This design comes from an exercise in tuning for small area and a short achievable clock period on the open sky130 flow, not from production work. The RTL was checked by simulation tests, not by an equivalence proof against the original design. Some runs may be left out. An edit can pass the tests and still lose a function that they never use. Power and IR drop assume default switching activity.

**flow/design.v**
```verilog
`timescale 1ns / 1ps
module booth_multiplication(Product,multiplicand,multiplier
    );
parameter multiplier_width=8;
parameter multiplicand_width=8;
reg [multiplicand_width-1 : 0] AC;
reg [multiplier_width-1 : 0] QR;
input [multiplicand_width-1 : 0] multiplicand;
input [multiplier_width-1 : 0] multiplier;
reg [multiplicand_width-1 : 0] BR;   
reg qnext;   
output [15:0] Product;
assign Product = (multiplicand==8'b10000000 && multiplier == 8'b10000000) ? 16'b0100000000000000 : {AC,QR};
integer i;
always@(multiplicand,multiplier) 
begin
BR=multiplicand;
QR=multiplier;
AC=0;
qnext=1'b0;
for(i=0; i<multiplier_width; i=i+1)
    begin
    case({QR[0],qnext})
    2'b01:  AC=AC+BR;
    2'b10:  AC=AC-BR;
    default: ;
    endcase
    qnext=QR[0];
    QR={AC[0],QR[multiplier_width-1 : 1]};
    AC={AC[multiplicand_width-1],AC[multiplicand_width-1 : 1]};
    end
end
endmodule
`timescale 1ns / 1ps
module ALU_16_bit(A,B,data_in,op_dec,clk,reset,ans_ex,DM_data,data_out,flag_ex);
input [15:0] A,B,data_in;
input [5:0] op_dec;
input reset,clk;
output reg [15:0] ans_ex,DM_data;
output reg [15:0] data_out;
output wire [1:0] flag_ex;
wire [15:0] data_out_buff,ans_tmp,arith_shift,temp,BB;
reg [1:0] flag_prv;
wire zero,overflow;
wire [15:0] mul_prod;
assign BB = ((op_dec == 6'b000001 || op_dec==6'b001001) ? ~B + 1'b1 : B);     
assign temp = A[14:0]+BB[14:0];       
assign overflow = temp[15]^A[15]^BB[15];    
arithshift rsa(A,B,arith_shift);     
booth_multiplication bm(mul_prod,A[7:0],B[7:0]);
assign ans_tmp = 		  
  (op_dec == 6'b000000 ) ?  A+B             
: (op_dec == 6'b000001) ? A-B				 
: (op_dec == 6'b000010 ) ? B					 
: (op_dec == 6'b000011 ) ? mul_prod			 
: (op_dec == 6'b000100 ) ? A&B				 
: (op_dec == 6'b000101 ) ? A|B				 
: (op_dec == 6'b000110 ) ? A^B				 
: (op_dec == 6'b000111 ) ? ~B				 
: (op_dec == 6'b001000 ) ? A+B				 
: (op_dec == 6'b001001 ) ? A-B				 
: (op_dec == 6'b001010 ) ? B					 
: (op_dec == 6'b001100 ) ? A&B				 
: (op_dec == 6'b001101 ) ? A|B   			 
: (op_dec == 6'b001110 ) ? A^B				 
: (op_dec == 6'b001111 ) ? ~B				 
: (op_dec == 6'b010000 ) ? ans_ex		 
: (op_dec == 6'b010001 ) ? ans_ex			 
: (op_dec == 6'b010100 ) ? A 				 
: (op_dec == 6'b010101 ) ? A					 
: (op_dec == 6'b010110 ) ? data_in			 
: (op_dec == 6'b010111 ) ? ans_ex			 
: (op_dec == 6'b011000 ) ? ans_ex			 
: (op_dec == 6'b011001 ) ? A<<B				 
: (op_dec == 6'b011010 ) ? A>>B 			 
: (op_dec == 6'b011011 ) ? arith_shift		 
: (op_dec == 6'b011100 ) ? ans_ex			 
: (op_dec == 6'b011101 ) ? ans_ex			 
: (op_dec == 6'b011110 ) ? ans_ex : ans_ex;	 
assign zero = (ans_tmp == 16'b0000000000000000) ? 1'b1 : 1'b0;   
assign flag_ex = 
(op_dec == 6'b000000) ? {zero,overflow} : 
(op_dec == 6'b000001) ? {zero,overflow} : 
(op_dec == 6'b000010) ? {zero,1'b0} :
(op_dec == 6'b000011) ? {zero,overflow} : 
(op_dec == 6'b000100) ? {zero,1'b0} : 
(op_dec == 6'b000101) ? {zero,1'b0} : 
(op_dec == 6'b000110) ? {zero,1'b0} : 
(op_dec == 6'b000111) ? {zero,1'b0} : 
(op_dec == 6'b001000) ? {zero,overflow} : 
(op_dec == 6'b001001) ? {zero,overflow} : 
(op_dec == 6'b001010) ? {zero,1'b0} : 
(op_dec == 6'b001100) ? {zero,1'b0} : 
(op_dec == 6'b001101) ? {zero,1'b0} : 
(op_dec == 6'b001110) ? {zero,1'b0} : 
(op_dec == 6'b001111) ? {zero,1'b0} : 
(op_dec == 6'b010000) ? 2'b00:
(op_dec == 6'b010001) ? 2'b00: 
(op_dec == 6'b010100) ? 2'b00: 
(op_dec == 6'b010101) ? 2'b00: 
(op_dec == 6'b010110) ? {zero,1'b0} : 
(op_dec == 6'b010111) ? 2'b00: 
(op_dec == 6'b011000) ? 2'b00: 
(op_dec == 6'b011001) ? {zero,1'b0} : 
(op_dec == 6'b011010) ? {zero,1'b0} : 
(op_dec == 6'b011011) ? {zero,1'b0} : 
(op_dec == 6'b011100) ? flag_prv : 
(op_dec == 6'b011101) ? flag_prv : 
(op_dec == 6'b011110) ? flag_prv : flag_prv;
assign data_out_buff = ((op_dec==6'b010111) ? A : data_out);    
always @ (posedge clk)    
begin
		ans_ex <= (reset==0) ? 16'b0000000000000000 : ans_tmp ;
		data_out <= (reset==0) ? 16'b0000000000000000 : data_out_buff ;
		DM_data <= (reset==0) ? 16'b0000000000000000 : B;
		flag_prv <= (reset==0) ? 2'b00 : flag_ex;
end
endmodule
module arithshift(A,B,Ans);
input signed [15:0] A,B;   
output [15:0] Ans;
assign Ans = A >>> B;
endmodule
`timescale 1ns / 1ps
module data_dependency(ins,clk,reset,imm,op_dec,RW_dm,mux_sel_A,mux_sel_B,imm_sel,mem_en_ex,mem_rw_ex,mem_mux_sel_dm);
input [31:0] ins;
input clk,reset;
output reg [15:0] imm;
output reg [5:0] op_dec;
output [4:0] RW_dm;
output [1:0]mux_sel_A, mux_sel_B;    
output imm_sel, mem_en_ex, mem_rw_ex, mem_mux_sel_dm;
wire [14:0] and1_out;
wire jmp;
wire Cond_J;
wire LD_fd;
wire Imm;
wire LD1;
wire ST;
wire nor1_out,d1_out,and2_out,d3_out,d4_out,d5_out,or1_out,and3_out,d7_out,and7_out,and6_out,and4_out,and5_out;
wire comp1,comp2,comp3,comp4,comp5,comp6;
wire [14:0] ext;
reg [4:0] reg2,reg3,reg4,reg5,reg6,reg7;
assign jmp = (~ins[26])&(~ins[27])&ins[28]&ins[29]&ins[30]&(~ins[31]);  
assign Cond_J = ins[28]&ins[29]&ins[30]&(~ins[31]);
assign LD_fb = (~ins[26])&(~ins[27])&ins[28]&(~ins[29])&ins[30]&(~ins[31])&(~d1_out);  
assign Imm = ins[29]&(~ins[30])&(~ins[31]);
assign LD1 = (~ins[26])&(~ins[27])&ins[28]&(~ins[29])&ins[30]&(~ins[31]);
assign ST = ins[26]&(~ins[27])&ins[28]&(~ins[29])&ins[30]&(~ins[31]);
assign nor1_out = ~(jmp|Cond_J|d1_out);   
assign ext[0]= nor1_out;
assign ext[14:1] = nor1_out ==1 ? 14'b11111111111111 : 14'b00000000000000;
assign and1_out = ext&ins[25:11];
assign and2_out = LD1&(~d4_out);
assign or1_out = d4_out|d5_out;
assign and3_out = (~d3_out)&or1_out;
assign RW_dm = reg5;
DFlipFlop d1(LD_fb,clk,d1_out,reset);
DFlipFlop d3(ins[26],clk,d3_out,reset);
DFlipFlop d4(and2_out,clk,d4_out,reset);
DFlipFlop d5(ST,clk,d5_out,reset);
DFlipFlop d2(Imm,clk,imm_sel,reset);
DFlipFlop d6(d3_out,clk,mem_rw_ex,reset);
DFlipFlop d7(and3_out,clk,d7_out,reset);
DFlipFlop d8(or1_out,clk,mem_en_ex,reset);
DFlipFlop d9(d7_out,clk,mem_mux_sel_dm,reset);
assign comp1 =  (reg4 == reg2) ? 1'b1 : 1'b0;
assign comp2 =  (reg5 == reg2) ? 1'b1 : 1'b0;
assign comp3 =  (reg6 == reg2) ? 1'b1 : 1'b0;
assign comp4 =  (reg4 == reg7) ? 1'b1 : 1'b0;
assign comp5 =  (reg7 == reg5) ? 1'b1 : 1'b0;
assign comp6 =  (reg7 == reg6) ? 1'b1 : 1'b0;
assign and7_out = comp2&(~comp1);
assign and6_out = (~comp1)&(~comp2)&comp3;
assign and5_out = (~comp4)&comp5;
assign and4_out = (~comp4)&(~comp5)&comp6;
priEnc p1(comp1,and7_out,and6_out,mux_sel_A);
priEnc p2(comp4,and5_out,and4_out,mux_sel_B);
always@(posedge clk) begin
    imm <= (reset==1'b1) ? ins[15:0] : 16'b0;
    op_dec <= (reset==1'b1) ? ins[31:26] : 6'b0;
    reg2 <= (reset==1'b1) ? and1_out[9:5] : 5'b0;  
    reg3 <= (reset==1'b1) ? and1_out[14:10] : 5'b0;
    reg4 <= (reset==1'b1) ? reg3 : 5'b0;
    reg5 <= (reset==1'b1) ? reg4 : 5'b0;
    reg6 <= (reset==1'b1) ? reg5 : 5'b0;
    reg7 <= (reset==1'b1) ? and1_out[4:0] : 5'b0;
end
endmodule
module DFlipFlop(D,clk,Q,reset);
input D;  
input clk;  
input reset;
output  Q;  
reg Q_temp;
assign Q = reset==1 ? Q_temp : 1'b0;
always @(posedge clk) begin
 Q_temp <= D; 
end 
endmodule  
module priEnc(B,C,D,out);
input B,C,D;
output [1:0]out;
assign out[0] = D|(~C&B);
assign out[1] = D|C;
endmodule
`timescale 1ns / 1ps
module reg_bank(ans_ex,ans_dm,ans_wb,imm,RA,RB,RW_dm,mux_sel_A,mux_sel_B,imm_sel,clk,A,B);
input [15:0] ans_ex,ans_dm,ans_wb,imm;
input [4:0] RA,RB,RW_dm;
input [1:0] mux_sel_A,mux_sel_B;
input clk,imm_sel;
output [15:0] A,B;
reg [15:0] AR,BR;   
wire [15:0] BI;
reg [15:0] reg_bank [31:0];
assign A = mux_sel_A[1] ? (mux_sel_A[0] ? ans_wb : ans_dm ) : (mux_sel_A[0] ? ans_ex : AR);   
assign BI = mux_sel_B[1] ? (mux_sel_B[0] ? ans_wb : ans_dm ) : (mux_sel_B[0] ? ans_ex : BR);
assign B = imm_sel ? imm : BI;
always@(posedge clk) begin                     
	AR <= reg_bank[RA]; 							 
	BR <= reg_bank[RB];							 
	reg_bank[RW_dm] <= ans_dm;			 
end
endmodule
`timescale 1ns / 1ps
module stall_control(op,clk,reset,stall,stall_pm);
input [5:0] op;
input clk, reset;
output stall, stall_pm;
wire HLT, L_D, JUMP, stall_temp, stall_pm_temp, Q1, Q2, Q4;
assign HLT = op[0] & (~op[1]) & (~op[2]) & (~op[3]) & op[4] & (~op[5]);
assign L_D = (~op[0]) & (~op[1]) & op[2] & (~op[3]) & op[4] & (~op[5]) & (~Q1);
assign JUMP = op[2] & op[3] & op[4] & (~op[5]) & (~Q4);
DFlipFlop d1(L_D,clk,Q1,reset);
DFlipFlop d2(JUMP,clk,Q2,reset);
DFlipFlop d3(stall_temp,clk,stall_pm_temp,reset);
DFlipFlop d4(Q2,clk,Q4,reset);
assign stall_temp = HLT | L_D | JUMP; 
assign stall = stall_temp;
assign stall_pm = stall_pm_temp;  
endmodule  
`timescale 1ns / 1ps
module WriteBack(ans_dm, clk, reset, ans_wb);
input [15:0] ans_dm;
input clk, reset;
output reg [15:0] ans_wb;
wire [15:0] ans_wb_temp;
assign ans_wb_temp = reset==1'b1 ? ans_dm : 16'b0;
always @(posedge clk) begin  
	ans_wb <= ans_wb_temp; 
end
endmodule
`timescale 1ns / 1ps
module jump_control(jmp_address_pm,current_address,op,flag_ex,interrupt,clk,reset,jmp_loc,pc_mux_sel);
input [15:0] jmp_address_pm,current_address;
input [5:0] op;
input [1:0] flag_ex;
input interrupt,clk,reset;
output [15:0] jmp_loc;
output pc_mux_sel;	 
wire wJV,wJNV,wJZ,wJNZ,RET,wInt,flag_mux_sel;
wire [15:0] next_add,interrupt_mux_out;
wire [15:0] sel_add_mux_out;
wire [1:0] flag_mux_out;
reg [15:0] hold_add;
reg [1:0] flag_reg;
wire [1:0] sel_jmp;
assign JV = (~op[0])&(~op[1])&(op[2])&(op[3])&(op[4])&(~op[5]);
assign JNV = (op[0])&(~op[1])&(op[2])&(op[3])&(op[4])&(~op[5]);
assign JZ = (~op[0])&(op[1])&(op[2])&(op[3])&(op[4])&(~op[5]);
assign JNZ = (op[0])&(op[1])&(op[2])&(op[3])&(op[4])&(~op[5]);
assign JMP = (~op[0])&(~op[1])&(~op[2])&(op[3])&(op[4])&(~op[5]);
assign wJV = sel_jmp[0] & JV;
assign wJNV = (~sel_jmp[0]) & JNV;
assign wJZ = sel_jmp[1] & JZ;
assign wJNZ = (~sel_jmp[1]) & JNZ;
assign RET = (~op[0])&(~op[1])&(~op[2])&(~op[3])&(op[4])&(~op[5]);
DFlipFlop d1(interrupt,clk,wInt,reset);
DFlipFlop d2(wInt,clk,flag_mux_sel,reset);
assign next_add = current_address + 16'b0000000000000001;
assign sel_add_mux_out = (interrupt == 1'b1) ? next_add : hold_add;
assign flag_mux_out = (flag_mux_sel == 1'b1) ? flag_ex : flag_reg;
assign sel_jmp = (RET == 1'b1 ) ? flag_reg : flag_ex ;
assign interrupt_mux_out  = (wInt == 1'b1 ) ? 16'b1111000000000000 : jmp_address_pm;
assign jmp_loc = (RET == 1'b1) ? hold_add : interrupt_mux_out;
assign pc_mux_sel = wJV|wJNV|wJZ|wJNZ|wInt|RET|JMP;
always@(posedge clk) begin
	hold_add <= (reset == 1'b1 ) ? sel_add_mux_out : 16'b0;
	flag_reg <= (reset == 1'b1 ) ? flag_mux_out : 2'b0;
end
endmodule
`timescale 1ns / 1ps
module branch_predictor(presentState,prediction,opcode,pc_mux_sel,clk,reset); 
input pc_mux_sel, clk, reset;
input [5:0] opcode;
output prediction;				 
output [1:0] presentState;		 
reg [1:0] present_state;		 
wire prediction_incorrect;
reg update;
assign prediction = present_state[1];
assign prediction_incorrect = (opcode[5:2] == 4'b0111) ? ((pc_mux_sel == prediction) ? (1'b0) : (1'b1)) : (1'b0) ;   
assign presentState = present_state;
always@(posedge clk) begin
	present_state <= (reset) ? present_state : 2'b00;
	if(opcode[5:2] == 4'b0111) begin 
		present_state <= (prediction_incorrect == 1'b1) ? ((present_state == 2'b00 | present_state == 2'b10) ? (2'b01) : (2'b10)) :	((present_state == 2'b10 | present_state == 2'b11) ? (2'b11) : (2'b00)) ;
	end
end
endmodule
`timescale 1ns / 1ps
module Program_memory(jmp_loc , pc_mux_sel , stall , stall_pm , reset , clk , PM_out , ins , current_address);
input [15:0] jmp_loc;
input pc_mux_sel , stall , stall_pm , reset , clk;
input [31:0] PM_out;    
output [31:0] ins;
output [15:0] current_address;
wire [31:0] ins_pm;
wire [15:0] CAJ,CAR,IA;
reg [15:0] hold_address,next_address;
reg [31:0] ins_prv;
assign CAJ = (stall == 1'b0 ) ? next_address : hold_address;     
assign CAR = (pc_mux_sel == 1'b0 ) ? CAJ : jmp_loc;    
assign current_address = (reset == 1'b0 ) ? 16'b0 : CAR;    
assign IA = current_address + 16'b0000000000000001;    
assign ins_pm = (stall_pm==1'b0) ? PM_out : ins_prv;    
assign ins = (reset==1'b1) ? ins_pm : 32'b0;    
always@(posedge clk) begin
	next_address <= (reset==1'b1) ? IA : 16'b0;   
	hold_address <= (reset==1'b1) ? current_address : 16'b0;   
	ins_prv <= (reset==1'b1) ? ins : 32'b0;    
end
endmodule
`timescale 1ns / 1ps
module dataMemoryBlock(ans_ex, DM_data, mem_rw_ex, mem_en_ex,mem_mux_sel_dm,reset,clk, DM_out, ans_dm);
input [15:0] ans_ex,DM_data;
input mem_rw_ex , mem_en_ex, mem_mux_sel_dm,reset,clk;
input [15:0] DM_out;    
output [15:0] ans_dm;
reg [15:0] Ex_out;
wire[15:0] temp;
assign ans_dm = (mem_mux_sel_dm == 1'b0)  ? Ex_out : DM_out;  
assign temp = (reset == 1'b1) ? ans_ex : 16'b0;
always @(posedge clk) begin
	Ex_out <= temp;
end
endmodule
`timescale 1ns / 1ps
module MIPS_16_bit_Processor(data_in,clk,interrupt,reset,data_out,imem_addr,imem_rdata,dmem_en,dmem_we,dmem_addr,dmem_wdata,dmem_rdata,prediction,present_state);
input [15:0] data_in;
input clk;
input interrupt;
input reset;
output [15:0] data_out;
output [15:0] imem_addr;
input [31:0] imem_rdata;
output dmem_en;
output dmem_we;
output [15:0] dmem_addr;
output [15:0] dmem_wdata;
input [15:0] dmem_rdata;
output [1:0] present_state;
output prediction;
wire [31:0] ins;
wire [15:0] A;
wire [15:0] B;
wire [15:0] Current_Address;
wire [15:0] ans_ex;
wire [15:0] ans_dm;
wire [15:0] ans_wb;
wire [1:0] mux_sel_A;
wire [1:0] mux_sel_B;
wire imm_sel;
wire [15:0] jmp_loc;
wire pc_mux_sel; 
wire stall , stall_pm;
wire [15:0] DM_data;
wire mem_rw_ex , mem_en_ex, mem_mux_sel_dm;
wire [15:0] imm;
wire [4:0] RA,RB,RW_dm;
wire [5:0] op_dec;
wire [15:0] jmp_address_pm,current_address;
wire [1:0] flag_ex;
Program_memory p1(jmp_loc , pc_mux_sel , stall , stall_pm , reset , clk , imem_rdata , ins , Current_Address);
assign imem_addr = Current_Address;
assign RA = ins[20:16];
assign RB = ins[15:11];
data_dependency p8(ins,clk,reset,imm,op_dec,RW_dm,mux_sel_A,mux_sel_B,imm_sel,mem_en_ex,mem_rw_ex,mem_mux_sel_dm);
ALU_16_bit p2(A,B,data_in,op_dec,clk,reset,ans_ex,DM_data,data_out,flag_ex);
dataMemoryBlock p3(ans_ex, DM_data, mem_rw_ex, mem_en_ex,mem_mux_sel_dm,reset,clk, dmem_rdata, ans_dm);
assign dmem_en = mem_en_ex;
assign dmem_we = mem_rw_ex;
assign dmem_addr = ans_ex;
assign dmem_wdata = DM_data;
reg_bank p4(ans_ex,ans_dm,ans_wb,imm,RA,RB,RW_dm,mux_sel_A,mux_sel_B,imm_sel,clk,A,B);
stall_control p5(ins[31:26],clk,reset,stall,stall_pm);
WriteBack p6(ans_dm, clk, reset, ans_wb);
jump_control p7(ins[15:0],Current_Address,ins[31:26],flag_ex,interrupt,clk,reset,jmp_loc,pc_mux_sel);
branch_predictor bp(present_state,prediction,ins[31:26],pc_mux_sel,clk,reset);
endmodule
```
**flow/run.sh**
```bash
#!/bin/bash
# synth_recipe.tcl (not shown) runs the flow's synth.tcl, then flattens the netlist and writes it again
# the make line also repeats each setting of config.mk as NAME=value (left out here)
make -C /OpenROAD-flow-scripts/flow DESIGN_CONFIG=/design/flow/config.mk WORK_HOME=/design/flow/orfs CLKGATE_MAP_FILE= SYNTH_SCRIPT=/design/flow/synth_recipe.tcl finish
```
**flow/config.mk**
```make
export PLATFORM = sky130hd
export DESIGN_NAME = MIPS_16_bit_Processor
export DESIGN_NICKNAME = MIPS_16_bit_Processor
export VERILOG_FILES = /design/flow/design.v
export SDC_FILE = /design/flow/constraint.sdc
export NUM_CORES = 4
export LEC_CHECK = 0
export CAP_MARGIN = 35
export CORE_MARGIN = 2
export CORE_UTILIZATION = 40
export SLEW_MARGIN = 35
```
**flow/constraint.sdc**
```tcl
create_clock -name core_clock -period 24.0 [get_ports {clk}]
set_input_delay 4.8000 -clock core_clock [delete_from_list [all_inputs] [get_ports {clk}]]
set_output_delay 4.8000 -clock core_clock [all_outputs]
set_load 0.01 [all_outputs]
```
==> summary.md, run 1 <==
| Metric | Value |
|---|---|
| Final Cell Area | `around 54000 um2` |
| Area growth, synth to finish | `15.0%` |
| N_diodes | `5` |
| #FFs+latches synth | `around 750` |
| Most common cell after layout, fill and taps aside | `nand2_1` |
| Worst EP arrival | `between 15 and 20 ns` |
| Number of synthesized flops with an enable pin | `slightly above 500` |
| Total iterations of the first detailed-routing run | `6` |
| Synth Area in Adders | `3.72%` |
| FILL cells | `11100` |
| Clock sink count | `754` |
| Hold_sp | `p8.reg3[2]$_SDFF_PN0_` |
| Initial antenna violation count | `10` |
| Final #Nets | `around 5200` |
| Most used cell, CP | `ha_1` |
| Top routing layer used | `met4` |
| Final worst-path cycle share | `between 90% and 100%` |
| Reg area | `around 20000 um2` |
| Slowest-stage cell, CP | `clkdlybuf4s50_1` |
| Worst hold margin | `between 0.4 and 0.5 ns` |
| TritonCTS Buffers | `84` |
| Period minus WS final | `about 23 ns` |
| Biggest regs | `p4.reg_bank (512), p1.ins_prv (32)` |
| Leakage Power | `a little under 20 nW` |
| Ys flop type | `edfxtp_1` |
| Starting DRT DRC Count | `between 4000 and 5000` |
| Total Power | `between 9 and 10 mW` |
| Final hold vios | `0` |
| Max incr delay on CP | `0.51 ns` |
| I/O pin count | `approximately 140` |
| Largest net degree at the start of global routing | `160` |
| Signal buffers | `approximately 360` |
| Slew margin rel. | `slightly below 30%` |
| Simple-gate portion of the synthesized area | `~18%` |
| Status | `timing/DRC/antenna clean` |
| Flop2flop setup slack | `about 8.1 ns` |
| Yosys warnings | `16` |
| Drt drc | `0` |
| Share of cells above drive strength 1 | `between 10% and 20%` |
## run 1: per-layer routing
layer,vias up,global-route usage [%]
met3,537,5.33
li1,18500,-
met2,2229,45.7
met5,-,0
met4,0,16.4
met1,20400,37.4
## run 1: cell usage after synthesis (126+ instances only)
| cell type | n | area [um2] |
|---|---|---|
| nand2_1 | 818 | 3070 |
| edfxtp_1 | 514 | 15400 |
| nor2_1 | 393 | 1480 |
| a21oi_1 | 283 | 1420 |
| clkbuf_1 | 267 | 1000 |
| dfxtp_1 | 240 | 4800 |
| o21ai_0 | 207 | 1040 |
| nand3_1 | 170 | 851 |
| mux2i_1 | 160 | 1600 |
| xnor2_1 | 151 | 1320 |
| mux4_2 | 146 | 3290 |
| ha_1 | 126 | 1580 |
## run 1: power by group
part	switching (mW)	total (mW)	internal (mW)	leakage (nW)
registers	0.0485	1.53	1.48	6.78
logic	4.10	7.07	2.97	11.8
clock network	0.562	1.32	0.756	1.34
total	4.71	9.92	5.21	19.9
## run 1: per-stage QoR
step | instances | utilization (%)
after floorplan | 4916 | -
after global placement | 6438 | 43.3
after detailed placement | 6440 | 43.4
after CTS | 6595 | 45.7
after global routing | 6625 | 46.2
final | 6628 | 46.2
Run 1, signal routing as the flow saved it:
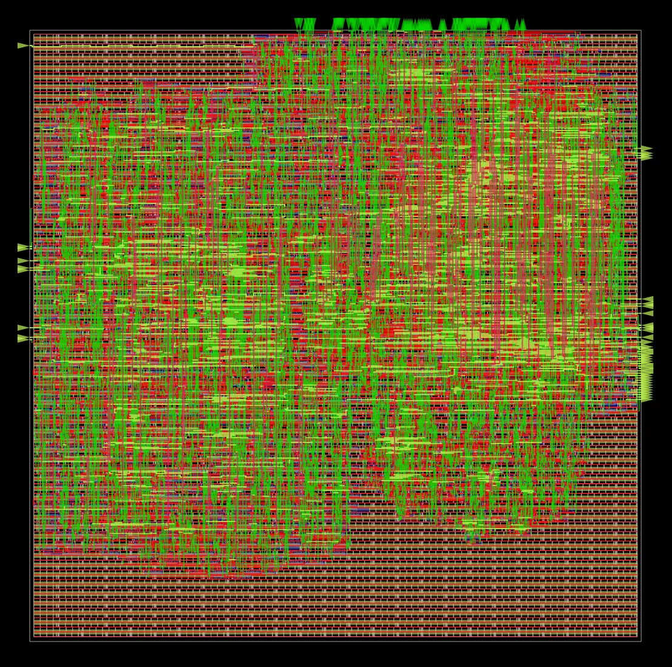
met2 WL: 82200 um
WL final: 181000 um
Avg WL per Cell: 27.3 um
met3 wire length: 16100 um

Run 1, M3 wires:
Bar = 100 um.
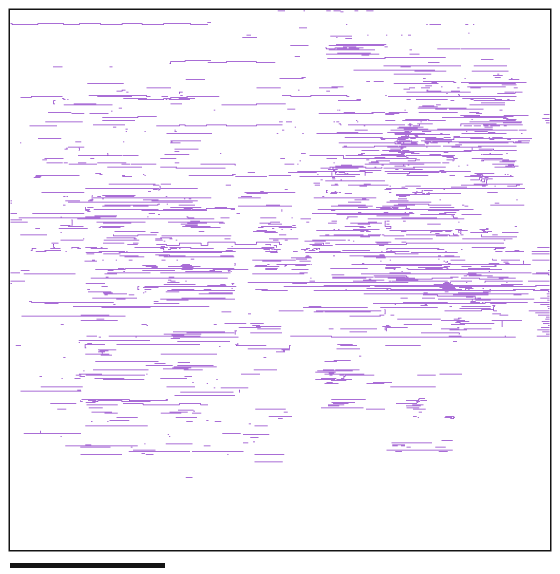
longest straight run	130 um
wire length on this layer	16100 um
vias post-DR: 41600
met3 GRT Util: 5.33%

Run 1, clock distribution:
Bar = 100 um.
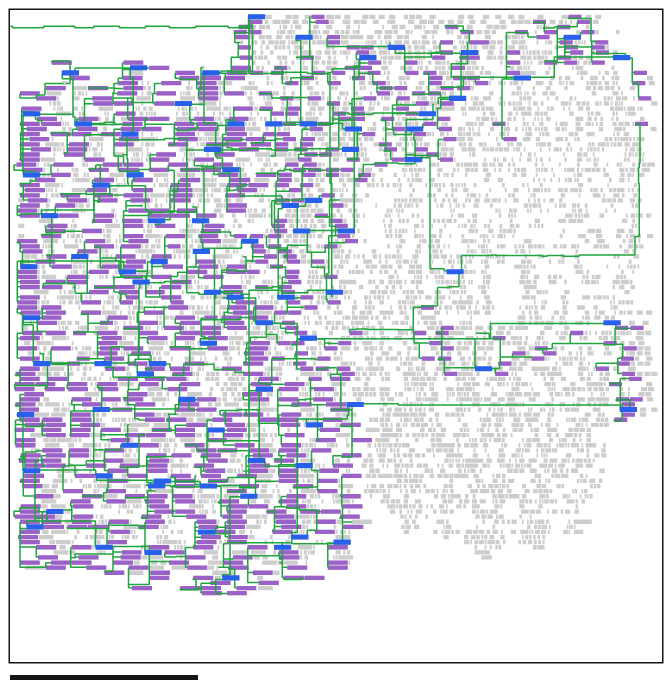
[green] clock wires | length: 10200 um
[blue] clock drivers | count: 84
[purple] flip-flops | count: 754
routed clock nets	85

Run 1, signal wires on met1:
Bar = 100 um. Cells faint in the background.
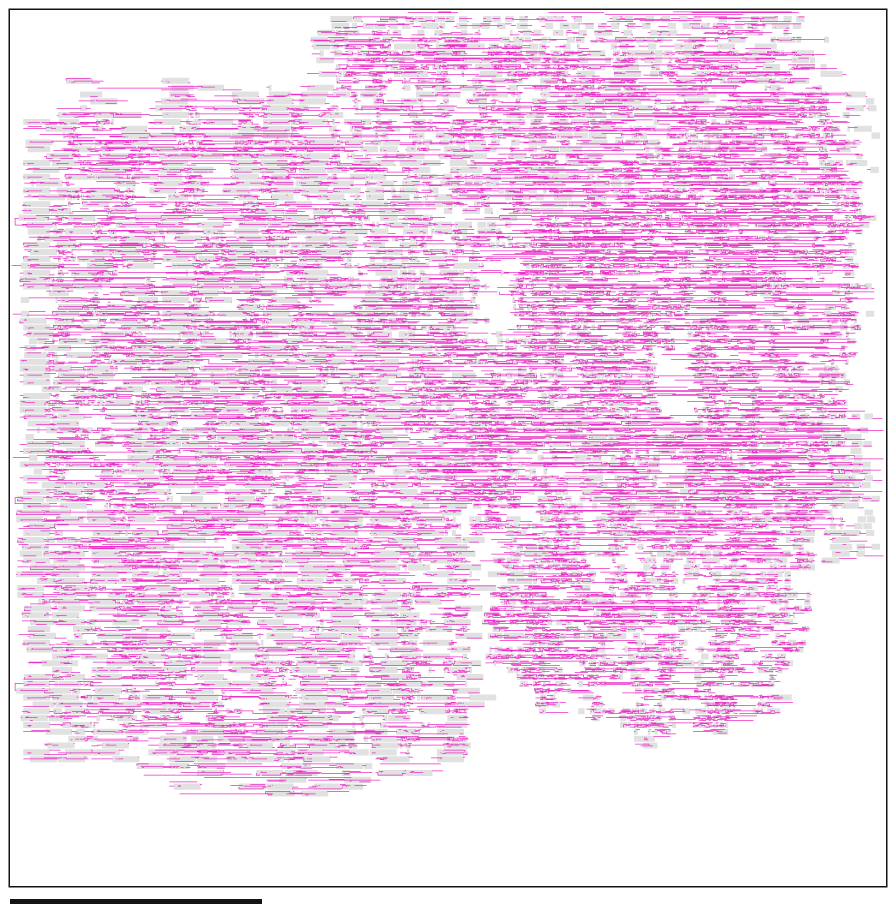
nets with wire on the layer	4895
longest straight run	83.3 um
wire length on this layer	71.0 mm
main direction	horizontal

## Run 2: files that changed since run 1, shown whole
==> flow/design.v <==
`timescale 1ns / 1ps
module MIPS_16_bit_Processor(data_in,clk,interrupt,reset,data_out,imem_addr,imem_rdata,dmem_en,dmem_we,dmem_addr,dmem_wdata,dmem_rdata,prediction,present_state);
input [15:0] data_in;
input clk;
input interrupt;
input reset;
output [15:0] data_out;
output [15:0] imem_addr;
input [31:0] imem_rdata;
output dmem_en;
output dmem_we;
output [15:0] dmem_addr;
output [15:0] dmem_wdata;
input [15:0] dmem_rdata;
output [1:0] present_state;
output prediction;
reg [31:0] ins_prv;             
reg [15:0] next_address, hold_address;
reg q1_t, q2_t, q3_t, q4_t;     
reg d3_t, d5_t, d6_t, d7_t, d8_t, d9_t;
reg g_t;                        
reg [4:0] reg4, reg5;
reg [4:0] wb_idx;
reg [15:0] wb_data;
reg rst_q;
reg [15:0] ans_ex, DM_data, data_out_r, Ex_out;
reg [1:0] flag_prv;
reg wi_t, fm_t;
reg [15:0] hold_add;
reg [1:0] flag_reg;
reg [1:0] ps;
reg [15:0] rf [0:31];
wire stall_pm = reset & q3_t;
wire [31:0] ins = reset ? (stall_pm ? ins_prv : imem_rdata) : 32'b0;
wire [5:0] op = ins[31:26];
wire Q1 = reset & q1_t;
wire Q2 = reset & q2_t;
wire Q4 = reset & q4_t;
wire is_LD  = (op == 6'o24);
wire is_ST  = (op == 6'o25);
wire HLT    = (op == 6'o21);
wire Cond_J = (op[5:2] == 4'b0111);
wire L_D    = is_LD & ~Q1;
wire JUMP   = Cond_J & ~Q4;
wire stall  = HLT | L_D | JUMP;
wire nor1_out = ~(Cond_J | Q1);
wire d3_out = reset & d3_t;
wire d5_out = reset & d5_t;
wire d7_out = reset & d7_t;
wire or1_out = Q1 | d5_out;
wire and3_out = ~d3_out & or1_out;
wire mem_rw_ex = reset & d6_t;
wire mem_en_ex = reset & d8_t;
wire mem_mux_sel_dm = reset & d9_t;
always @(posedge clk) begin
    ins_prv <= ins;
    q1_t <= L_D;
    q2_t <= JUMP;
    q3_t <= stall;
    q4_t <= Q2;
    d3_t <= ins[26];
    d5_t <= is_ST;
    d6_t <= d3_out;
    d7_t <= and3_out;
    d8_t <= or1_out;
    d9_t <= d7_out;
    g_t <= nor1_out;
end
wire [5:0] op_dec = ins_prv[31:26];
wire [15:0] imm = ins_prv[15:0];
wire imm_sel = (op_dec[5:3] == 3'b001);
wire [4:0] reg2 = g_t ? ins_prv[20:16] : 5'b0;
wire [4:0] reg3 = g_t ? ins_prv[25:21] : 5'b0;
wire [4:0] reg7 = g_t ? ins_prv[15:11] : 5'b0;
wire [4:0] reg6 = rst_q ? wb_idx : 5'b0;
wire [15:0] ans_wb = rst_q ? wb_data : 16'b0;
wire [15:0] ans_dm = mem_mux_sel_dm ? dmem_rdata : Ex_out;
wire comp1 = (reg4 == reg2);
wire comp2 = (reg5 == reg2);
wire comp3 = (reg6 == reg2);
wire comp4 = (reg4 == reg7);
wire comp5 = (reg7 == reg5);
wire comp6 = (reg7 == reg6);
wire [15:0] AR = rf[ins_prv[20:16]];
wire [15:0] BR = rf[ins_prv[15:11]];
wire [15:0] A  = comp1 ? ans_ex : comp2 ? ans_dm : comp3 ? ans_wb : AR;
wire [15:0] BI = comp4 ? ans_ex : comp5 ? ans_dm : comp6 ? ans_wb : BR;
wire [15:0] B  = imm_sel ? imm : BI;
wire is_sub = (op_dec[4] == 1'b0) & (op_dec[2:0] == 3'b001);
wire [15:0] BB = is_sub ? ~B : B;
wire [15:0] sum = A + BB + {15'b0, is_sub};
wire ovf = sum[15];
wire a80 = (A[7:0] == 8'h80);
wire b80 = (B[7:0] == 8'h80);
wire signed [8:0] ma = {A[7] & ~(a80 & ~b80), A[7:0]};
wire signed [7:0] mb = B[7:0];
wire signed [16:0] mp = ma * mb;
wire [15:0] mul_prod = mp[15:0];
wire sh_big = |B[15:4];
wire [3:0] sh = B[3:0];
wire [15:0] sh_l = sh_big ? 16'b0 : (A << sh);
wire [15:0] sh_r = sh_big ? 16'b0 : (A >> sh);
wire signed [15:0] A_s = A;
wire [15:0] sh_ra0 = A_s >>> sh;
wire [15:0] sh_ra = sh_big ? {16{A[15]}} : sh_ra0;
reg [15:0] ans_tmp;
always @(*) begin
    ans_tmp = ans_ex;
    if (op_dec[4] == 1'b0) begin
        case (op_dec[2:0])
            3'd0: ans_tmp = sum;
            3'd1: ans_tmp = sum;
            3'd2: ans_tmp = B;
            3'd3: ans_tmp = mul_prod;
            3'd4: ans_tmp = A & B;
            3'd5: ans_tmp = A | B;
            3'd6: ans_tmp = A ^ B;
            default: ans_tmp = ~B;
        endcase
    end else begin
        case (op_dec[3:0])
            4'd4: ans_tmp = A;
            4'd5: ans_tmp = A;
            4'd6: ans_tmp = data_in;
            4'd9: ans_tmp = sh_l;
            4'd10: ans_tmp = sh_r;
            4'd11: ans_tmp = sh_ra;
            default: ans_tmp = ans_ex;
        endcase
    end
end
wire z_add = ~|((A ^ B) ^ {(A[14:0] | B[14:0]), 1'b0});
wire z_eq  = (A == B);
wire z_B   = ~|B;
wire z_nB  = &B;
wire z_mul = ~|A[7:0] | ~|B[7:0];
wire z_and = ~|(A & B);
wire z_or  = ~|(A | B);
wire z_in  = ~|data_in;
wire z_ls  = sh_big | ~|(A & (16'hFFFF >> sh));
wire z_rs  = sh_big | ~|(A & (16'hFFFF << sh));
wire z_rsa = ~A[15] & z_rs;
reg [1:0] flag_ex;
always @(*) begin
    flag_ex = flag_prv;
    if (op_dec[4] == 1'b0) begin
        case (op_dec[2:0])
            3'd0: flag_ex = {z_add, ovf};
            3'd1: flag_ex = {z_eq, ovf};
            3'd2: flag_ex = {z_B, 1'b0};
            3'd3: flag_ex = {z_mul, ovf};
            3'd4: flag_ex = {z_and, 1'b0};
            3'd5: flag_ex = {z_or, 1'b0};
            3'd6: flag_ex = {z_eq, 1'b0};
            default: flag_ex = {z_nB, 1'b0};
        endcase
    end else begin
        case (op_dec[3:0])
            4'd6: flag_ex = {z_in, 1'b0};
            4'd9: flag_ex = {z_ls, 1'b0};
            4'd10: flag_ex = {z_rs, 1'b0};
            4'd11: flag_ex = {z_rsa, 1'b0};
            4'd12, 4'd13, 4'd14, 4'd15: flag_ex = flag_prv;
            default: flag_ex = 2'b00;
        endcase
    end
end
wire is_OUT = (op_dec == 6'o27);
always @(posedge clk) begin
    ans_ex <= reset ? ans_tmp : 16'b0;
    data_out_r <= reset ? (is_OUT ? A : data_out_r) : 16'b0;
    DM_data <= reset ? B : 16'b0;
    flag_prv <= reset ? flag_ex : 2'b00;
    Ex_out <= reset ? ans_ex : 16'b0;
    reg4 <= reset ? reg3 : 5'b0;
    reg5 <= reset ? reg4 : 5'b0;
    wb_idx <= reg5;
    wb_data <= ans_dm;
    rst_q <= reset;
    rf[wb_idx] <= wb_data;
end
wire wInt = reset & wi_t;
wire flag_mux_sel = reset & fm_t;
wire RET = (op == 6'o20);
wire JMP = (op == 6'o30);
wire JV  = (op == 6'o34);
wire JNV = (op == 6'o35);
wire JZ  = (op == 6'o36);
wire JNZ = (op == 6'o37);
wire pc_mux_sel = (JV & flag_ex[0]) | (JNV & ~flag_ex[0]) | (JZ & flag_ex[1]) | (JNZ & ~flag_ex[1])
                | wInt | RET | JMP;
wire [15:0] jmp_loc = RET ? hold_add : (wInt ? 16'hF000 : ins[15:0]);
wire [15:0] CAJ = stall ? hold_address : next_address;
wire [15:0] CAR = pc_mux_sel ? jmp_loc : CAJ;
wire [15:0] current_address = reset ? CAR : 16'b0;
wire [15:0] IA = current_address + 16'd1;
always @(posedge clk) begin
    next_address <= reset ? IA : 16'b0;
    hold_address <= current_address;
    wi_t <= interrupt;
    fm_t <= wInt;
    hold_add <= reset ? (interrupt ? IA : hold_add) : 16'b0;
    flag_reg <= reset ? (flag_mux_sel ? flag_ex : flag_reg) : 2'b00;
end
wire pred = ps[1];
wire incorrect = (pc_mux_sel != pred);
always @(posedge clk) begin
    if (Cond_J)
        ps <= incorrect ? (ps[0] ? 2'b10 : 2'b01) : (ps[1] ? 2'b11 : 2'b00);
    else if (!reset)
        ps <= 2'b00;
end
assign imem_addr = current_address;
assign dmem_en = mem_en_ex;
assign dmem_we = mem_rw_ex;
assign dmem_addr = ans_ex;
assign dmem_wdata = DM_data;
assign data_out = data_out_r;
assign prediction = pred;
assign present_state = ps;
endmodule
Run 2, signal routing as the flow saved it:
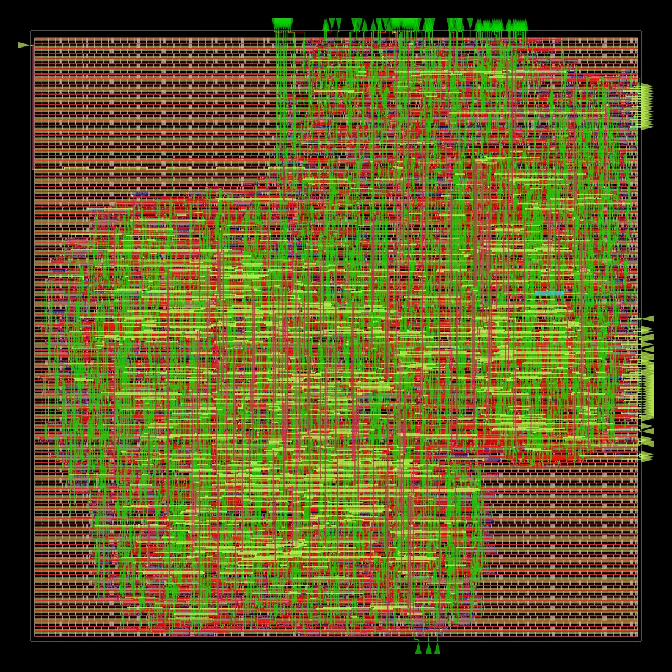
vias post-DR: 31900
Avg WL per Cell: 30.8 um
post-route met1 wirelength: 58700 um

Run 2, cells by drive strength:
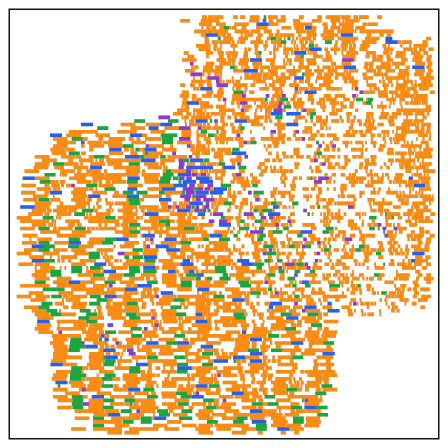
colour	size	cells	share
green	_2 cells	297	8.1%
blue	_6 and larger	132	3.6%
purple	_3 and _4 cells	136	3.7%
orange	_0 and _1 cells	3093	85%
Area growth, synth to finish: 14.7%
Final Cell Area: 47300 um2
PnR worst setup slack: 7.19 ns
Signal buffers: 243

Run 2, signal wires on met1:
Bar = 100 um. Cells faint in the background.
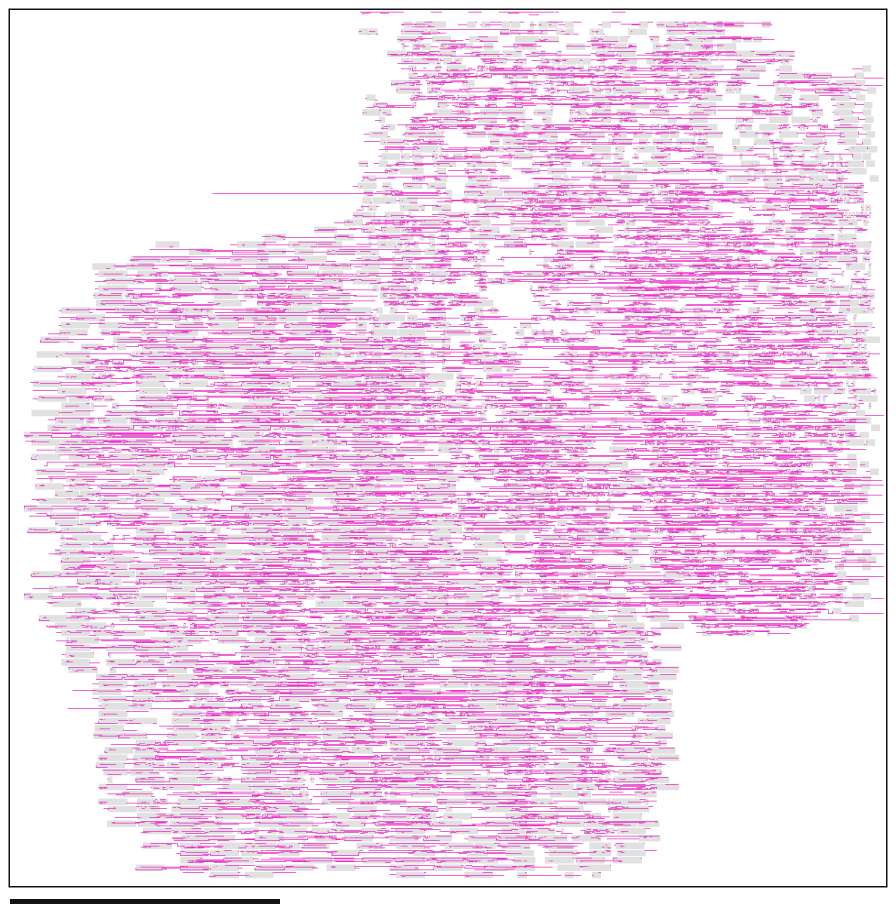
wire length on this layer	58.7 mm
longest straight run	97.5 um
WL final: 155000 um
GR Util met1: 36.2%

==> summary.md, run 2 <==
| Metric | Value |
|---|---|
| Flop2flop setup slack | `13.58 ns (was 8.14 ns)` |
| Layout Cells excl Fill | `5027 (was 6628)` |
| Clock sink count | `708 (was 754)` |
| Slew margin rel. | `32.4% (was 29.0%)` |
| Power Sequential | `1.47 mW (was 1.53 mW)` |
| Met2 WL | `72100 um (was 82200 um)` |
| Hold_sp | `reg5[4]$_SDFF_PN0_ (was p8.reg3[2]$_SDFF_PN0_)` |
| Period minus WS final | `16.81 ns (was 23.35 ns)` |
| Biggest regs | `rf (512), ins_prv (32) (was p4.reg_bank (512), p1.ins_prv (32))` |
| FILL cells | `9309 (was 11100)` |
| Largest net degree at the start of global routing | `95 (was 160)` |
| Busiest grt layer | `met2 (unchanged)` |
| Drt drc | `0 (unchanged)` |
| Area leader, netlist | `edfxtp_1 (unchanged)` |
| Clock network fraction of total power | `27.3% (was 13.3%)` |
| Initial antenna violation count | `2 (was 10)` |
| TritonCTS Buffers | `81 (was 84)` |
| Share of cells above drive strength 1 | `15.4% (was 14.0%)` |
| I/O pin count | `136 (unchanged)` |
| Worst EP arrival | `12.01 ns (was 18.55 ns)` |
| Synth top area cells | `edfxtp_1 (37%), dfxtp_1 (9.4%), mux4_2 (9.3%) (was edfxtp_1 (33%), dfxtp_1 (10%), mux4_2 (7.0%))` |
| Global-route met2 utilization | `46.6% (was 45.7%)` |
| Number of synthesized flops with an enable pin | `514 (unchanged)` |
| Slowest-stage cell, CP | `or2_1 (was clkdlybuf4s50_1)` |
| Simple-gate portion of the synthesized area | `11.1% (was 18.0%)` |
| Clk pwr | `1.27 mW (was 1.32 mW)` |
| Met3 wire length | `15900 um (was 16100 um)` |
| Psw | `1.82 mW (was 4.71 mW)` |
| Logic power comb | `1.92 mW (was 7.07 mW)` |
| Placed cell count | `4879 (was 6440)` |
| Starting DRT DRC Count | `4597 (was 4945)` |
| Status | `timing/DRC/antenna clean (unchanged)` |
| Worst hold margin | `0.408 ns (was 0.433 ns)` |
run 2: cell count changes after synthesis, moves of 84 or more:
cell / delta
a21oi_1: -145
a22oi_1: +94
and3_1: -103
clkbuf_1: -156
mux2i_1: +167
nand2_1: -593
nand3_1: -84
nor2_1: -94
o21ai_0: -98
xnor2_1: -101
run 2: layout make-up:
| cell class | instances | area (um2) | area share (%) |
|---|---|---|---|
| sequential | 708 | 19400 | 40.9 |
| tap | 1368 | 1710 | 3.62 |
| antenna | 1 | 2.50 | 0.00529 |
| timing repair buffer | 243 | 2610 | 5.51 |
| multi-input combinational | 2404 | 20300 | 43.0 |
| inverter | 156 | 588 | 1.24 |
| clock buffer | 104 | 2200 | 4.64 |
| clock inverter | 43 | 504 | 1.07 |
run 2: how the worst max path moves through the flow:
stage | slack (ns) | endpoint | startpoint | depth (start not counted)
4_1_cts | 7.27 | imem_addr[14] | reset | 27
2_1_floorplan | 8.95 | imem_addr[1] | reset | 24
3_3_place_gp | 7.27 | imem_addr[14] | reset | 26
5_1_grt | 6.79 | imem_addr[9] | reset | 26
6_report | 7.19 | imem_addr[0] | reset | 27
3_5_place_dp | 7.33 | imem_addr[14] | reset | 27
## Run 3: files that changed since run 2, shown whole
==> flow/design.v <==
`timescale 1ns / 1ps
module MIPS_16_bit_Processor(data_in,clk,interrupt,reset,data_out,imem_addr,imem_rdata,dmem_en,dmem_we,dmem_addr,dmem_wdata,dmem_rdata,prediction,present_state);
input [15:0] data_in;
input clk;
input interrupt;
input reset;
output [15:0] data_out;
output [15:0] imem_addr;
input [31:0] imem_rdata;
output dmem_en;
output dmem_we;
output [15:0] dmem_addr;
output [15:0] dmem_wdata;
input [15:0] dmem_rdata;
output [1:0] present_state;
output prediction;
reg [31:0] ins_prv;             
reg [15:0] next_address, hold_address;
reg q1_t, q2_t, q3_t, q4_t;     
reg d3_t, d5_t, d6_t, d7_t, d8_t, d9_t;
reg g_t;                        
reg [4:0] reg4, reg5;
reg [4:0] wb_idx;
reg [15:0] wb_data;
reg rst_q;
reg [15:0] ans_ex, DM_data, data_out_r, Ex_out;
reg [1:0] flag_prv;
reg wi_t;
reg [15:0] hold_add;
reg [1:0] ps;
reg [15:0] rf [0:31];
integer i, j;
wire [31:0] insU = q3_t ? ins_prv : imem_rdata;
wire [31:0] ins = reset ? insU : 32'b0;
wire [5:0] op = ins[31:26];
wire [5:0] opU = insU[31:26];
wire Q1 = reset & q1_t;
wire Q2 = reset & q2_t;
wire is_LD  = (op == 6'o24);
wire is_ST  = (op == 6'o25);
wire Cond_J = (op[5:2] == 4'b0111);
wire L_D    = is_LD & ~Q1;
wire JUMP   = Cond_J & ~(reset & q4_t);
wire stall  = (op == 6'o21) | L_D | JUMP;
wire nor1_out = ~(Cond_J | Q1);
wire d3_out = reset & d3_t;
wire d5_out = reset & d5_t;
wire d7_out = reset & d7_t;
wire or1_out = Q1 | d5_out;
wire and3_out = ~d3_out & or1_out;
wire mem_rw_ex = reset & d6_t;
wire mem_en_ex = reset & d8_t;
wire mem_mux_sel_dm = reset & d9_t;
always @(posedge clk) begin
    ins_prv <= ins;
    q1_t <= L_D;
    q2_t <= JUMP;
    q3_t <= stall;
    q4_t <= Q2;
    d3_t <= ins[26];
    d5_t <= is_ST;
    d6_t <= d3_out;
    d7_t <= and3_out;
    d8_t <= or1_out;
    d9_t <= d7_out;
    g_t <= nor1_out;
end
wire [5:0] op_dec = ins_prv[31:26];
wire [15:0] imm = ins_prv[15:0];
wire imm_sel = (op_dec[5:3] == 3'b001);
wire [4:0] reg2 = g_t ? ins_prv[20:16] : 5'b0;
wire [4:0] reg3 = g_t ? ins_prv[25:21] : 5'b0;
wire [4:0] reg7 = g_t ? ins_prv[15:11] : 5'b0;
wire [4:0] reg6 = rst_q ? wb_idx : 5'b0;
wire [15:0] ans_wb = rst_q ? wb_data : 16'b0;
wire [15:0] ans_dm = mem_mux_sel_dm ? dmem_rdata : Ex_out;
wire comp1 = (reg4 == reg2);
wire comp2 = (reg5 == reg2);
wire comp3 = (reg6 == reg2);
wire comp4 = (reg4 == reg7);
wire comp5 = (reg7 == reg5);
wire comp6 = (reg7 == reg6);
wire [15:0] AR = rf[ins_prv[20:16]];
wire [15:0] BR = rf[ins_prv[15:11]];
wire selA_dm = ~comp1 & comp2 & d9_t;
wire selB_dm = ~imm_sel & ~comp4 & comp5 & d9_t;
wire [15:0] A_early = comp1 ? ans_ex : comp2 ? Ex_out : comp3 ? ans_wb : AR;
wire [15:0] B_early = imm_sel ? imm : comp4 ? ans_ex : comp5 ? Ex_out : comp6 ? ans_wb : BR;
wire [15:0] A = selA_dm ? dmem_rdata : A_early;
wire [15:0] B = selB_dm ? dmem_rdata : B_early;
wire is_sub = (op_dec[4] == 1'b0) & (op_dec[2:0] == 3'b001);
wire [15:0] BB = is_sub ? ~B : B;
wire [15:0] sum = A + BB + {15'b0, is_sub};
wire ovf = sum[15];
reg [15:0] row [0:7];
reg [15:0] cs_s, cs_c, cs_t;
always @(*) begin
    for (i = 0; i < 8; i = i + 1) begin
        row[i] = 16'b0;
        for (j = 0; j < 8; j = j + 1)
            row[i][i+j] = ((i == 7) ^ (j == 7)) ? ~(A[j] & B[i]) : (A[j] & B[i]);
    end
    cs_s = row[0] ^ row[1] ^ 16'h8100;
    cs_c = ((row[0] & row[1]) | (row[0] & 16'h8100) | (row[1] & 16'h8100)) << 1;
    for (i = 2; i < 8; i = i + 1) begin
        cs_t = cs_s ^ cs_c ^ row[i];
        cs_c = ((cs_s & cs_c) | (cs_s & row[i]) | (cs_c & row[i])) << 1;
        cs_s = cs_t;
    end
end
wire mul_fix = (A[7:0] == 8'h80) & (B[7:0] != 8'h80);
wire [15:0] mul_pp = cs_s + cs_c;
wire [15:0] mul_prod = mul_fix ? {B[7], B[7:0], 7'b0} : mul_pp;
wire sh_big = |B[15:4];
wire [3:0] sh = B[3:0];
wire sh_fill = (op_dec[1:0] == 2'b11) & A[15];    
reg [15:0] sh_in, sh_out;
always @(*)
    for (i = 0; i < 16; i = i + 1)
        sh_in[i] = (op_dec[1:0] == 2'b01) ? A[15-i] : A[i];
wire [31:0] sh_ext = {{16{sh_fill}}, sh_in};
wire [31:0] sh_t = sh_ext >> sh;
wire [15:0] sh_r = sh_big ? {16{sh_fill}} : sh_t[15:0];
always @(*)
    for (i = 0; i < 16; i = i + 1)
        sh_out[i] = (op_dec[1:0] == 2'b01) ? sh_r[15-i] : sh_r[i];
reg [15:0] ans_tmp;
always @(*) begin
    ans_tmp = ans_ex;
    if (op_dec[4] == 1'b0) begin
        case (op_dec[2:0])
            3'd0: ans_tmp = sum;
            3'd1: ans_tmp = sum;
            3'd2: ans_tmp = B;
            3'd3: ans_tmp = mul_prod;
            3'd4: ans_tmp = A & B;
            3'd5: ans_tmp = A | B;
            3'd6: ans_tmp = A ^ B;
            default: ans_tmp = ~B;
        endcase
    end else begin
        case (op_dec[3:0])
            4'd4: ans_tmp = A;
            4'd5: ans_tmp = A;
            4'd6: ans_tmp = data_in;
            4'd9: ans_tmp = sh_out;
            4'd10: ans_tmp = sh_out;
            4'd11: ans_tmp = sh_out;
            default: ans_tmp = ans_ex;
        endcase
    end
end
wire z_add = ~|((A ^ B) ^ {(A[14:0] | B[14:0]), 1'b0});
wire z_eq  = (A == B);
wire z_B   = ~|B;
wire z_nB  = &B;
wire z_mul = ~|A[7:0] | ~|B[7:0];
wire z_and = ~|(A & B);
wire z_or  = ~|(A | B);
wire z_in  = ~|data_in;
wire z_ls  = sh_big | ~|(A & (16'hFFFF >> sh));
wire z_rs  = sh_big | ~|(A & (16'hFFFF << sh));
wire z_rsa = ~A[15] & z_rs;
reg [1:0] flag_ex;
always @(*) begin
    flag_ex = flag_prv;
    if (op_dec[4] == 1'b0) begin
        case (op_dec[2:0])
            3'd0: flag_ex = {z_add, ovf};
            3'd1: flag_ex = {z_eq, ovf};
            3'd2: flag_ex = {z_B, 1'b0};
            3'd3: flag_ex = {z_mul, ovf};
            3'd4: flag_ex = {z_and, 1'b0};
            3'd5: flag_ex = {z_or, 1'b0};
            3'd6: flag_ex = {z_eq, 1'b0};
            default: flag_ex = {z_nB, 1'b0};
        endcase
    end else begin
        case (op_dec[3:0])
            4'd6: flag_ex = {z_in, 1'b0};
            4'd9: flag_ex = {z_ls, 1'b0};
            4'd10: flag_ex = {z_rs, 1'b0};
            4'd11: flag_ex = {z_rsa, 1'b0};
            4'd12, 4'd13, 4'd14, 4'd15: flag_ex = flag_prv;
            default: flag_ex = 2'b00;
        endcase
    end
end
wire is_OUT = (op_dec == 6'o27);
always @(posedge clk) begin
    ans_ex <= reset ? ans_tmp : 16'b0;
    data_out_r <= reset ? (is_OUT ? A : data_out_r) : 16'b0;
    DM_data <= reset ? B : 16'b0;
    flag_prv <= reset ? flag_ex : 2'b00;
    Ex_out <= reset ? ans_ex : 16'b0;
    reg4 <= reset ? reg3 : 5'b0;
    reg5 <= reset ? reg4 : 5'b0;
    wb_idx <= reg5;
    wb_data <= ans_dm;
    rst_q <= reset;
    rf[wb_idx] <= wb_data;
end
wire RET = (opU == 6'o20);
wire JMP = (opU == 6'o30);
wire CJ  = (opU[5:2] == 4'b0111);
wire stallU = (opU == 6'o21) | ((opU == 6'o24) & ~q1_t) | (CJ & ~q4_t);
wire X = wi_t | RET | JMP;
wire [15:0] jmp_loc = RET ? hold_add : (wi_t ? 16'hF000 : insU[15:0]);
wire [15:0] CAJ = stallU ? hold_address : next_address;
wire [15:0] t0 = X ? jmp_loc : CAJ;           
wire [15:0] t1 = (X | CJ) ? jmp_loc : CAJ;    
wire cond = (opU[1] ? flag_ex[1] : flag_ex[0]) ^ opU[0];
wire [15:0] CAR = cond ? t1 : t0;
wire pc_mux_sel = X | (CJ & cond);
wire [15:0] IA = CAR + 16'd1;
always @(posedge clk) begin
    next_address <= reset ? IA : 16'b0;
    hold_address <= reset ? CAR : 16'b0;
    wi_t <= interrupt;
    hold_add <= reset ? (interrupt ? IA : hold_add) : 16'b0;
end
wire incorrect = (pc_mux_sel != ps[1]);
always @(posedge clk) begin
    if (!reset)
        ps <= 2'b00;
    else if (CJ)
        ps <= incorrect ? (ps[0] ? 2'b10 : 2'b01) : (ps[1] ? 2'b11 : 2'b00);
end
assign imem_addr = reset ? CAR : 16'b0;
assign dmem_en = mem_en_ex;
assign dmem_we = mem_rw_ex;
assign dmem_addr = ans_ex;
assign dmem_wdata = DM_data;
assign data_out = data_out_r;
assign prediction = ps[1];
assign present_state = ps;
endmodule
Run 3, signal wires on met1:
Bar = 100 um. Cells faint in the background.
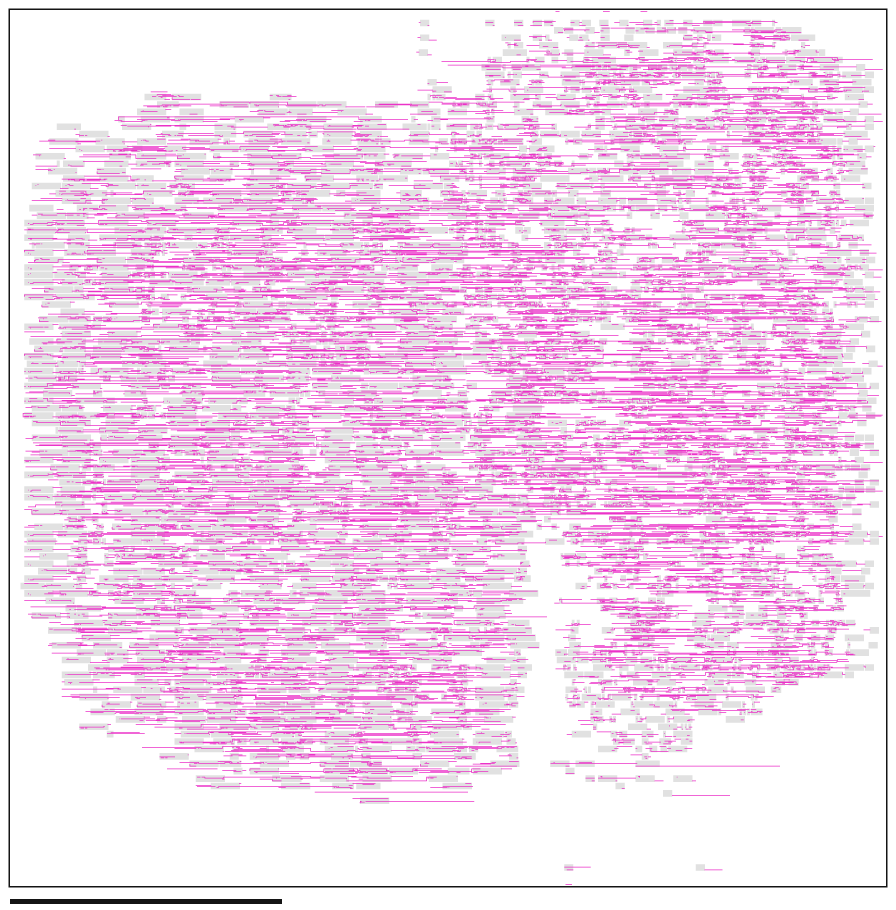
share of all routed wire	39%
nets with wire on the layer	3431

Run 3, cells by drive strength:
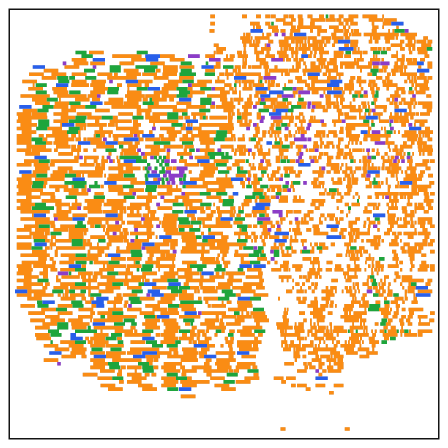
colour	size	cells	share
purple	_3 and _4 cells	134	3.8%
orange	_0 and _1 cells	2953	84%
blue	_6 and larger	103	2.9%
green	_2 cells	337	9.6%
Signal buffers: 237
Area growth, synth to finish: 13.7%

Run 3, signal routing as the flow saved it:
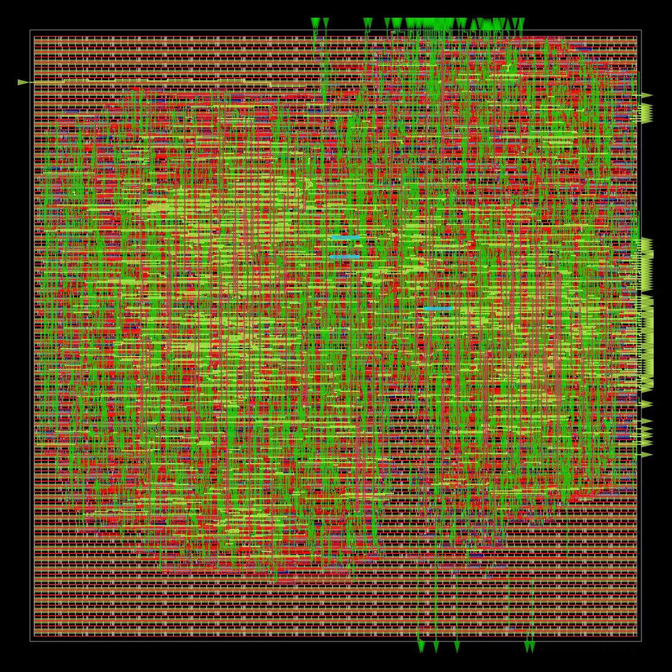
met3 wire length: 14300 um
top routing layer used: met5

==> summary.md, run 3 <==
| Metric | Value |
|---|---|
| Final #Nets | `3640 (was 3799)` |
| Internal Power | `2.69 mW (was 2.84 mW)` |
| Final Cell Area | `45900 um2 (was 47300 um2)` |
| Placed cell count | `4679 (was 4879)` |
| Final hold vios | `0 (unchanged)` |
| Clock slew at reported path FFs | `0.07 ns (was 0.06 ns)` |
| I/O pin count | `136 (unchanged)` |
| Largest net degree at the start of global routing | `132 (was 95)` |
| Starting DRT DRC Count | `4138 (was 4597)` |
| Gate power share | `36.2% (was 41.2%)` |
| Yosys warnings | `2 (was 1)` |
| Critical path endpoint | `imem_addr[8] (was imem_addr[0])` |
| Initial antenna violation count | `9 (was 2)` |
| Clk pwr | `1.25 mW (was 1.27 mW)` |
| Flop2flop setup slack | `13.29 ns (was 13.58 ns)` |
| Final worst-path cycle share | `63.8% (was 70.0%)` |
| Leakage Power | `15.7 nW (was 16.6 nW)` |
| Hold_sp | `reg5[0]$_SDFF_PN0_ (was reg5[4]$_SDFF_PN0_)` |
| Layout Cells excl Fill | `4828 (was 5027)` |
| Vias post-DR | `30700 (was 31900)` |
| Total iterations of the first detailed-routing run | `6 (unchanged)` |
| Yosys top cell area share | `38.1% (was 37.5%)` |
| PnR worst setup slack | `8.68 ns (was 7.19 ns)` |
| Period minus WS final | `15.32 ns (was 16.81 ns)` |
| Synth top cells by count | `edfxtp_1 (512), mux2i_1 (327), nor2_1 (263) (was edfxtp_1 (514), mux2i_1 (327), nor2_1 (299))` |
| Top-count cell post-synth | `edfxtp_1 (unchanged)` |
| Synth top area cells | `edfxtp_1 (38%), dfxtp_1 (9.7%), mux4_2 (9.5%) (was edfxtp_1 (37%), dfxtp_1 (9.4%), mux4_2 (9.3%))` |
| Max incr delay on CP | `0.66 ns (was 0.72 ns)` |
| Clock sink count | `708 (unchanged)` |
| Worst hold margin | `0.426 ns (was 0.408 ns)` |
| FILL cells | `8995 (was 9309)` |
| Worst EP arrival | `10.52 ns (was 12.01 ns)` |
| Most common cell after layout, fill and taps aside | `edfxtp_1 (unchanged)` |
| Global-route wire length before repair | `212000 um (was 221000 um)` |
| Number of synthesized flops with an enable pin | `512 (was 514)` |
| Drt drc | `0 (unchanged)` |
| Total negative slack | `0 ns (unchanged)` |
| Status | `timing/DRC/antenna clean (unchanged)` |
| #FFs+latches synth | `708 (unchanged)` |
| Max reg flops | `512 (unchanged)` |
| Ys flop type | `edfxtp_1 (unchanged)` |
| Sw Share | `37.2% (was 39.1%)` |
| Slowest-stage cell, CP | `clkdlybuf4s50_1 (was or2_1)` |
| Slew margin rel. | `31.0% (was 32.4%)` |
| Clock network fraction of total power | `29.1% (was 27.3%)` |
| Psw | `1.60 mW (was 1.82 mW)` |
| Avg WL per Cell | `30.7 um (was 30.8 um)` |
| Logic power comb | `1.55 mW (was 1.92 mW)` |
| Power Sequential | `1.49 mW (was 1.47 mW)` |
| Stages on the worst setup path | `22 (was 27)` |
| Sequential Power Share | `34.6% (was 31.5%)` |
| Biggest regs | `rf (512), ins_prv (32) (unchanged)` |
| Group drawing the most power | `combinational cells (unchanged)` |
| Simple-gate portion of the synthesized area | `10.7% (was 11.1%)` |
| TritonCTS Buffers | `80 (was 81)` |
| Share of cells above drive strength 1 | `16.3% (was 15.4%)` |
| Capturing point of the worst reg2reg path | `ans_ex[15]$_SDFFE_PN0P_ (unchanged)` |
## run 3: changes by cell type after synthesis, moves of 13 or more
| cell | previous run | this run |
|---|---|---|
| inv_1 | 144 | 83 |
| nor2_1 | 299 | 263 |
| clkbuf_1 | 111 | 143 |
| o21ai_0 | 109 | 139 |
| buf_4 | 50 | 23 |
| mux2_2 | 35 | 61 |
| a22o_1 | 10 | 31 |
| ha_1 | 81 | 65 |
| nand2b_1 | 24 | 39 |
| fa_1 | 57 | 44 |
| nand4_1 | 40 | 27 |
## run 3: layer usage
metal / GRT usage (%) / wire, um / vias up
li1: - / - / 13200
met1: 36.9 / 58100 / 15400
met2: 44.8 / 68300 / 1710
met3: 5.87 / 14300 / 387
met4: 13.0 / 7500 / 6
met5: 0 / 39 / -
## run 3: layout make-up
class / instances / area, um2 / area share, %
Inverter: 93 / 352 / 0.766
Sequential cell: 708 / 19300 / 42.1
Clock buffer: 101 / 2150 / 4.68
Multi-Input combinational cell: 2344 / 19700 / 43.0
Tap cell: 1298 / 1620 / 3.54
Antenna cell: 3 / 7.51 / 0.0164
Clock inverter: 44 / 523 / 1.14
Timing Repair Buffer: 237 / 2170 / 4.72
==> inputs of run 4 (changes only) <==
==> flow/flow/run.sh (new file) <==
#!/bin/bash
set -euo pipefail
export SETUP_SLACK_MARGIN=10
bash standard.sh > standard_flow.log 2>&1
==> flow/standard.sh (new file) <==
#!/bin/bash
# synth_recipe.tcl (not shown) runs the flow's synth.tcl, then flattens the netlist and writes it again
# the make line also repeats each setting of config.mk as NAME=value (left out here)
make -C /OpenROAD-flow-scripts/flow DESIGN_CONFIG=/design/flow/config.mk WORK_HOME=/design/flow/orfs CLKGATE_MAP_FILE= SYNTH_SCRIPT=/design/flow/synth_recipe.tcl "${@:-finish}"
removed: flow/run.sh
Run 4, cells by drive strength:
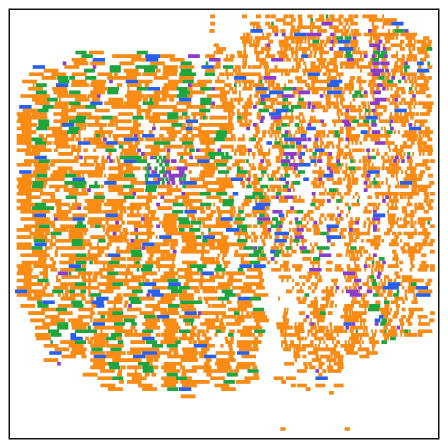
colour	size	cells	share
blue	_6 and larger	121	3.4%
purple	_3 and _4 cells	211	5.9%
orange	_0 and _1 cells	2887	80%
green	_2 cells	371	10%

Run 4, clock distribution:
Bar = 100 um.
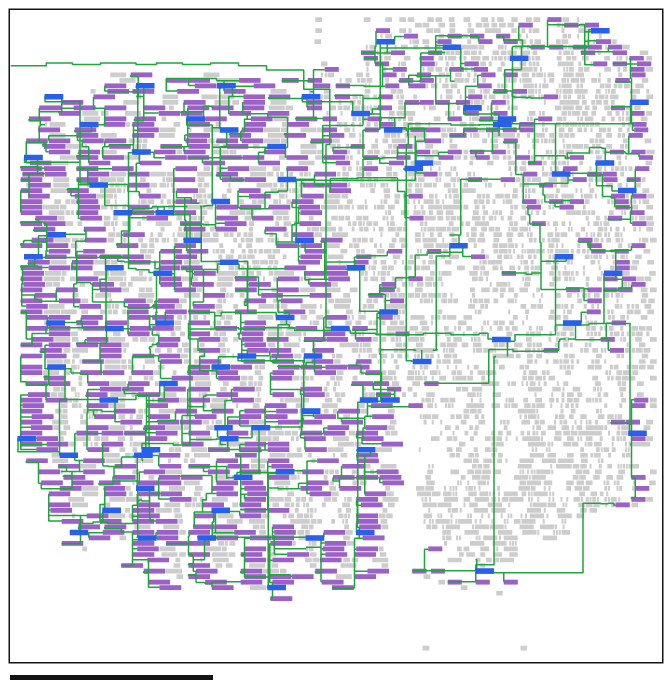
[green] clock wires | length: 9570 um
[purple] flip-flops | count: 708
[blue] clock drivers | count: 80
routed clock nets	81

Run 4, M3 wires:
Bar = 100 um.
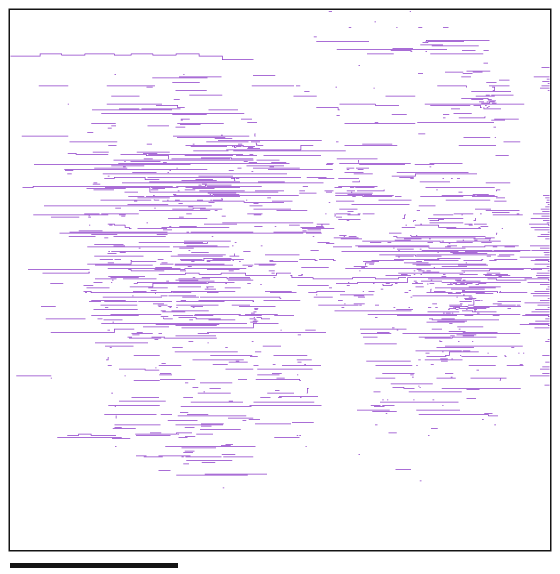
longest straight run	145 um
share of all routed wire	9.7%
nets with wire on the layer	575
wire length on this layer	14600 um
main direction	horizontal
vias post-DR: 31300
WL final: 151000 um
met3 GRT Util: 5.90%

==> summary.md, run 4 <==
| Metric | Value |
|---|---|
| Most common cell after layout, fill and taps aside | `edfxtp_1 (unchanged)` |
| Final Cell Area | `46900 um2 (was 45900 um2)` |
| Sw Share | `37.4% (was 37.2%)` |
| Busiest grt layer | `met2 (unchanged)` |
| CP Launch Point | `dmem_rdata[13] (was dmem_rdata[6])` |
| Signal buffers | `296 (was 237)` |
| Starting DRT DRC Count | `4421 (was 4138)` |
| I/O pin count | `136 (unchanged)` |
| Clock slew at reported path FFs | `0.07 ns (about the same)` |
| Share of cells above drive strength 1 | `19.6% (was 16.3%)` |
| Largest class | `multi-input combinational cells (unchanged)` |
| Worst EP arrival | `9.17 ns (was 10.52 ns)` |
| Clock-cell share | `5.69% (was 5.81%)` |
| Top-count cell post-synth | `edfxtp_1 (unchanged)` |
| Capturing point of the worst reg2reg path | `ans_ex[15]$_SDFFE_PN0P_ (unchanged)` |
| Ys flop type | `edfxtp_1 (unchanged)` |
| GR Util met1 | `37.2% (was 36.9%)` |
| Stages on the worst setup path | `21 (was 22)` |
| Clock sink count | `708 (unchanged)` |
| Area growth, synth to finish | `16.3% (was 13.7%)` |
| Multi-input combinational area share | `43.0% (about the same)` |
| Biggest regs | `rf (512), ins_prv (32) (unchanged)` |
| FILL cells | `8921 (was 8995)` |
| Global-route met2 utilization | `45.3% (was 44.8%)` |
| Total iterations of the first detailed-routing run | `6 (unchanged)` |
| Largest net degree at the start of global routing | `132 (unchanged)` |
| Status | `timing/DRC/antenna clean (unchanged)` |
| Sequential Power Share | `33.7% (was 34.6%)` |
| Met2 WL | `68900 um (was 68300 um)` |
| Psw | `1.65 mW (was 1.60 mW)` |
| Slew margin rel. | `32.1% (was 31.0%)` |
| Avg WL per Cell | `30.8 um (was 30.7 um)` |
| Nonclk inv count | `95 (was 93)` |
| TritonCTS Buffers | `80 (unchanged)` |
| Synth top cells by count | `edfxtp_1 (512), mux2i_1 (327), nor2_1 (263) (unchanged)` |
| Seq/total area | `41.2% (was 42.1%)` |
| Internal Power | `2.77 mW (was 2.69 mW)` |
| #FFs+latches synth | `708 (unchanged)` |
| Leakage Power | `16.2 nW (was 15.7 nW)` |
| Max incr delay on CP | `0.35 ns (was 0.66 ns)` |
| Clock network fraction of total power | `28.3% (was 29.1%)` |
| Well Taps | `1298 (unchanged)` |
run 4: cells by family after synthesis:
logic type,after synthesis,share of synthesized area [%]
buffers and inverters,342,3.79
AOI/OAI and AO/OA,705,12.3
muxes,560,19.4
adders and majority gates,109,4.20
xor gates and xnor gates,84,1.86
and+or+nand+nor,886,10.7
DFF,708,47.8
run 4: what timing repair did:
item,4_1_cts,5_1_grt
endpoints found under the setup margin,16,15
pin swaps,20,16
gates cloned,5,1
resized for setup,100,49
setup buffers,32,24
run 4: power by group through the flow:
stage	logic, mW	registers (mW)	clock network, mW
finish	1.68	1.49	1.25
global route	1.80	1.49	1.31
CTS	1.60	1.48	1.26
detailed placement	1.53	1.51	0
global placement	1.52	1.51	0
floorplan	0.987	1.47	0
run 4: per-stage QoR:
| step | power (mW) | std cells | utilization (%) | hold WS, ns |
|---|---|---|---|---|
| 6_report | 4.42 | 4892 | 46.9 | 0.421 |
| 5_1_grt | 4.60 | 4889 | 46.9 | 0.428 |
| 4_1_cts | 4.35 | 4861 | 46.5 | 0.424 |
| 3_5_place_dp | 3.04 | 4679 | 43.2 | 0.417 |
| 3_3_place_gp | 3.03 | 4678 | 43.1 | 0.415 |
| 2_1_floorplan | 2.46 | 3394 | - | 0.329 |
==> inputs of run 5 (changes only) <==
--- a/flow/design.v
+++ b/flow/design.v
@@ -15,7 +15,7 @@
 output [1:0] present_state;
 output prediction;
 reg [31:0] ins_prv;             
-reg [15:0] next_address, hold_address;
+reg [15:0] hold_address;           
 reg q1_t, q2_t, q3_t, q4_t;     
 reg d3_t, d5_t, d6_t, d7_t, d8_t, d9_t;
 reg g_t;                        
@@ -26,7 +26,7 @@
 reg [15:0] ans_ex, DM_data, data_out_r, Ex_out;
 reg [1:0] flag_prv;
 reg wi_t;
-reg [15:0] hold_add;
+reg [15:0] hold_ret;               
 reg [1:0] ps;
 reg [15:0] rf [0:31];
 integer i, j;
@@ -80,8 +80,17 @@
 wire comp4 = (reg4 == reg7);
 wire comp5 = (reg7 == reg5);
 wire comp6 = (reg7 == reg6);
-wire [15:0] AR = rf[ins_prv[20:16]];
-wire [15:0] BR = rf[ins_prv[15:11]];
+wire [31:0] selA = 32'b1 << ins_prv[20:16];
+wire [31:0] selB = 32'b1 << ins_prv[15:11];
+reg [15:0] AR, BR;
+always @(*) begin
+    AR = 16'b0;
+    BR = 16'b0;
+    for (i = 0; i < 32; i = i + 1) begin
+        AR = AR | ({16{selA[i]}} & rf[i]);
+        BR = BR | ({16{selB[i]}} & rf[i]);
+    end
+end
 wire selA_dm = ~comp1 & comp2 & d9_t;
 wire selB_dm = ~imm_sel & ~comp4 & comp5 & d9_t;
 wire [15:0] A_early = comp1 ? ans_ex : comp2 ? Ex_out : comp3 ? ans_wb : AR;
@@ -90,7 +99,8 @@
 wire [15:0] B = selB_dm ? dmem_rdata : B_early;
 wire is_sub = (op_dec[4] == 1'b0) & (op_dec[2:0] == 3'b001);
 wire [15:0] BB = is_sub ? ~B : B;
-wire [15:0] sum = A + BB + {15'b0, is_sub};
+wire [16:0] sum17 = {A, 1'b1} + {BB, is_sub};
+wire [15:0] sum = sum17[16:1];
 wire ovf = sum[15];
 reg [15:0] row [0:7];
 reg [15:0] cs_s, cs_c, cs_t;
@@ -205,6 +215,8 @@
 wire CJ  = (opU[5:2] == 4'b0111);
 wire stallU = (opU == 6'o21) | ((opU == 6'o24) & ~q1_t) | (CJ & ~q4_t);
 wire X = wi_t | RET | JMP;
+wire [15:0] next_address = rst_q ? hold_address + 16'd1 : 16'b0;
+wire [15:0] hold_add = hold_ret + 16'd1;
 wire [15:0] jmp_loc = RET ? hold_add : (wi_t ? 16'hF000 : insU[15:0]);
 wire [15:0] CAJ = stallU ? hold_address : next_address;
 wire [15:0] t0 = X ? jmp_loc : CAJ;           
@@ -212,12 +224,10 @@
 wire cond = (opU[1] ? flag_ex[1] : flag_ex[0]) ^ opU[0];
 wire [15:0] CAR = cond ? t1 : t0;
 wire pc_mux_sel = X | (CJ & cond);
-wire [15:0] IA = CAR + 16'd1;
-always @(posedge clk) begin
-    next_address <= reset ? IA : 16'b0;
+always @(posedge clk) begin
     hold_address <= reset ? CAR : 16'b0;
     wi_t <= interrupt;
-    hold_add <= reset ? (interrupt ? IA : hold_add) : 16'b0;
+    hold_ret <= reset ? (interrupt ? CAR : hold_ret) : 16'hFFFF;
 end
 wire incorrect = (pc_mux_sel != ps[1]);
 always @(posedge clk) begin
==> flow/flow/run.sh (replaced) <==
#!/bin/bash
set -euo pipefail
export SETUP_SLACK_MARGIN=12
export BUFFER_PORTS_ARGS="-buffer_cell sky130_fd_sc_hd__buf_2"
bash standard.sh > standard_flow.log 2>&1
Run 5, signal routing as the flow saved it:
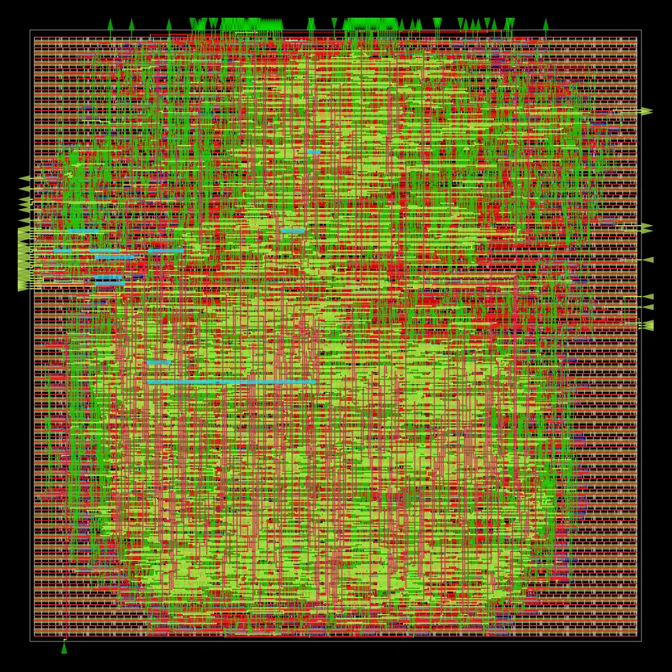
gr usage total: 40.1%
Avg WL per Cell: 39.2 um
post-route met1 wirelength: 77400 um
met3 wire length: 34700 um

Run 5, clock distribution:
Bar = 100 um.
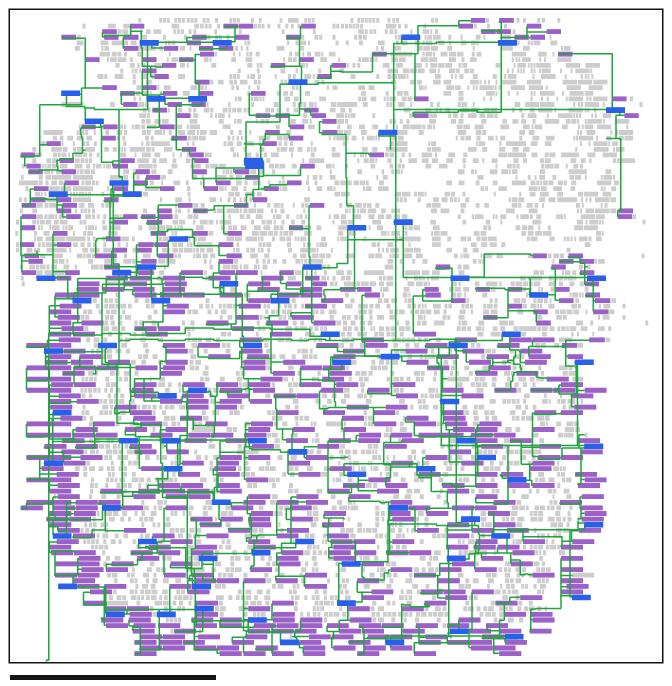
[blue] clock drivers | count: 80
[green] clock wires | length: 10000 um
[purple] flip-flops | count: 687
flops lie	all over the die
routed clock nets	81
clock network fraction of total power: 28.3%
clk pwr: 1.30 mW
worst-skew pair later-pin latency: 0.70 ns
clock skew: 0.0588 ns

Run 5, cells by drive strength:
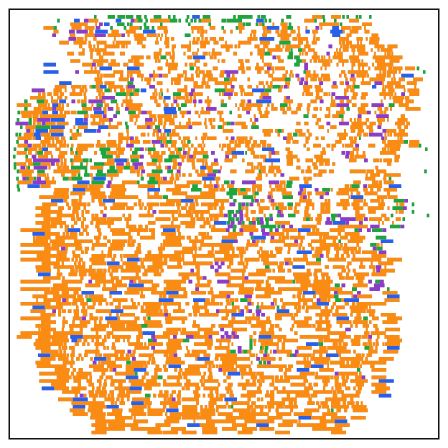
colour	size	cells	share
blue	_6 and larger	122	3.1%
orange	_0 and _1 cells	3247	82%
green	_2 cells	337	8.5%
purple	_3 and _4 cells	276	6.9%
Final Cell Area: 45500 um2
Signal buffers: 353
PnR worst setup slack: 9.66 ns

==> summary.md, run 5 <==
| Metric | Value |
|---|---|
| Status | `timing/DRC/antenna clean (unchanged)` |
| #FFs+latches synth | `687 (was 708)` |
| Slew margin rel. | `26.4% (was 32.1%)` |
| Flop2flop setup slack | `12.90 ns (was 13.68 ns)` |
| Max incr delay on CP | `0.61 ns (was 0.35 ns)` |
| Share of cells above drive strength 1 | `18.5% (was 19.6%)` |
| Gate power share | `40.1% (was 38.0%)` |
| Ys flop type | `edfxtp_1 (unchanged)` |
| Top routing layer used | `met5 (unchanged)` |
| Busiest grt layer | `met1 (was met2)` |
| Yosys top cell area share | `39.4% (was 38.1%)` |
| Final worst-path cycle share | `59.8% (was 58.2%)` |
| Psw | `1.86 mW (was 1.65 mW)` |
| Number of synthesized flops with an enable pin | `512 (unchanged)` |
| FILL cells | `9075 (was 8921)` |
| Period minus WS final | `14.34 ns (was 13.97 ns)` |
| Synth top area cells | `edfxtp_1 (39%), dfxtp_1 (9.0%), and3_1 (4.9%) (was edfxtp_1 (38%), dfxtp_1 (9.7%), mux4_2 (9.5%))` |
| Post-CTS setup buffer count | `36 (was 32)` |
| Mux share of post-synthesis cell area | `4.59% (was 19.4%)` |
| Logic power comb | `1.84 mW (was 1.68 mW)` |
| CP Launch Point | `dmem_rdata[13] (unchanged)` |
| Biggest regs | `rf (512), ins_prv (32) (unchanged)` |
| Most common cell after layout, fill and taps aside | `edfxtp_1 (unchanged)` |
| Vias post-DR | `38200 (was 31300)` |
| Simple-gate portion of the synthesized area | `21.3% (was 10.7%)` |
| Sequential Power Share | `31.5% (was 33.7%)` |
| Post-cts resize count | `56 (was 100)` |
## run 5: changes by cell type after synthesis, moves of 79 or more
cell       change
mux4_2       -170
nand3_1      +222
nand4_1      +101
mux2i_1      -194
a2111oi_0     +79
and3_1       +284
## run 5: critical path, delay by kind of cell
kind                     cells  cell delay, ns
AND/OR/NAND/NOR              8            1.60
XOR/XNOR                     1            0.17
multiplexers                 3            0.61
buffers and inverters        5            0.76
adder cells (fa/ha/maj)      1            0.42
AO/OA/AOI/OAI                5            1.17
## run 5: through the flow
stage / std cells / instance area, um2
after floorplan: 3796 / 39300
after global placement: 5058 / 41700
after detailed placement: 5058 / 41800
after CTS: 5244 / 45100
after global routing: 5262 / 45400
final: 5272 / 45500
## run 5: cell type report
class / count / area (um2) / share of cell area, %
multi-input combinational: 2693 / 19300 / 42.5
sequential: 687 / 18900 / 41.6
timing repair buffer: 353 / 2460 / 5.41
clock buffer: 102 / 2230 / 4.90
tap: 1276 / 1600 / 3.51
clock inverter: 45 / 502 / 1.10
inverter: 102 / 432 / 0.949
antenna: 14 / 35.0 / 0.0771
==> inputs of run 6 (changes only) <==
--- a/flow/design.v
+++ b/flow/design.v
@@ -20,8 +20,9 @@
 reg d3_t, d5_t, d6_t, d7_t, d8_t, d9_t;
 reg g_t;                        
 reg [4:0] reg4, reg5;
-reg [4:0] wb_idx;
-reg [15:0] wb_data;
+reg [4:0] reg6;
+reg [15:0] ans_wb;
+reg [15:0] AR, BR;                
 reg rst_q;
 reg [15:0] ans_ex, DM_data, data_out_r, Ex_out;
 reg [1:0] flag_prv;
@@ -71,8 +72,6 @@
 wire [4:0] reg2 = g_t ? ins_prv[20:16] : 5'b0;
 wire [4:0] reg3 = g_t ? ins_prv[25:21] : 5'b0;
 wire [4:0] reg7 = g_t ? ins_prv[15:11] : 5'b0;
-wire [4:0] reg6 = rst_q ? wb_idx : 5'b0;
-wire [15:0] ans_wb = rst_q ? wb_data : 16'b0;
 wire [15:0] ans_dm = mem_mux_sel_dm ? dmem_rdata : Ex_out;
 wire comp1 = (reg4 == reg2);
 wire comp2 = (reg5 == reg2);
@@ -80,15 +79,15 @@
 wire comp4 = (reg4 == reg7);
 wire comp5 = (reg7 == reg5);
 wire comp6 = (reg7 == reg6);
-wire [31:0] selA = 32'b1 << ins_prv[20:16];
-wire [31:0] selB = 32'b1 << ins_prv[15:11];
-reg [15:0] AR, BR;
+wire [31:0] selA = 32'b1 << ins[20:16];
+wire [31:0] selB = 32'b1 << ins[15:11];
+reg [15:0] rdA, rdB;
 always @(*) begin
-    AR = 16'b0;
-    BR = 16'b0;
+    rdA = 16'b0;
+    rdB = 16'b0;
     for (i = 0; i < 32; i = i + 1) begin
-        AR = AR | ({16{selA[i]}} & rf[i]);
-        BR = BR | ({16{selB[i]}} & rf[i]);
+        rdA = rdA | ({16{selA[i]}} & rf[i]);
+        rdB = rdB | ({16{selB[i]}} & rf[i]);
     end
 end
 wire selA_dm = ~comp1 & comp2 & d9_t;
@@ -160,42 +159,38 @@
         endcase
     end
 end
-wire z_add = ~|((A ^ B) ^ {(A[14:0] | B[14:0]), 1'b0});
-wire z_eq  = (A == B);
-wire z_B   = ~|B;
-wire z_nB  = &B;
-wire z_mul = ~|A[7:0] | ~|B[7:0];
-wire z_and = ~|(A & B);
-wire z_or  = ~|(A | B);
-wire z_in  = ~|data_in;
-wire z_ls  = sh_big | ~|(A & (16'hFFFF >> sh));
-wire z_rs  = sh_big | ~|(A & (16'hFFFF << sh));
-wire z_rsa = ~A[15] & z_rs;
-reg [1:0] flag_ex;
-always @(*) begin
-    flag_ex = flag_prv;
-    if (op_dec[4] == 1'b0) begin
-        case (op_dec[2:0])
-            3'd0: flag_ex = {z_add, ovf};
-            3'd1: flag_ex = {z_eq, ovf};
-            3'd2: flag_ex = {z_B, 1'b0};
-            3'd3: flag_ex = {z_mul, ovf};
-            3'd4: flag_ex = {z_and, 1'b0};
-            3'd5: flag_ex = {z_or, 1'b0};
-            3'd6: flag_ex = {z_eq, 1'b0};
-            default: flag_ex = {z_nB, 1'b0};
-        endcase
-    end else begin
-        case (op_dec[3:0])
-            4'd6: flag_ex = {z_in, 1'b0};
-            4'd9: flag_ex = {z_ls, 1'b0};
-            4'd10: flag_ex = {z_rs, 1'b0};
-            4'd11: flag_ex = {z_rsa, 1'b0};
-            4'd12, 4'd13, 4'd14, 4'd15: flag_ex = flag_prv;
-            default: flag_ex = 2'b00;
-        endcase
-    end
-end
+wire c_lo   = (op_dec[4] == 1'b0);                       
+wire c_add  = c_lo & (op_dec[2:0] == 3'd0);
+wire c_eqx  = c_lo & ((op_dec[2:0] == 3'd1) | (op_dec[2:0] == 3'd6));    
+wire c_movB = c_lo & (op_dec[2:0] == 3'd2);
+wire c_mul  = c_lo & (op_dec[2:0] == 3'd3);
+wire c_and  = c_lo & (op_dec[2:0] == 3'd4);
+wire c_or   = c_lo & (op_dec[2:0] == 3'd5);
+wire c_not  = c_lo & (op_dec[2:0] == 3'd7);
+wire c_hi   = op_dec[4];                                 
+wire c_in   = c_hi & (op_dec[3:0] == 4'd6);
+wire c_ls   = c_hi & (op_dec[3:0] == 4'd9);
+wire c_rs   = c_hi & (op_dec[3:1] == 3'd5);              
+wire c_rsa  = c_hi & (op_dec[3:0] == 4'd11);
+wire c_j    = c_hi & (op_dec[3:2] == 2'd3);              
+wire c_zf   = c_lo | c_in | c_ls | c_rs;                 
+wire c_ovf  = c_lo & ~op_dec[2] & ~(op_dec[1] & ~op_dec[0]);   
+wire [15:0] mask_l = 16'hFFFF >> B[3:0];
+wire [15:0] mask_r = 16'hFFFF << B[3:0];
+wire [15:0] t_add = (A ^ B) ^ {(A[14:0] | B[14:0]), 1'b0};
+wire [15:0] nz = ({16{c_add}} & t_add)
+               | ({16{c_eqx}} & (A ^ B))
+               | ({16{c_movB}} & B)
+               | ({16{c_not}} & ~B)
+               | ({16{c_and}} & (A & B))
+               | ({16{c_or}} & (A | B))
+               | ({16{c_in}} & data_in)
+               | ({16{c_ls & ~sh_big}} & A & mask_l)
+               | ({16{c_rs & ~sh_big}} & A & mask_r)
+               | {c_rsa & A[15], 14'b0, c_mul & (|A[7:0]) & (|B[7:0])};
+wire zf = (c_zf & ~|nz) | (c_j & flag_prv[1]);
+wire of = (c_ovf & ovf) | (c_j & flag_prv[0]);
+wire [1:0] flag_ex = {zf, of};
 wire is_OUT = (op_dec == 6'o27);
 always @(posedge clk) begin
     ans_ex <= reset ? ans_tmp : 16'b0;
@@ -205,10 +200,12 @@
     Ex_out <= reset ? ans_ex : 16'b0;
     reg4 <= reset ? reg3 : 5'b0;
     reg5 <= reset ? reg4 : 5'b0;
-    wb_idx <= reg5;
-    wb_data <= ans_dm;
+    reg6 <= reset ? reg5 : 5'b0;
+    ans_wb <= reset ? ans_dm : 16'b0;
     rst_q <= reset;
-    rf[wb_idx] <= wb_data;
+    AR <= rdA;
+    BR <= rdB;
+    rf[reg5] <= ans_dm;
 end
 wire RET = (opU == 6'o20);
 wire JMP = (opU == 6'o30);
Run 6, signal routing as the flow saved it:
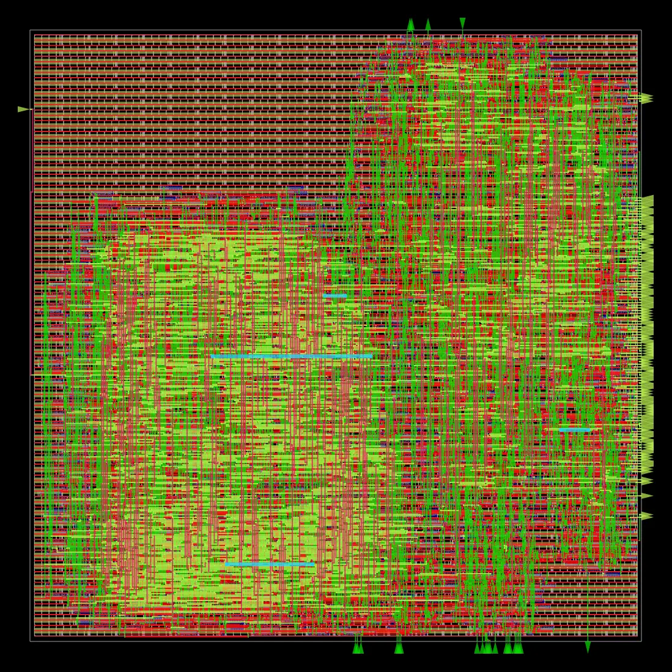
post-route met1 wirelength: 63900 um
gr usage total: 36.5%
met2 WL: 74600 um
WL final: 180000 um
met3 wire length: 27400 um

Run 6, cells by drive strength:
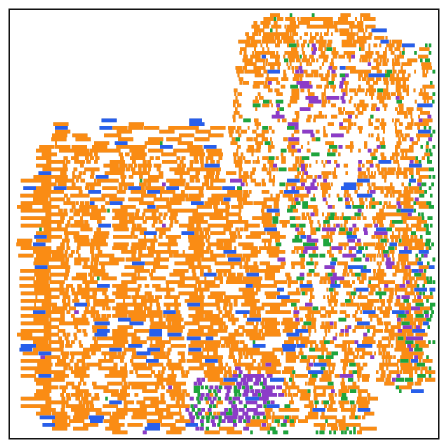
colour	size	cells	share
blue	_6 and larger	135	3.7%
green	_2 cells	334	9.2%
purple	_3 and _4 cells	255	7.0%
orange	_0 and _1 cells	2904	80%
Signal buffers: 314
PnR worst setup slack: 9.96 ns
Area growth, synth to finish: 18.7%
Final Cell Area: 44400 um2

Run 6, M3 wires:
Bar = 100 um.
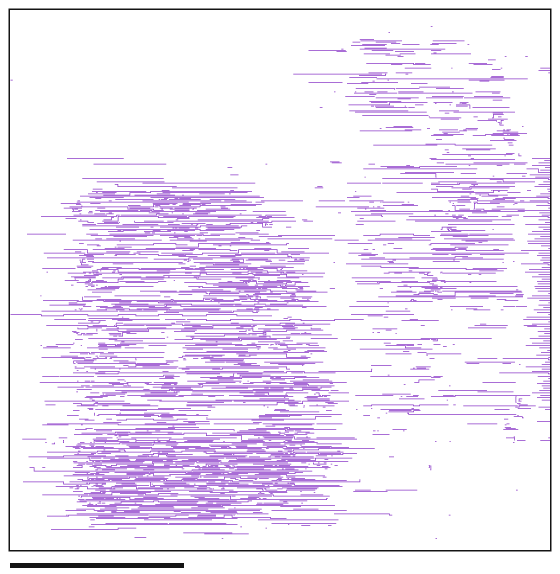
nets with wire on the layer	785
main direction	horizontal
wire length on this layer	27.4 mm
longest straight run	113 um
share of all routed wire	15%
met3 GRT Util: 14.4%
vias post-DR: 34300

==> summary.md, run 6 <==
| Metric | Value |
|---|---|
| Core Util, Final | `47.7% (was 47.0%)` |
| Clock skew | `0.0433 ns (was 0.0588 ns)` |
| Top-count cell post-synth | `edfxtp_1 (unchanged)` |
| Nonclk inv count | `90 (was 102)` |
| I/O pin count | `136 (unchanged)` |
| Clock sink count | `719 (was 687)` |
| Max incr delay on CP | `0.36 ns (was 0.61 ns)` |
| Clock slew at reported path FFs | `0.05 ns (was 0.06 ns)` |
| Slowest-stage cell, CP | `a2111oi_4 (was a21oi_1)` |
| Final worst-path cycle share | `58.5% (was 59.8%)` |
| Total Power | `4.59 mW (was 4.58 mW)` |
| Seq cells | `719 (was 687)` |
| Total iterations of the first detailed-routing run | `8 (was 9)` |
| Share of cells above drive strength 1 | `20.0% (was 18.5%)` |
| Number of synthesized flops with an enable pin | `512 (unchanged)` |
| Power Sequential | `1.48 mW (was 1.44 mW)` |
| #FFs+latches synth | `719 (was 687)` |
| FILL cells | `8528 (was 9075)` |
| Placed cell areas | `40200 um2 (was 41800 um2)` |
| Area of the multi-input gates | `17700 um2 (was 19300 um2)` |
| Global-route wire length before repair | `246000 um (was 282000 um)` |
| Synth top area cells | `edfxtp_1 (41%), dfxtp_1 (11%), a22oi_1 (6.2%) (was edfxtp_1 (39%), dfxtp_1 (9.0%), and3_1 (4.9%))` |
| Synth top cells by count | `edfxtp_1 (512), a22oi_1 (310), nor2_1 (301) (was edfxtp_1 (512), nand3_1 (309), and3_1 (307))` |
| Reg area | `19500 um2 (was 18900 um2)` |
| Largest net degree at the start of global routing | `62 (was 65)` |
| Internal Power | `2.86 mW (was 2.72 mW)` |
| N_diodes | `4 (was 14)` |
| Layout Cells excl Fill | `4886 (was 5272)` |
| Gate power share | `39.6% (was 40.1%)` |
| Buffer share of cell area | `5.42% (was 5.41%)` |
| Flop2flop setup slack | `14.54 ns (was 12.90 ns)` |
| Final #Nets | `3740 (was 4096)` |
| Status | `timing/DRC/antenna clean (unchanged)` |
| Placed cell count | `4669 (was 5058)` |
| Busiest grt layer | `met2 (was met1)` |
| Initial antenna violation count | `7 (was 22)` |
| Sequential Power Share | `32.2% (was 31.5%)` |
| Avg WL per Cell | `36.8 um (was 39.2 um)` |
| Most common cell after layout, fill and taps aside | `edfxtp_1 (unchanged)` |
| GR Util met1 | `45.7% (was 54.0%)` |
| Slew margin rel. | `26.5% (was 26.4%)` |
| Largest class | `registers (was multi-input combinational cells)` |
| Starting DRT DRC Count | `6838 (was 8156)` |
| Drt drc | `0 (unchanged)` |
| Clkbuf count | `96 (was 102)` |
| Capturing point of the worst reg2reg path | `ans_ex[15]$_SDFFE_PN0P_ (unchanged)` |
| Critical path endpoint | `imem_addr[15] (was imem_addr[6])` |
| Final hold vios | `0 (unchanged)` |
| Area leader, netlist | `edfxtp_1 (unchanged)` |
| Worst hold margin | `0.440 ns (was 0.435 ns)` |
| Hold_sp | `d7_t$_DFF_P_ (unchanged)` |
| Seq/total area | `44.0% (was 41.6%)` |
| Group drawing the most power | `combinational cells (unchanged)` |
| Clk pwr | `1.29 mW (was 1.30 mW)` |
| Yosys top cell area share | `41.1% (was 39.4%)` |
| Yosys warnings | `2 (unchanged)` |
| Multi-input combinational area share | `40.0% (was 42.5%)` |
-- run 6: cell types whose count changed in the layout (fill, tap and decap cells not counted), sizes merged, moves of 49 or more --
cell / previous run / this run
nand3: 309 / 124
a32oi: 61 / 12
a221oi: 30 / 128
and3: 307 / 25
nand4: 128 / 76
a22o: 21 / 108
a22oi: 96 / 312
a2111oi: 86 / 7
-- run 6: critical path: cells and delay by family --
kind            cells  cell delay, ns
compound gates      7            1.62
fa+ha+maj           1            0.22
buf+inv             6            0.85
simple gates        9            1.75
-- run 6: per-layer routing --
metal	wire, um	share of wire, %
met1	63900	36
met2	74600	42
met3	27400	15
met4	13700	7.6
met5	147	0.082
-- run 6: kinds of logic (layout without fill, tap and decap cells) --
family | Yosys count | count (layout) | share of synthesized area [%]
other cells | 0 | 4 | 0
fa+ha+maj | 109 | 109 | 4.49
flops | 719 | 719 | 52.2
simple gates | 970 | 974 | 12.8
buf+inv | 300 | 545 | 3.21
mux | 139 | 139 | 3.90
xor+xnor | 98 | 98 | 2.33
compound gates | 1044 | 1044 | 21.0
-- run 6: what timing repair did --
action,CTS,global route
endpoints found under the hold margin,0,0
cloned,5,1
setup buffers,39,17
gates resized for setup,102,23
pin swaps,31,20
setup endpoints to repair,16,16
==> inputs of run 7 (changes only) <==
--- a/flow/design.v
+++ b/flow/design.v
@@ -94,13 +94,9 @@
 wire selB_dm = ~imm_sel & ~comp4 & comp5 & d9_t;
 wire [15:0] A_early = comp1 ? ans_ex : comp2 ? Ex_out : comp3 ? ans_wb : AR;
 wire [15:0] B_early = imm_sel ? imm : comp4 ? ans_ex : comp5 ? Ex_out : comp6 ? ans_wb : BR;
-wire [15:0] A = selA_dm ? dmem_rdata : A_early;
-wire [15:0] B = selB_dm ? dmem_rdata : B_early;
-wire is_sub = (op_dec[4] == 1'b0) & (op_dec[2:0] == 3'b001);
-wire [15:0] BB = is_sub ? ~B : B;
-wire [16:0] sum17 = {A, 1'b1} + {BB, is_sub};
-wire [15:0] sum = sum17[16:1];
-wire ovf = sum[15];
+wire [15:0] A, B, sum;
+wire [1:0] flag_ex;
+wire cond;
 reg [15:0] row [0:7];
 reg [15:0] cs_s, cs_c, cs_t;
 always @(*) begin
@@ -159,6 +155,83 @@
         endcase
     end
 end
+wire is_OUT = (op_dec == 6'o27);
+always @(posedge clk) begin
+    ans_ex <= reset ? ans_tmp : 16'b0;
+    data_out_r <= reset ? (is_OUT ? A : data_out_r) : 16'b0;
+    DM_data <= reset ? B : 16'b0;
+    flag_prv <= reset ? flag_ex : 2'b00;
+    Ex_out <= reset ? ans_ex : 16'b0;
+    reg4 <= reset ? reg3 : 5'b0;
+    reg5 <= reset ? reg4 : 5'b0;
+    reg6 <= reset ? reg5 : 5'b0;
+    ans_wb <= reset ? ans_dm : 16'b0;
+    rst_q <= reset;
+    AR <= rdA;
+    BR <= rdB;
+    rf[reg5] <= ans_dm;
+end
+wire RET = (opU == 6'o20);
+wire JMP = (opU == 6'o30);
+wire CJ  = (opU[5:2] == 4'b0111);
+wire stallU = (opU == 6'o21) | ((opU == 6'o24) & ~q1_t) | (CJ & ~q4_t);
+wire X = wi_t | RET | JMP;
+wire [15:0] next_address = rst_q ? hold_address + 16'd1 : 16'b0;
+wire [15:0] hold_add = hold_ret + 16'd1;
+wire [15:0] jmp_loc = RET ? hold_add : (wi_t ? 16'hF000 : insU[15:0]);
+wire [15:0] CAJ = stallU ? hold_address : next_address;
+wire [15:0] t0 = X ? jmp_loc : CAJ;           
+wire [15:0] t1 = (X | CJ) ? jmp_loc : CAJ;    
+wire [15:0] CAR = cond ? t1 : t0;
+jump_unit ju(
+    .A_early(A_early), .B_early(B_early), .dm(dmem_rdata),
+    .selA_dm(selA_dm), .selB_dm(selB_dm),
+    .op_dec(op_dec), .data_in(data_in), .flag_prv(flag_prv),
+    .jop(opU[1:0]), .reset(reset), .t0(t0), .t1(t1),
+    .A(A), .B(B), .sum(sum), .flag_ex(flag_ex), .cond(cond), .imem_addr(imem_addr));
+wire pc_mux_sel = X | (CJ & cond);
+always @(posedge clk) begin
+    hold_address <= reset ? CAR : 16'b0;
+    wi_t <= interrupt;
+    hold_ret <= reset ? (interrupt ? CAR : hold_ret) : 16'hFFFF;
+end
+wire incorrect = (pc_mux_sel != ps[1]);
+always @(posedge clk) begin
+    if (!reset)
+        ps <= 2'b00;
+    else if (CJ)
+        ps <= incorrect ? (ps[0] ? 2'b10 : 2'b01) : (ps[1] ? 2'b11 : 2'b00);
+end
+assign dmem_en = mem_en_ex;
+assign dmem_we = mem_rw_ex;
+assign dmem_addr = ans_ex;
+assign dmem_wdata = DM_data;
+assign data_out = data_out_r;
+assign prediction = ps[1];
+assign present_state = ps;
+endmodule
+module jump_unit(A_early, B_early, dm, selA_dm, selB_dm, op_dec, data_in, flag_prv,
+                 jop, reset, t0, t1, A, B, sum, flag_ex, cond, imem_addr);
+input [15:0] A_early, B_early, dm;
+input selA_dm, selB_dm;
+input [5:0] op_dec;
+input [15:0] data_in;
+input [1:0] flag_prv;
+input [1:0] jop;             
+input reset;
+input [15:0] t0, t1;         
+output [15:0] A, B, sum;
+output [1:0] flag_ex;
+output cond;
+output [15:0] imem_addr;
+assign A = selA_dm ? dm : A_early;
+assign B = selB_dm ? dm : B_early;
+wire is_sub = (op_dec[4] == 1'b0) & (op_dec[2:0] == 3'b001);
+wire [15:0] BB = is_sub ? ~B : B;
+wire [16:0] sum17 = {A, 1'b1} + {BB, is_sub};
+assign sum = sum17[16:1];
+wire ovf = sum[15];
+wire sh_big = |B[15:4];
 wire c_lo   = (op_dec[4] == 1'b0);                       
 wire c_add  = c_lo & (op_dec[2:0] == 3'd0);
 wire c_eqx  = c_lo & ((op_dec[2:0] == 3'd1) | (op_dec[2:0] == 3'd6));    
@@ -190,55 +263,7 @@
                | {c_rsa & A[15], 14'b0, c_mul & (|A[7:0]) & (|B[7:0])};
 wire zf = (c_zf & ~|nz) | (c_j & flag_prv[1]);
 wire of = (c_ovf & ovf) | (c_j & flag_prv[0]);
-wire [1:0] flag_ex = {zf, of};
-wire is_OUT = (op_dec == 6'o27);
-always @(posedge clk) begin
-    ans_ex <= reset ? ans_tmp : 16'b0;
-    data_out_r <= reset ? (is_OUT ? A : data_out_r) : 16'b0;
-    DM_data <= reset ? B : 16'b0;
-    flag_prv <= reset ? flag_ex : 2'b00;
-    Ex_out <= reset ? ans_ex : 16'b0;
-    reg4 <= reset ? reg3 : 5'b0;
-    reg5 <= reset ? reg4 : 5'b0;
-    reg6 <= reset ? reg5 : 5'b0;
-    ans_wb <= reset ? ans_dm : 16'b0;
-    rst_q <= reset;
-    AR <= rdA;
-    BR <= rdB;
-    rf[reg5] <= ans_dm;
-end
-wire RET = (opU == 6'o20);
-wire JMP = (opU == 6'o30);
-wire CJ  = (opU[5:2] == 4'b0111);
-wire stallU = (opU == 6'o21) | ((opU == 6'o24) & ~q1_t) | (CJ & ~q4_t);
-wire X = wi_t | RET | JMP;
-wire [15:0] next_address = rst_q ? hold_address + 16'd1 : 16'b0;
-wire [15:0] hold_add = hold_ret + 16'd1;
-wire [15:0] jmp_loc = RET ? hold_add : (wi_t ? 16'hF000 : insU[15:0]);
-wire [15:0] CAJ = stallU ? hold_address : next_address;
-wire [15:0] t0 = X ? jmp_loc : CAJ;           
-wire [15:0] t1 = (X | CJ) ? jmp_loc : CAJ;    
-wire cond = (opU[1] ? flag_ex[1] : flag_ex[0]) ^ opU[0];
-wire [15:0] CAR = cond ? t1 : t0;
-wire pc_mux_sel = X | (CJ & cond);
-always @(posedge clk) begin
-    hold_address <= reset ? CAR : 16'b0;
-    wi_t <= interrupt;
-    hold_ret <= reset ? (interrupt ? CAR : hold_ret) : 16'hFFFF;
-end
-wire incorrect = (pc_mux_sel != ps[1]);
-always @(posedge clk) begin
-    if (!reset)
-        ps <= 2'b00;
-    else if (CJ)
-        ps <= incorrect ? (ps[0] ? 2'b10 : 2'b01) : (ps[1] ? 2'b11 : 2'b00);
-end
-assign imem_addr = reset ? CAR : 16'b0;
-assign dmem_en = mem_en_ex;
-assign dmem_we = mem_rw_ex;
-assign dmem_addr = ans_ex;
-assign dmem_wdata = DM_data;
-assign data_out = data_out_r;
-assign prediction = ps[1];
-assign present_state = ps;
+assign flag_ex = {zf, of};
+assign cond = (jop[1] ? flag_ex[1] : flag_ex[0]) ^ jop[0];
+assign imem_addr = cond ? (reset ? t1 : 16'b0) : (reset ? t0 : 16'b0);
 endmodule
--- a/flow/config.mk
+++ b/flow/config.mk
@@ -8,4 +8,5 @@
 export CAP_MARGIN = 35
 export CORE_MARGIN = 2
 export CORE_UTILIZATION = 40
+export CTS_BUF_LIST = sky130_fd_sc_hd__clkbuf_4
 export SLEW_MARGIN = 35
Run 7, cells by drive strength:
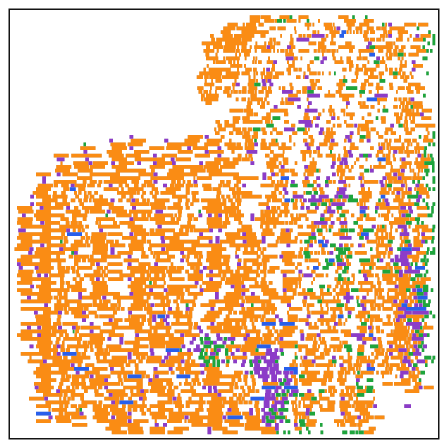
colour	size	cells	share
orange	_0 and _1 cells	2979	77%
purple	_3 and _4 cells	538	14%
green	_2 cells	324	8.3%
blue	_6 and larger	43	1.1%

Run 7, signal wires on met1:
Bar = 100 um. Cells faint in the background.
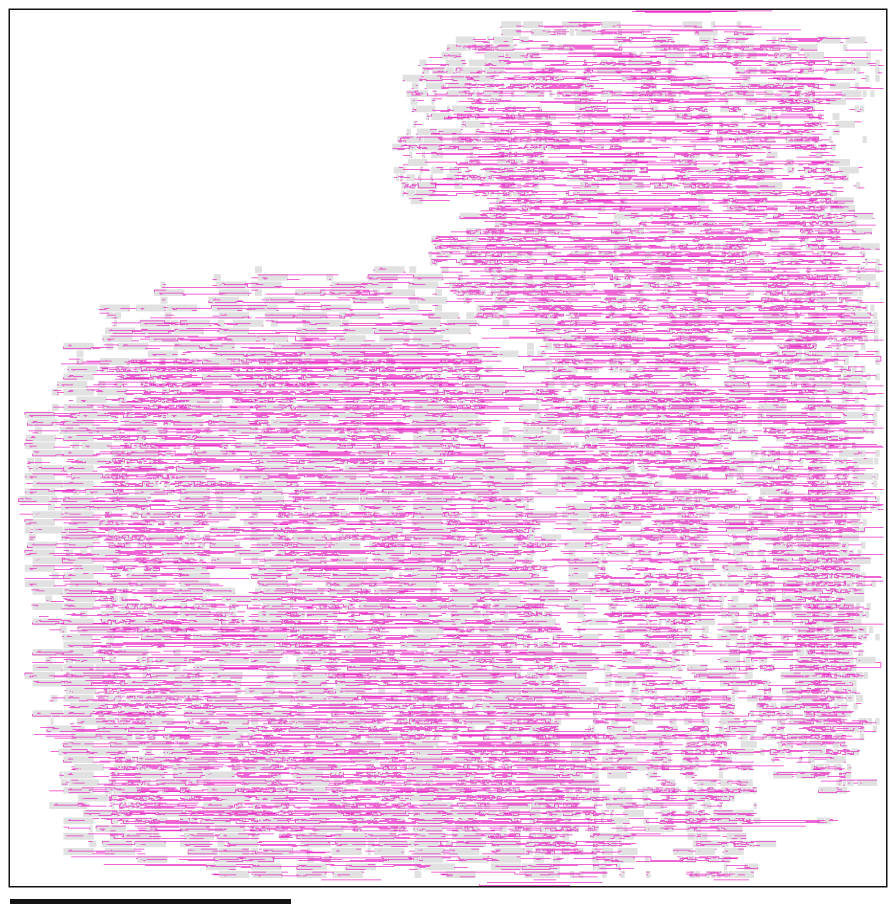
longest straight run	89.7 um
nets with wire on the layer	3692
main direction	horizontal
vias post-DR: 36000
GR Util met1: 46.3%
WL final: 183000 um

Run 7, signal routing as the flow saved it:
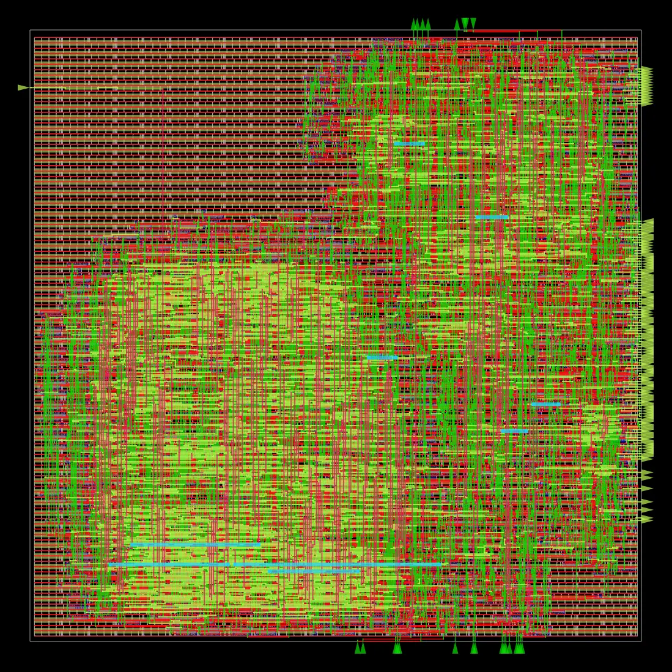
met3 wire length: 28600 um
met2 WL: 74500 um

==> summary.md, run 7 <==
| Metric | Value |
|---|---|
| Period minus WS final | `13.92 ns (was 14.04 ns)` |
| Clkbuf count | `258 (was 96)` |
| Clock skew | `0.119 ns (was 0.0433 ns)` |
| Worst-skew pair later-pin latency | `1.18 ns (was 0.67 ns)` |
| Max reg flops | `512 (unchanged)` |
| Final worst-path cycle share | `58.0% (was 58.5%)` |
| Global-route wire length before repair | `253000 um (was 246000 um)` |
| Worst path bufs/invs | `6 (unchanged)` |
| Signal buffers | `334 (was 314)` |
| Status | `timing/DRC/antenna clean (unchanged)` |
| Placed cell areas | `40700 um2 (was 40200 um2)` |
| Final hold vios | `0 (unchanged)` |
| Biggest regs | `rf (512), ins_prv (32) (unchanged)` |
| Drt drc | `0 (unchanged)` |
| Yosys top cell area share | `40.7% (was 41.1%)` |
| Slew margin rel. | `23.8% (was 26.5%)` |
| Power Sequential | `1.49 mW (was 1.48 mW)` |
| Flop2flop setup slack | `14.54 ns (about the same)` |
| Hold_sp | `q2_t$_DFF_P_ (was d7_t$_DFF_P_)` |
| Avg WL per Cell | `35.5 um (was 36.8 um)` |
| Ys flop type | `edfxtp_1 (unchanged)` |
| Yosys warnings | `2 (unchanged)` |
| Synth top cells by count | `edfxtp_1 (512), a22oi_1 (312), nor2_1 (276) (was edfxtp_1 (512), a22oi_1 (310), nor2_1 (301))` |
| N_diodes | `13 (was 4)` |
| Sw Share | `39.4% (was 37.7%)` |
==> run 7: cell types whose count changed after synthesis, moves of 15 or more <==
cell      before  now
xor2_1        30   45
and3_1        25   43
a21boi_0       3   22
nand4_1       76   95
a21oi_1      144  124
nor3_1        38   62
xnor2_1       67   51
o22ai_1        8   30
nor2_1       301  276
clkbuf_1     156  173
==> run 7: routing by layer <==
layer  share of wire, %  wire, um  up-vias  global-route usage, %
met5               0.19       340        -                  0.692
met4                7.2     13200       18                   21.2
met3                 16     28600      897                   15.1
met2                 41     74500     3524                   52.2
met1                 36     66300    17200                   46.3
li1                   -         -    14300                      -
==> run 7: worst max path at each step <==
stage	from	endpoint	slack [ns]	cells after the start
2_1_floorplan	dmem_rdata[3]	imem_addr[10]	10.81	21
3_3_place_gp	dmem_rdata[3]	imem_addr[3]	9.22	20
3_5_place_dp	dmem_rdata[3]	imem_addr[3]	9.15	20
4_1_cts	dmem_rdata[10]	imem_addr[14]	10.21	22
5_1_grt	dmem_rdata[14]	imem_addr[9]	10.01	25
6_report	dmem_rdata[14]	imem_addr[5]	10.08	23
==> inputs of run 8 (changes only) <==
--- a/flow/config.mk
+++ b/flow/config.mk
@@ -10,3 +10,4 @@
 export CORE_UTILIZATION = 40
 export CTS_BUF_LIST = sky130_fd_sc_hd__clkbuf_4
 export SLEW_MARGIN = 35
+export SYNTH_HIERARCHICAL = 1
Run 8, signal wires on met1:
Bar = 100 um. Cells faint in the background.
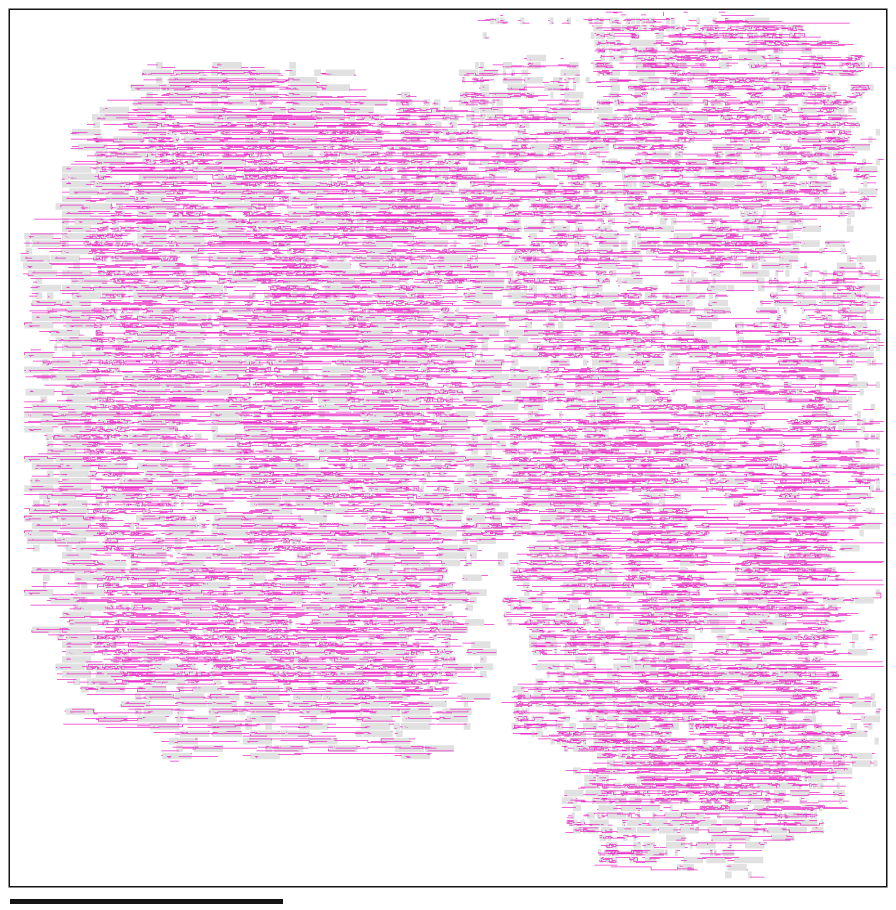
wire length on this layer	66.1 mm
longest straight run	119 um
WL final: 189000 um
vias post-DR: 37600

Run 8, signal routing as the flow saved it:
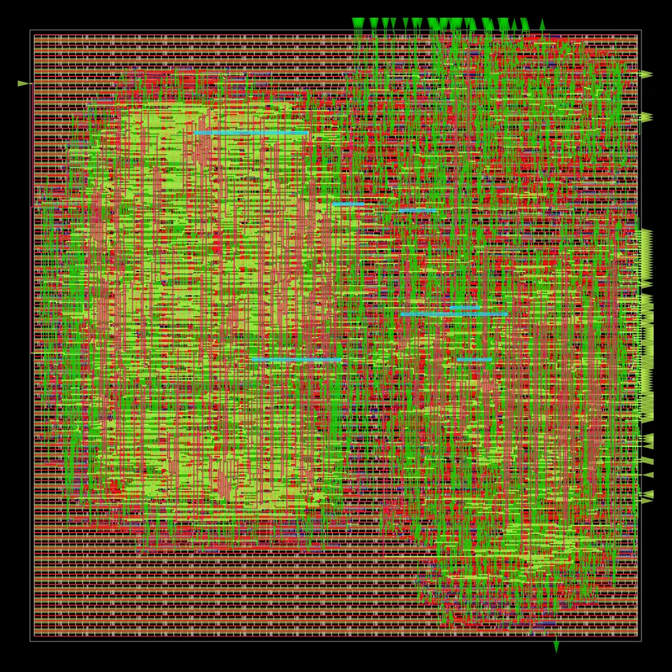
met2 WL: 80400 um
met3 wire length: 25700 um
gr usage total: 35.6%
Avg WL per Cell: 34.1 um
post-route met1 wirelength: 66100 um

Run 8, cells by drive strength:
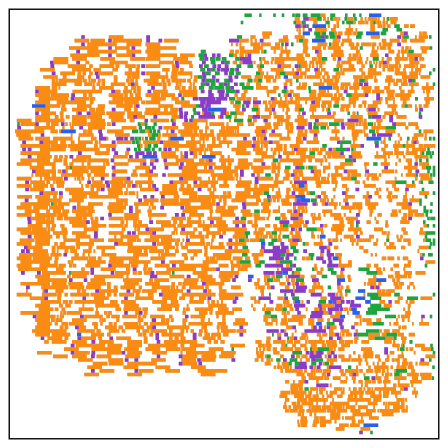
colour	size	cells	share
purple	_3 and _4 cells	527	12%
blue	_6 and larger	35	0.83%
orange	_0 and _1 cells	3294	78%
green	_2 cells	370	8.8%
PnR worst setup slack: 11.17 ns
Area growth, synth to finish: 15.9%
Signal buffers: 327

==> summary.md, run 8 <==
| Metric | Value |
|---|---|
| Mux share of post-synthesis cell area | `6.01% (was 3.41%)` |
| Family with the most delay on the worst path | `compound AO/OA/AOI/OAI gates (unchanged)` |
| TritonCTS Buffers | `185 (was 187)` |
| Met3 GRT Util | `11.8% (was 15.1%)` |
| Sequential Power Share | `35.9% (was 34.8%)` |
| Buffer share of cell area | `5.19% (was 5.66%)` |
| Clock network fraction of total power | `27.0% (was 26.0%)` |
| Final Cell Area | `46500 um2 (was 44500 um2)` |
| Placed cell count | `5122 (was 4723)` |
| Max reg flops | `512 (unchanged)` |
| Status | `timing/DRC/antenna clean (unchanged)` |
| Sw Share | `38.1% (was 39.4%)` |
| Most common cell after layout, fill and taps aside | `edfxtp_1 (unchanged)` |
| Leakage Power | `17.0 nW (was 15.9 nW)` |
| Seq cells | `719 (unchanged)` |
| Clock skew | `0.117 ns (was 0.119 ns)` |
| Top-count cell post-synth | `edfxtp_1 (unchanged)` |
| Max incr delay on CP | `0.35 ns (was 0.44 ns)` |
| Clock-cell share | `5.16% (was 5.47%)` |
| Top routing layer used | `met5 (unchanged)` |
| Nonclk inv count | `133 (was 100)` |
| Ys flop type | `edfxtp_1 (unchanged)` |
| Busiest grt layer | `met2 (unchanged)` |
| Core Util, Final | `46.6% (was 47.6%)` |
| Stages on the worst setup path | `17 (was 23)` |
| Multi-input combinational area share | `43.0% (was 40.4%)` |
| Flop2flop setup slack | `13.85 ns (was 14.54 ns)` |
| Yosys top cell area share | `38.3% (was 40.7%)` |
| Gate power share | `37.0% (was 39.2%)` |
| Yosys warnings | `8 (was 2)` |
| Total negative slack | `0 ns (unchanged)` |
| Worst-skew pair later-pin latency | `1.16 ns (was 1.18 ns)` |
| Psw | `1.55 mW (was 1.68 mW)` |
| Area leader, netlist | `edfxtp_1 (unchanged)` |
| Post-Synth XOR/XNOR Area | `1.79% (was 2.30%)` |
| Synth Area in Adders | `5.32% (was 4.49%)` |
| Simple-gate portion of the synthesized area | `14.9% (was 13.0%)` |
==> run 8: cell types whose count changed in the layout (fill, tap and decap cells not counted), sizes merged, moves of 28 or more <==
| cell | delta |
|---|---|
| ha | +35 |
| a22oi | +147 |
| nor2 | +53 |
| nor3 | +41 |
| inv | +38 |
| nand2 | +139 |
| mux2 | +39 |
| a22o | -82 |
| nand3 | -59 |
| mux2i | +28 |
| a221oi | -82 |
==> run 8: power by group through the flow <==
stage                     combinational [mW]  clock [mW]  sequential [mW]
after floorplan                        0.870           0             1.46
after global placement                  1.33           0             1.49
after detailed placement                1.34           0             1.49
after CTS                               1.43        1.11             1.46
after global routing                    1.60        1.17             1.46
final                                   1.51        1.10             1.46
==> run 8: Yosys stat by module, one instance, submodules excluded <==
module                 flops+latches  copies in the design
MIPS_16_bit_Processor            719                     1
jump_unit                          0                     1
==> run 8: final timing paths <==
kind	startpoint	to
setup / recovery	dmem_rdata[1]	imem_addr[15]
hold / removal	q2_t$_DFF_P_	q4_t$_DFF_P_
setup reg to reg	reg5[4]$_SDFF_PN0_	ans_ex[14]$_SDFFE_PN0P_
hold reg to reg	q2_t$_DFF_P_	q4_t$_DFF_P_
==> inputs of run 9 (changes only) <==
--- a/flow/design.v
+++ b/flow/design.v
@@ -182,7 +182,6 @@
 wire [15:0] CAJ = stallU ? hold_address : next_address;
 wire [15:0] t0 = X ? jmp_loc : CAJ;           
 wire [15:0] t1 = (X | CJ) ? jmp_loc : CAJ;    
-wire [15:0] CAR = cond ? t1 : t0;
 jump_unit ju(
     .A_early(A_early), .B_early(B_early), .dm(dmem_rdata),
     .selA_dm(selA_dm), .selB_dm(selB_dm),
@@ -191,9 +190,9 @@
     .A(A), .B(B), .sum(sum), .flag_ex(flag_ex), .cond(cond), .imem_addr(imem_addr));
 wire pc_mux_sel = X | (CJ & cond);
 always @(posedge clk) begin
-    hold_address <= reset ? CAR : 16'b0;
+    hold_address <= imem_addr;           
     wi_t <= interrupt;
-    hold_ret <= reset ? (interrupt ? CAR : hold_ret) : 16'hFFFF;
+    hold_ret <= reset ? (interrupt ? imem_addr : hold_ret) : 16'hFFFF;
 end
 wire incorrect = (pc_mux_sel != ps[1]);
 always @(posedge clk) begin
==> flow/config.mk (replaced) <==
export PLATFORM = sky130hd
export DESIGN_NAME = MIPS_16_bit_Processor
export DESIGN_NICKNAME = MIPS_16_bit_Processor
export VERILOG_FILES = /design/flow/design.v
export SDC_FILE = /design/flow/constraint.sdc
export NUM_CORES = 4
export LEC_CHECK = 0
export CAP_MARGIN = 15
export CORE_MARGIN = 2
export CORE_UTILIZATION = 40
export GPL_TIMING_DRIVEN = 1
export SLEW_MARGIN = 15
export SYNTH_HIERARCHICAL = 1
Run 9, cells by drive strength:
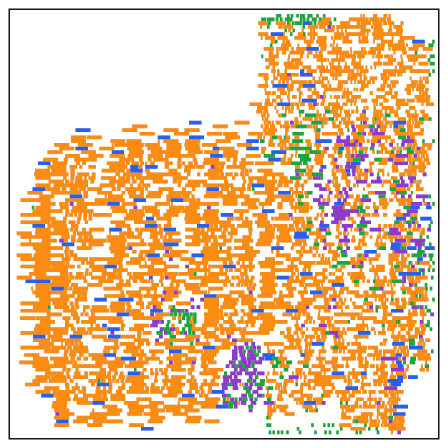
colour	size	cells	share
blue	_6 and larger	126	3.3%
green	_2 cells	315	8.2%
orange	_0 and _1 cells	3122	82%
purple	_3 and _4 cells	261	6.8%
Signal buffers: 315
Area growth, synth to finish: 17.3%

Run 9, signal wires on met1:
Bar = 100 um. Cells faint in the background.
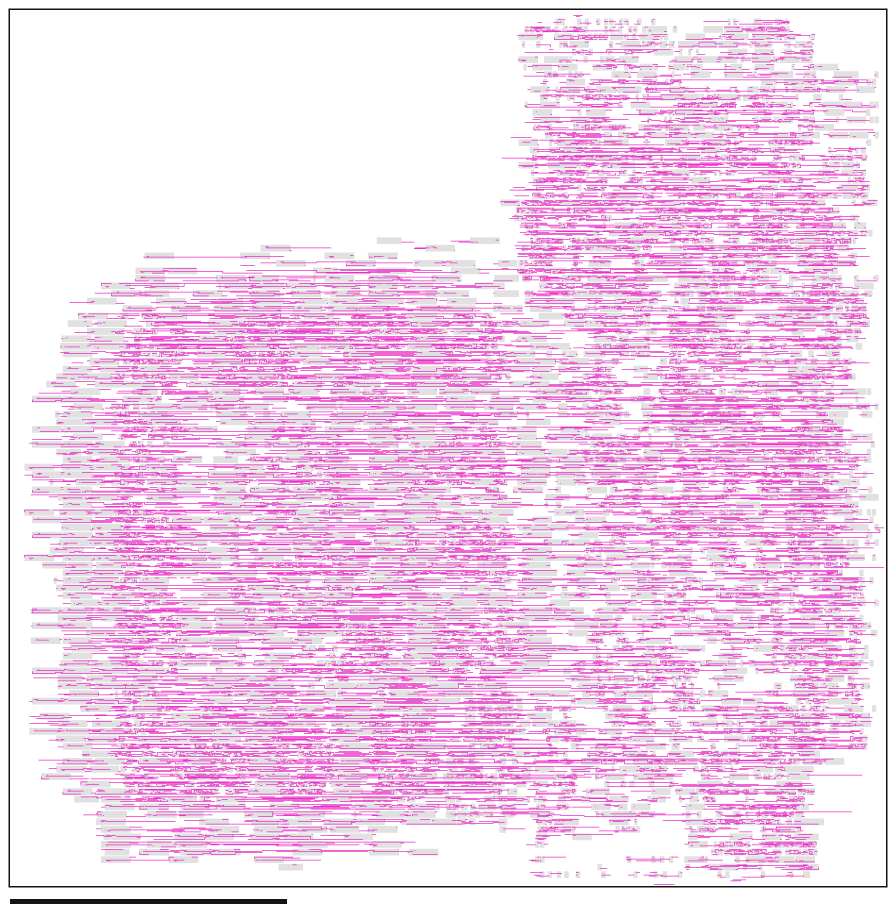
longest straight run	96.6 um
share of all routed wire	36%

Run 9, signal routing as the flow saved it:
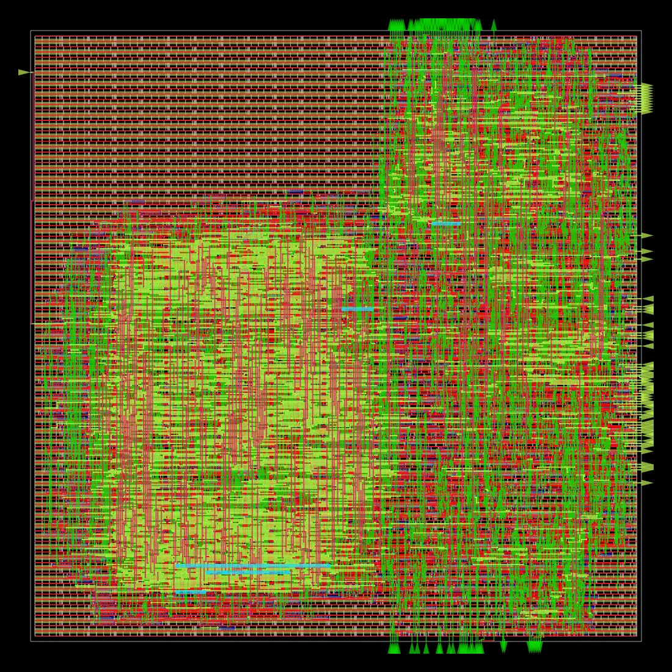
post-route met1 wirelength: 62200 um
vias post-DR: 36000
gr usage total: 34.0%
Avg WL per Cell: 34.2 um
WL final: 175000 um

==> summary.md, run 9 <==
| Metric | Value |
|---|---|
| Final #Nets | `3973 (was 4295)` |
| Number of synthesized flops with an enable pin | `512 (unchanged)` |
| Synth Area in Adders | `5.49% (was 5.32%)` |
| Buffer share of cell area | `5.02% (was 5.19%)` |
| #FFs+latches synth | `719 (unchanged)` |
| Period minus WS final | `12.87 ns (was 12.83 ns)` |
| Power Sequential | `1.48 mW (was 1.46 mW)` |
| Max incr delay on CP | `0.36 ns (was 0.35 ns)` |
| Leakage Power | `16.2 nW (was 17.0 nW)` |
| Status | `timing/DRC/antenna clean (unchanged)` |
| Synth top area cells | `edfxtp_1 (40%), dfxtp_1 (11%), a22oi_1 (6.2%) (was edfxtp_1 (38%), dfxtp_1 (10%), a22oi_1 (8.6%))` |
| Layout Cells excl Fill | `5113 (was 5534)` |
| Clock skew | `0.0563 ns (was 0.117 ns)` |
| Clock sink count | `719 (unchanged)` |
| Family with the most delay on the worst path | `compound AO/OA/AOI/OAI gates (unchanged)` |
| Placed cell count | `4871 (was 5122)` |
| Multi-input combinational area share | `41.7% (was 43.0%)` |
| Hold_sp | `q2_t$_DFF_P_ (unchanged)` |
| Core Util, Final | `47.3% (was 46.6%)` |
| Biggest regs | `rf (512), ins_prv (32) (unchanged)` |
| Worst flop-to-flop path startpoint | `g_t$_DFF_P_ (was reg5[4]$_SDFF_PN0_)` |
| Synth top cells by count | `edfxtp_1 (512), a22oi_1 (321), nor2_1 (288) (was edfxtp_1 (512), a22oi_1 (461), nor2_1 (333))` |
| Logic power comb | `1.63 mW (was 1.51 mW)` |
| Largest net degree at the start of global routing | `73 (was 80)` |
| Area leader, netlist | `edfxtp_1 (unchanged)` |
| Largest class | `registers (was multi-input combinational cells)` |
| Global-route wire length before repair | `242000 um (was 261000 um)` |
| FILL cells | `8821 (was 9346)` |
| Gate power share | `37.2% (was 37.0%)` |
| PnR worst setup slack | `11.13 ns (was 11.17 ns)` |
| I/O pin count | `136 (unchanged)` |
| Psw | `1.59 mW (was 1.55 mW)` |
| Max reg flops | `512 (unchanged)` |
| Simple-gate portion of the synthesized area | `13.3% (was 14.9%)` |
| Sequential Power Share | `33.9% (was 35.9%)` |
| Yosys warnings | `8 (unchanged)` |
| Post-cts resize count | `82 (was 96)` |
| Reg area | `19500 um2 (about the same)` |
| Clock-cell share | `5.80% (was 5.16%)` |
| Group drawing the most power | `combinational cells (unchanged)` |
==> run 9: worst max-delay path by stage <==
stage / startpoint / endpoint / slack (ns) / cells past startpoint
2_1_floorplan: dmem_rdata[3] / imem_addr[11] / 11.87 / 14
3_3_place_gp: dmem_rdata[4] / imem_addr[8] / 10.14 / 14
3_5_place_dp: dmem_rdata[1] / imem_addr[7] / 10.01 / 14
4_1_cts: dmem_rdata[3] / imem_addr[5] / 11.11 / 17
5_1_grt: dmem_rdata[10] / imem_addr[11] / 10.97 / 17
6_report: dmem_rdata[4] / imem_addr[10] / 11.13 / 18
==> run 9: logic make-up (layout without fill, tap and decap cells) <==
family                     Yosys count  after routing
AOI/OAI and AO/OA                 1049           1052
xor gates and xnor gates            89             89
adders and majority gates          145            145
buffers and inverters              358            584
DFF                                719            719
muxes                              180            182
other                                0             13
and+or+nand+nor                   1053           1053
==> run 9: routing by layer <==
metal,up-vias,share of wire (%),GRT usage [%]
met2,3433,41,49.3
met5,-,0.091,0.521
met4,11,7.4,19.6
met3,887,16,14.5
met1,17300,36,42.1
li1,14300,-,-

==> re-timing with driven ports <==
No port has a modelled driver above. Below, the same layouts with a new extraction and two added sets of constraints. Step 1 sets driving cells, clkbuf_16 on the clock port and buf_2 on the other inputs (assumed; they add their load-dependent delay and slew). Step 2 also shifts input and output timing later by t, the mid clock arrival at the registers, as if the neighbouring blocks saw the same clock. Three values: ideal, step 1, step 2; two values: the first two.
run | t, ns | slack for setup (ns) | hold slack, ns
run 1 | 0.734 | 0.649 / 0.589 / 0.589 | 0.433 / 0.433 / 0.433
run 2 | 0.731 | 7.193 / 7.170 / 7.170 | 0.408 / 0.408 / 0.408
run 3 | 0.727 | 8.683 / 8.647 / 8.647 | 0.426 / 0.426 / 0.426
run 4 | 0.730 | 10.030 / 9.956 / 9.956 | 0.421 / 0.421 / 0.421
run 5 | 0.750 | 9.656 / 9.544 / 9.544 | 0.435 / 0.435 / 0.435
run 6 | 0.715 | 9.956 / 9.905 / 9.905 | 0.440 / 0.440 / 0.440
run 7 | 1.177 | 10.080 / 9.989 / 9.989 | 0.449 / 0.449 / 0.449
run 8 | 1.169 | 11.174 / 11.086 / 11.086 | 0.434 / 0.434 / 0.434
run 9 | 0.710 | 11.126 / 11.064 / 11.064 | 0.437 / 0.437 / 0.437
After both steps setup and hold are still met in every run listed. For run 5, which loses most, drivers alone change the setup slack by -0.112 ns; drivers and shift together by -0.112 ns.
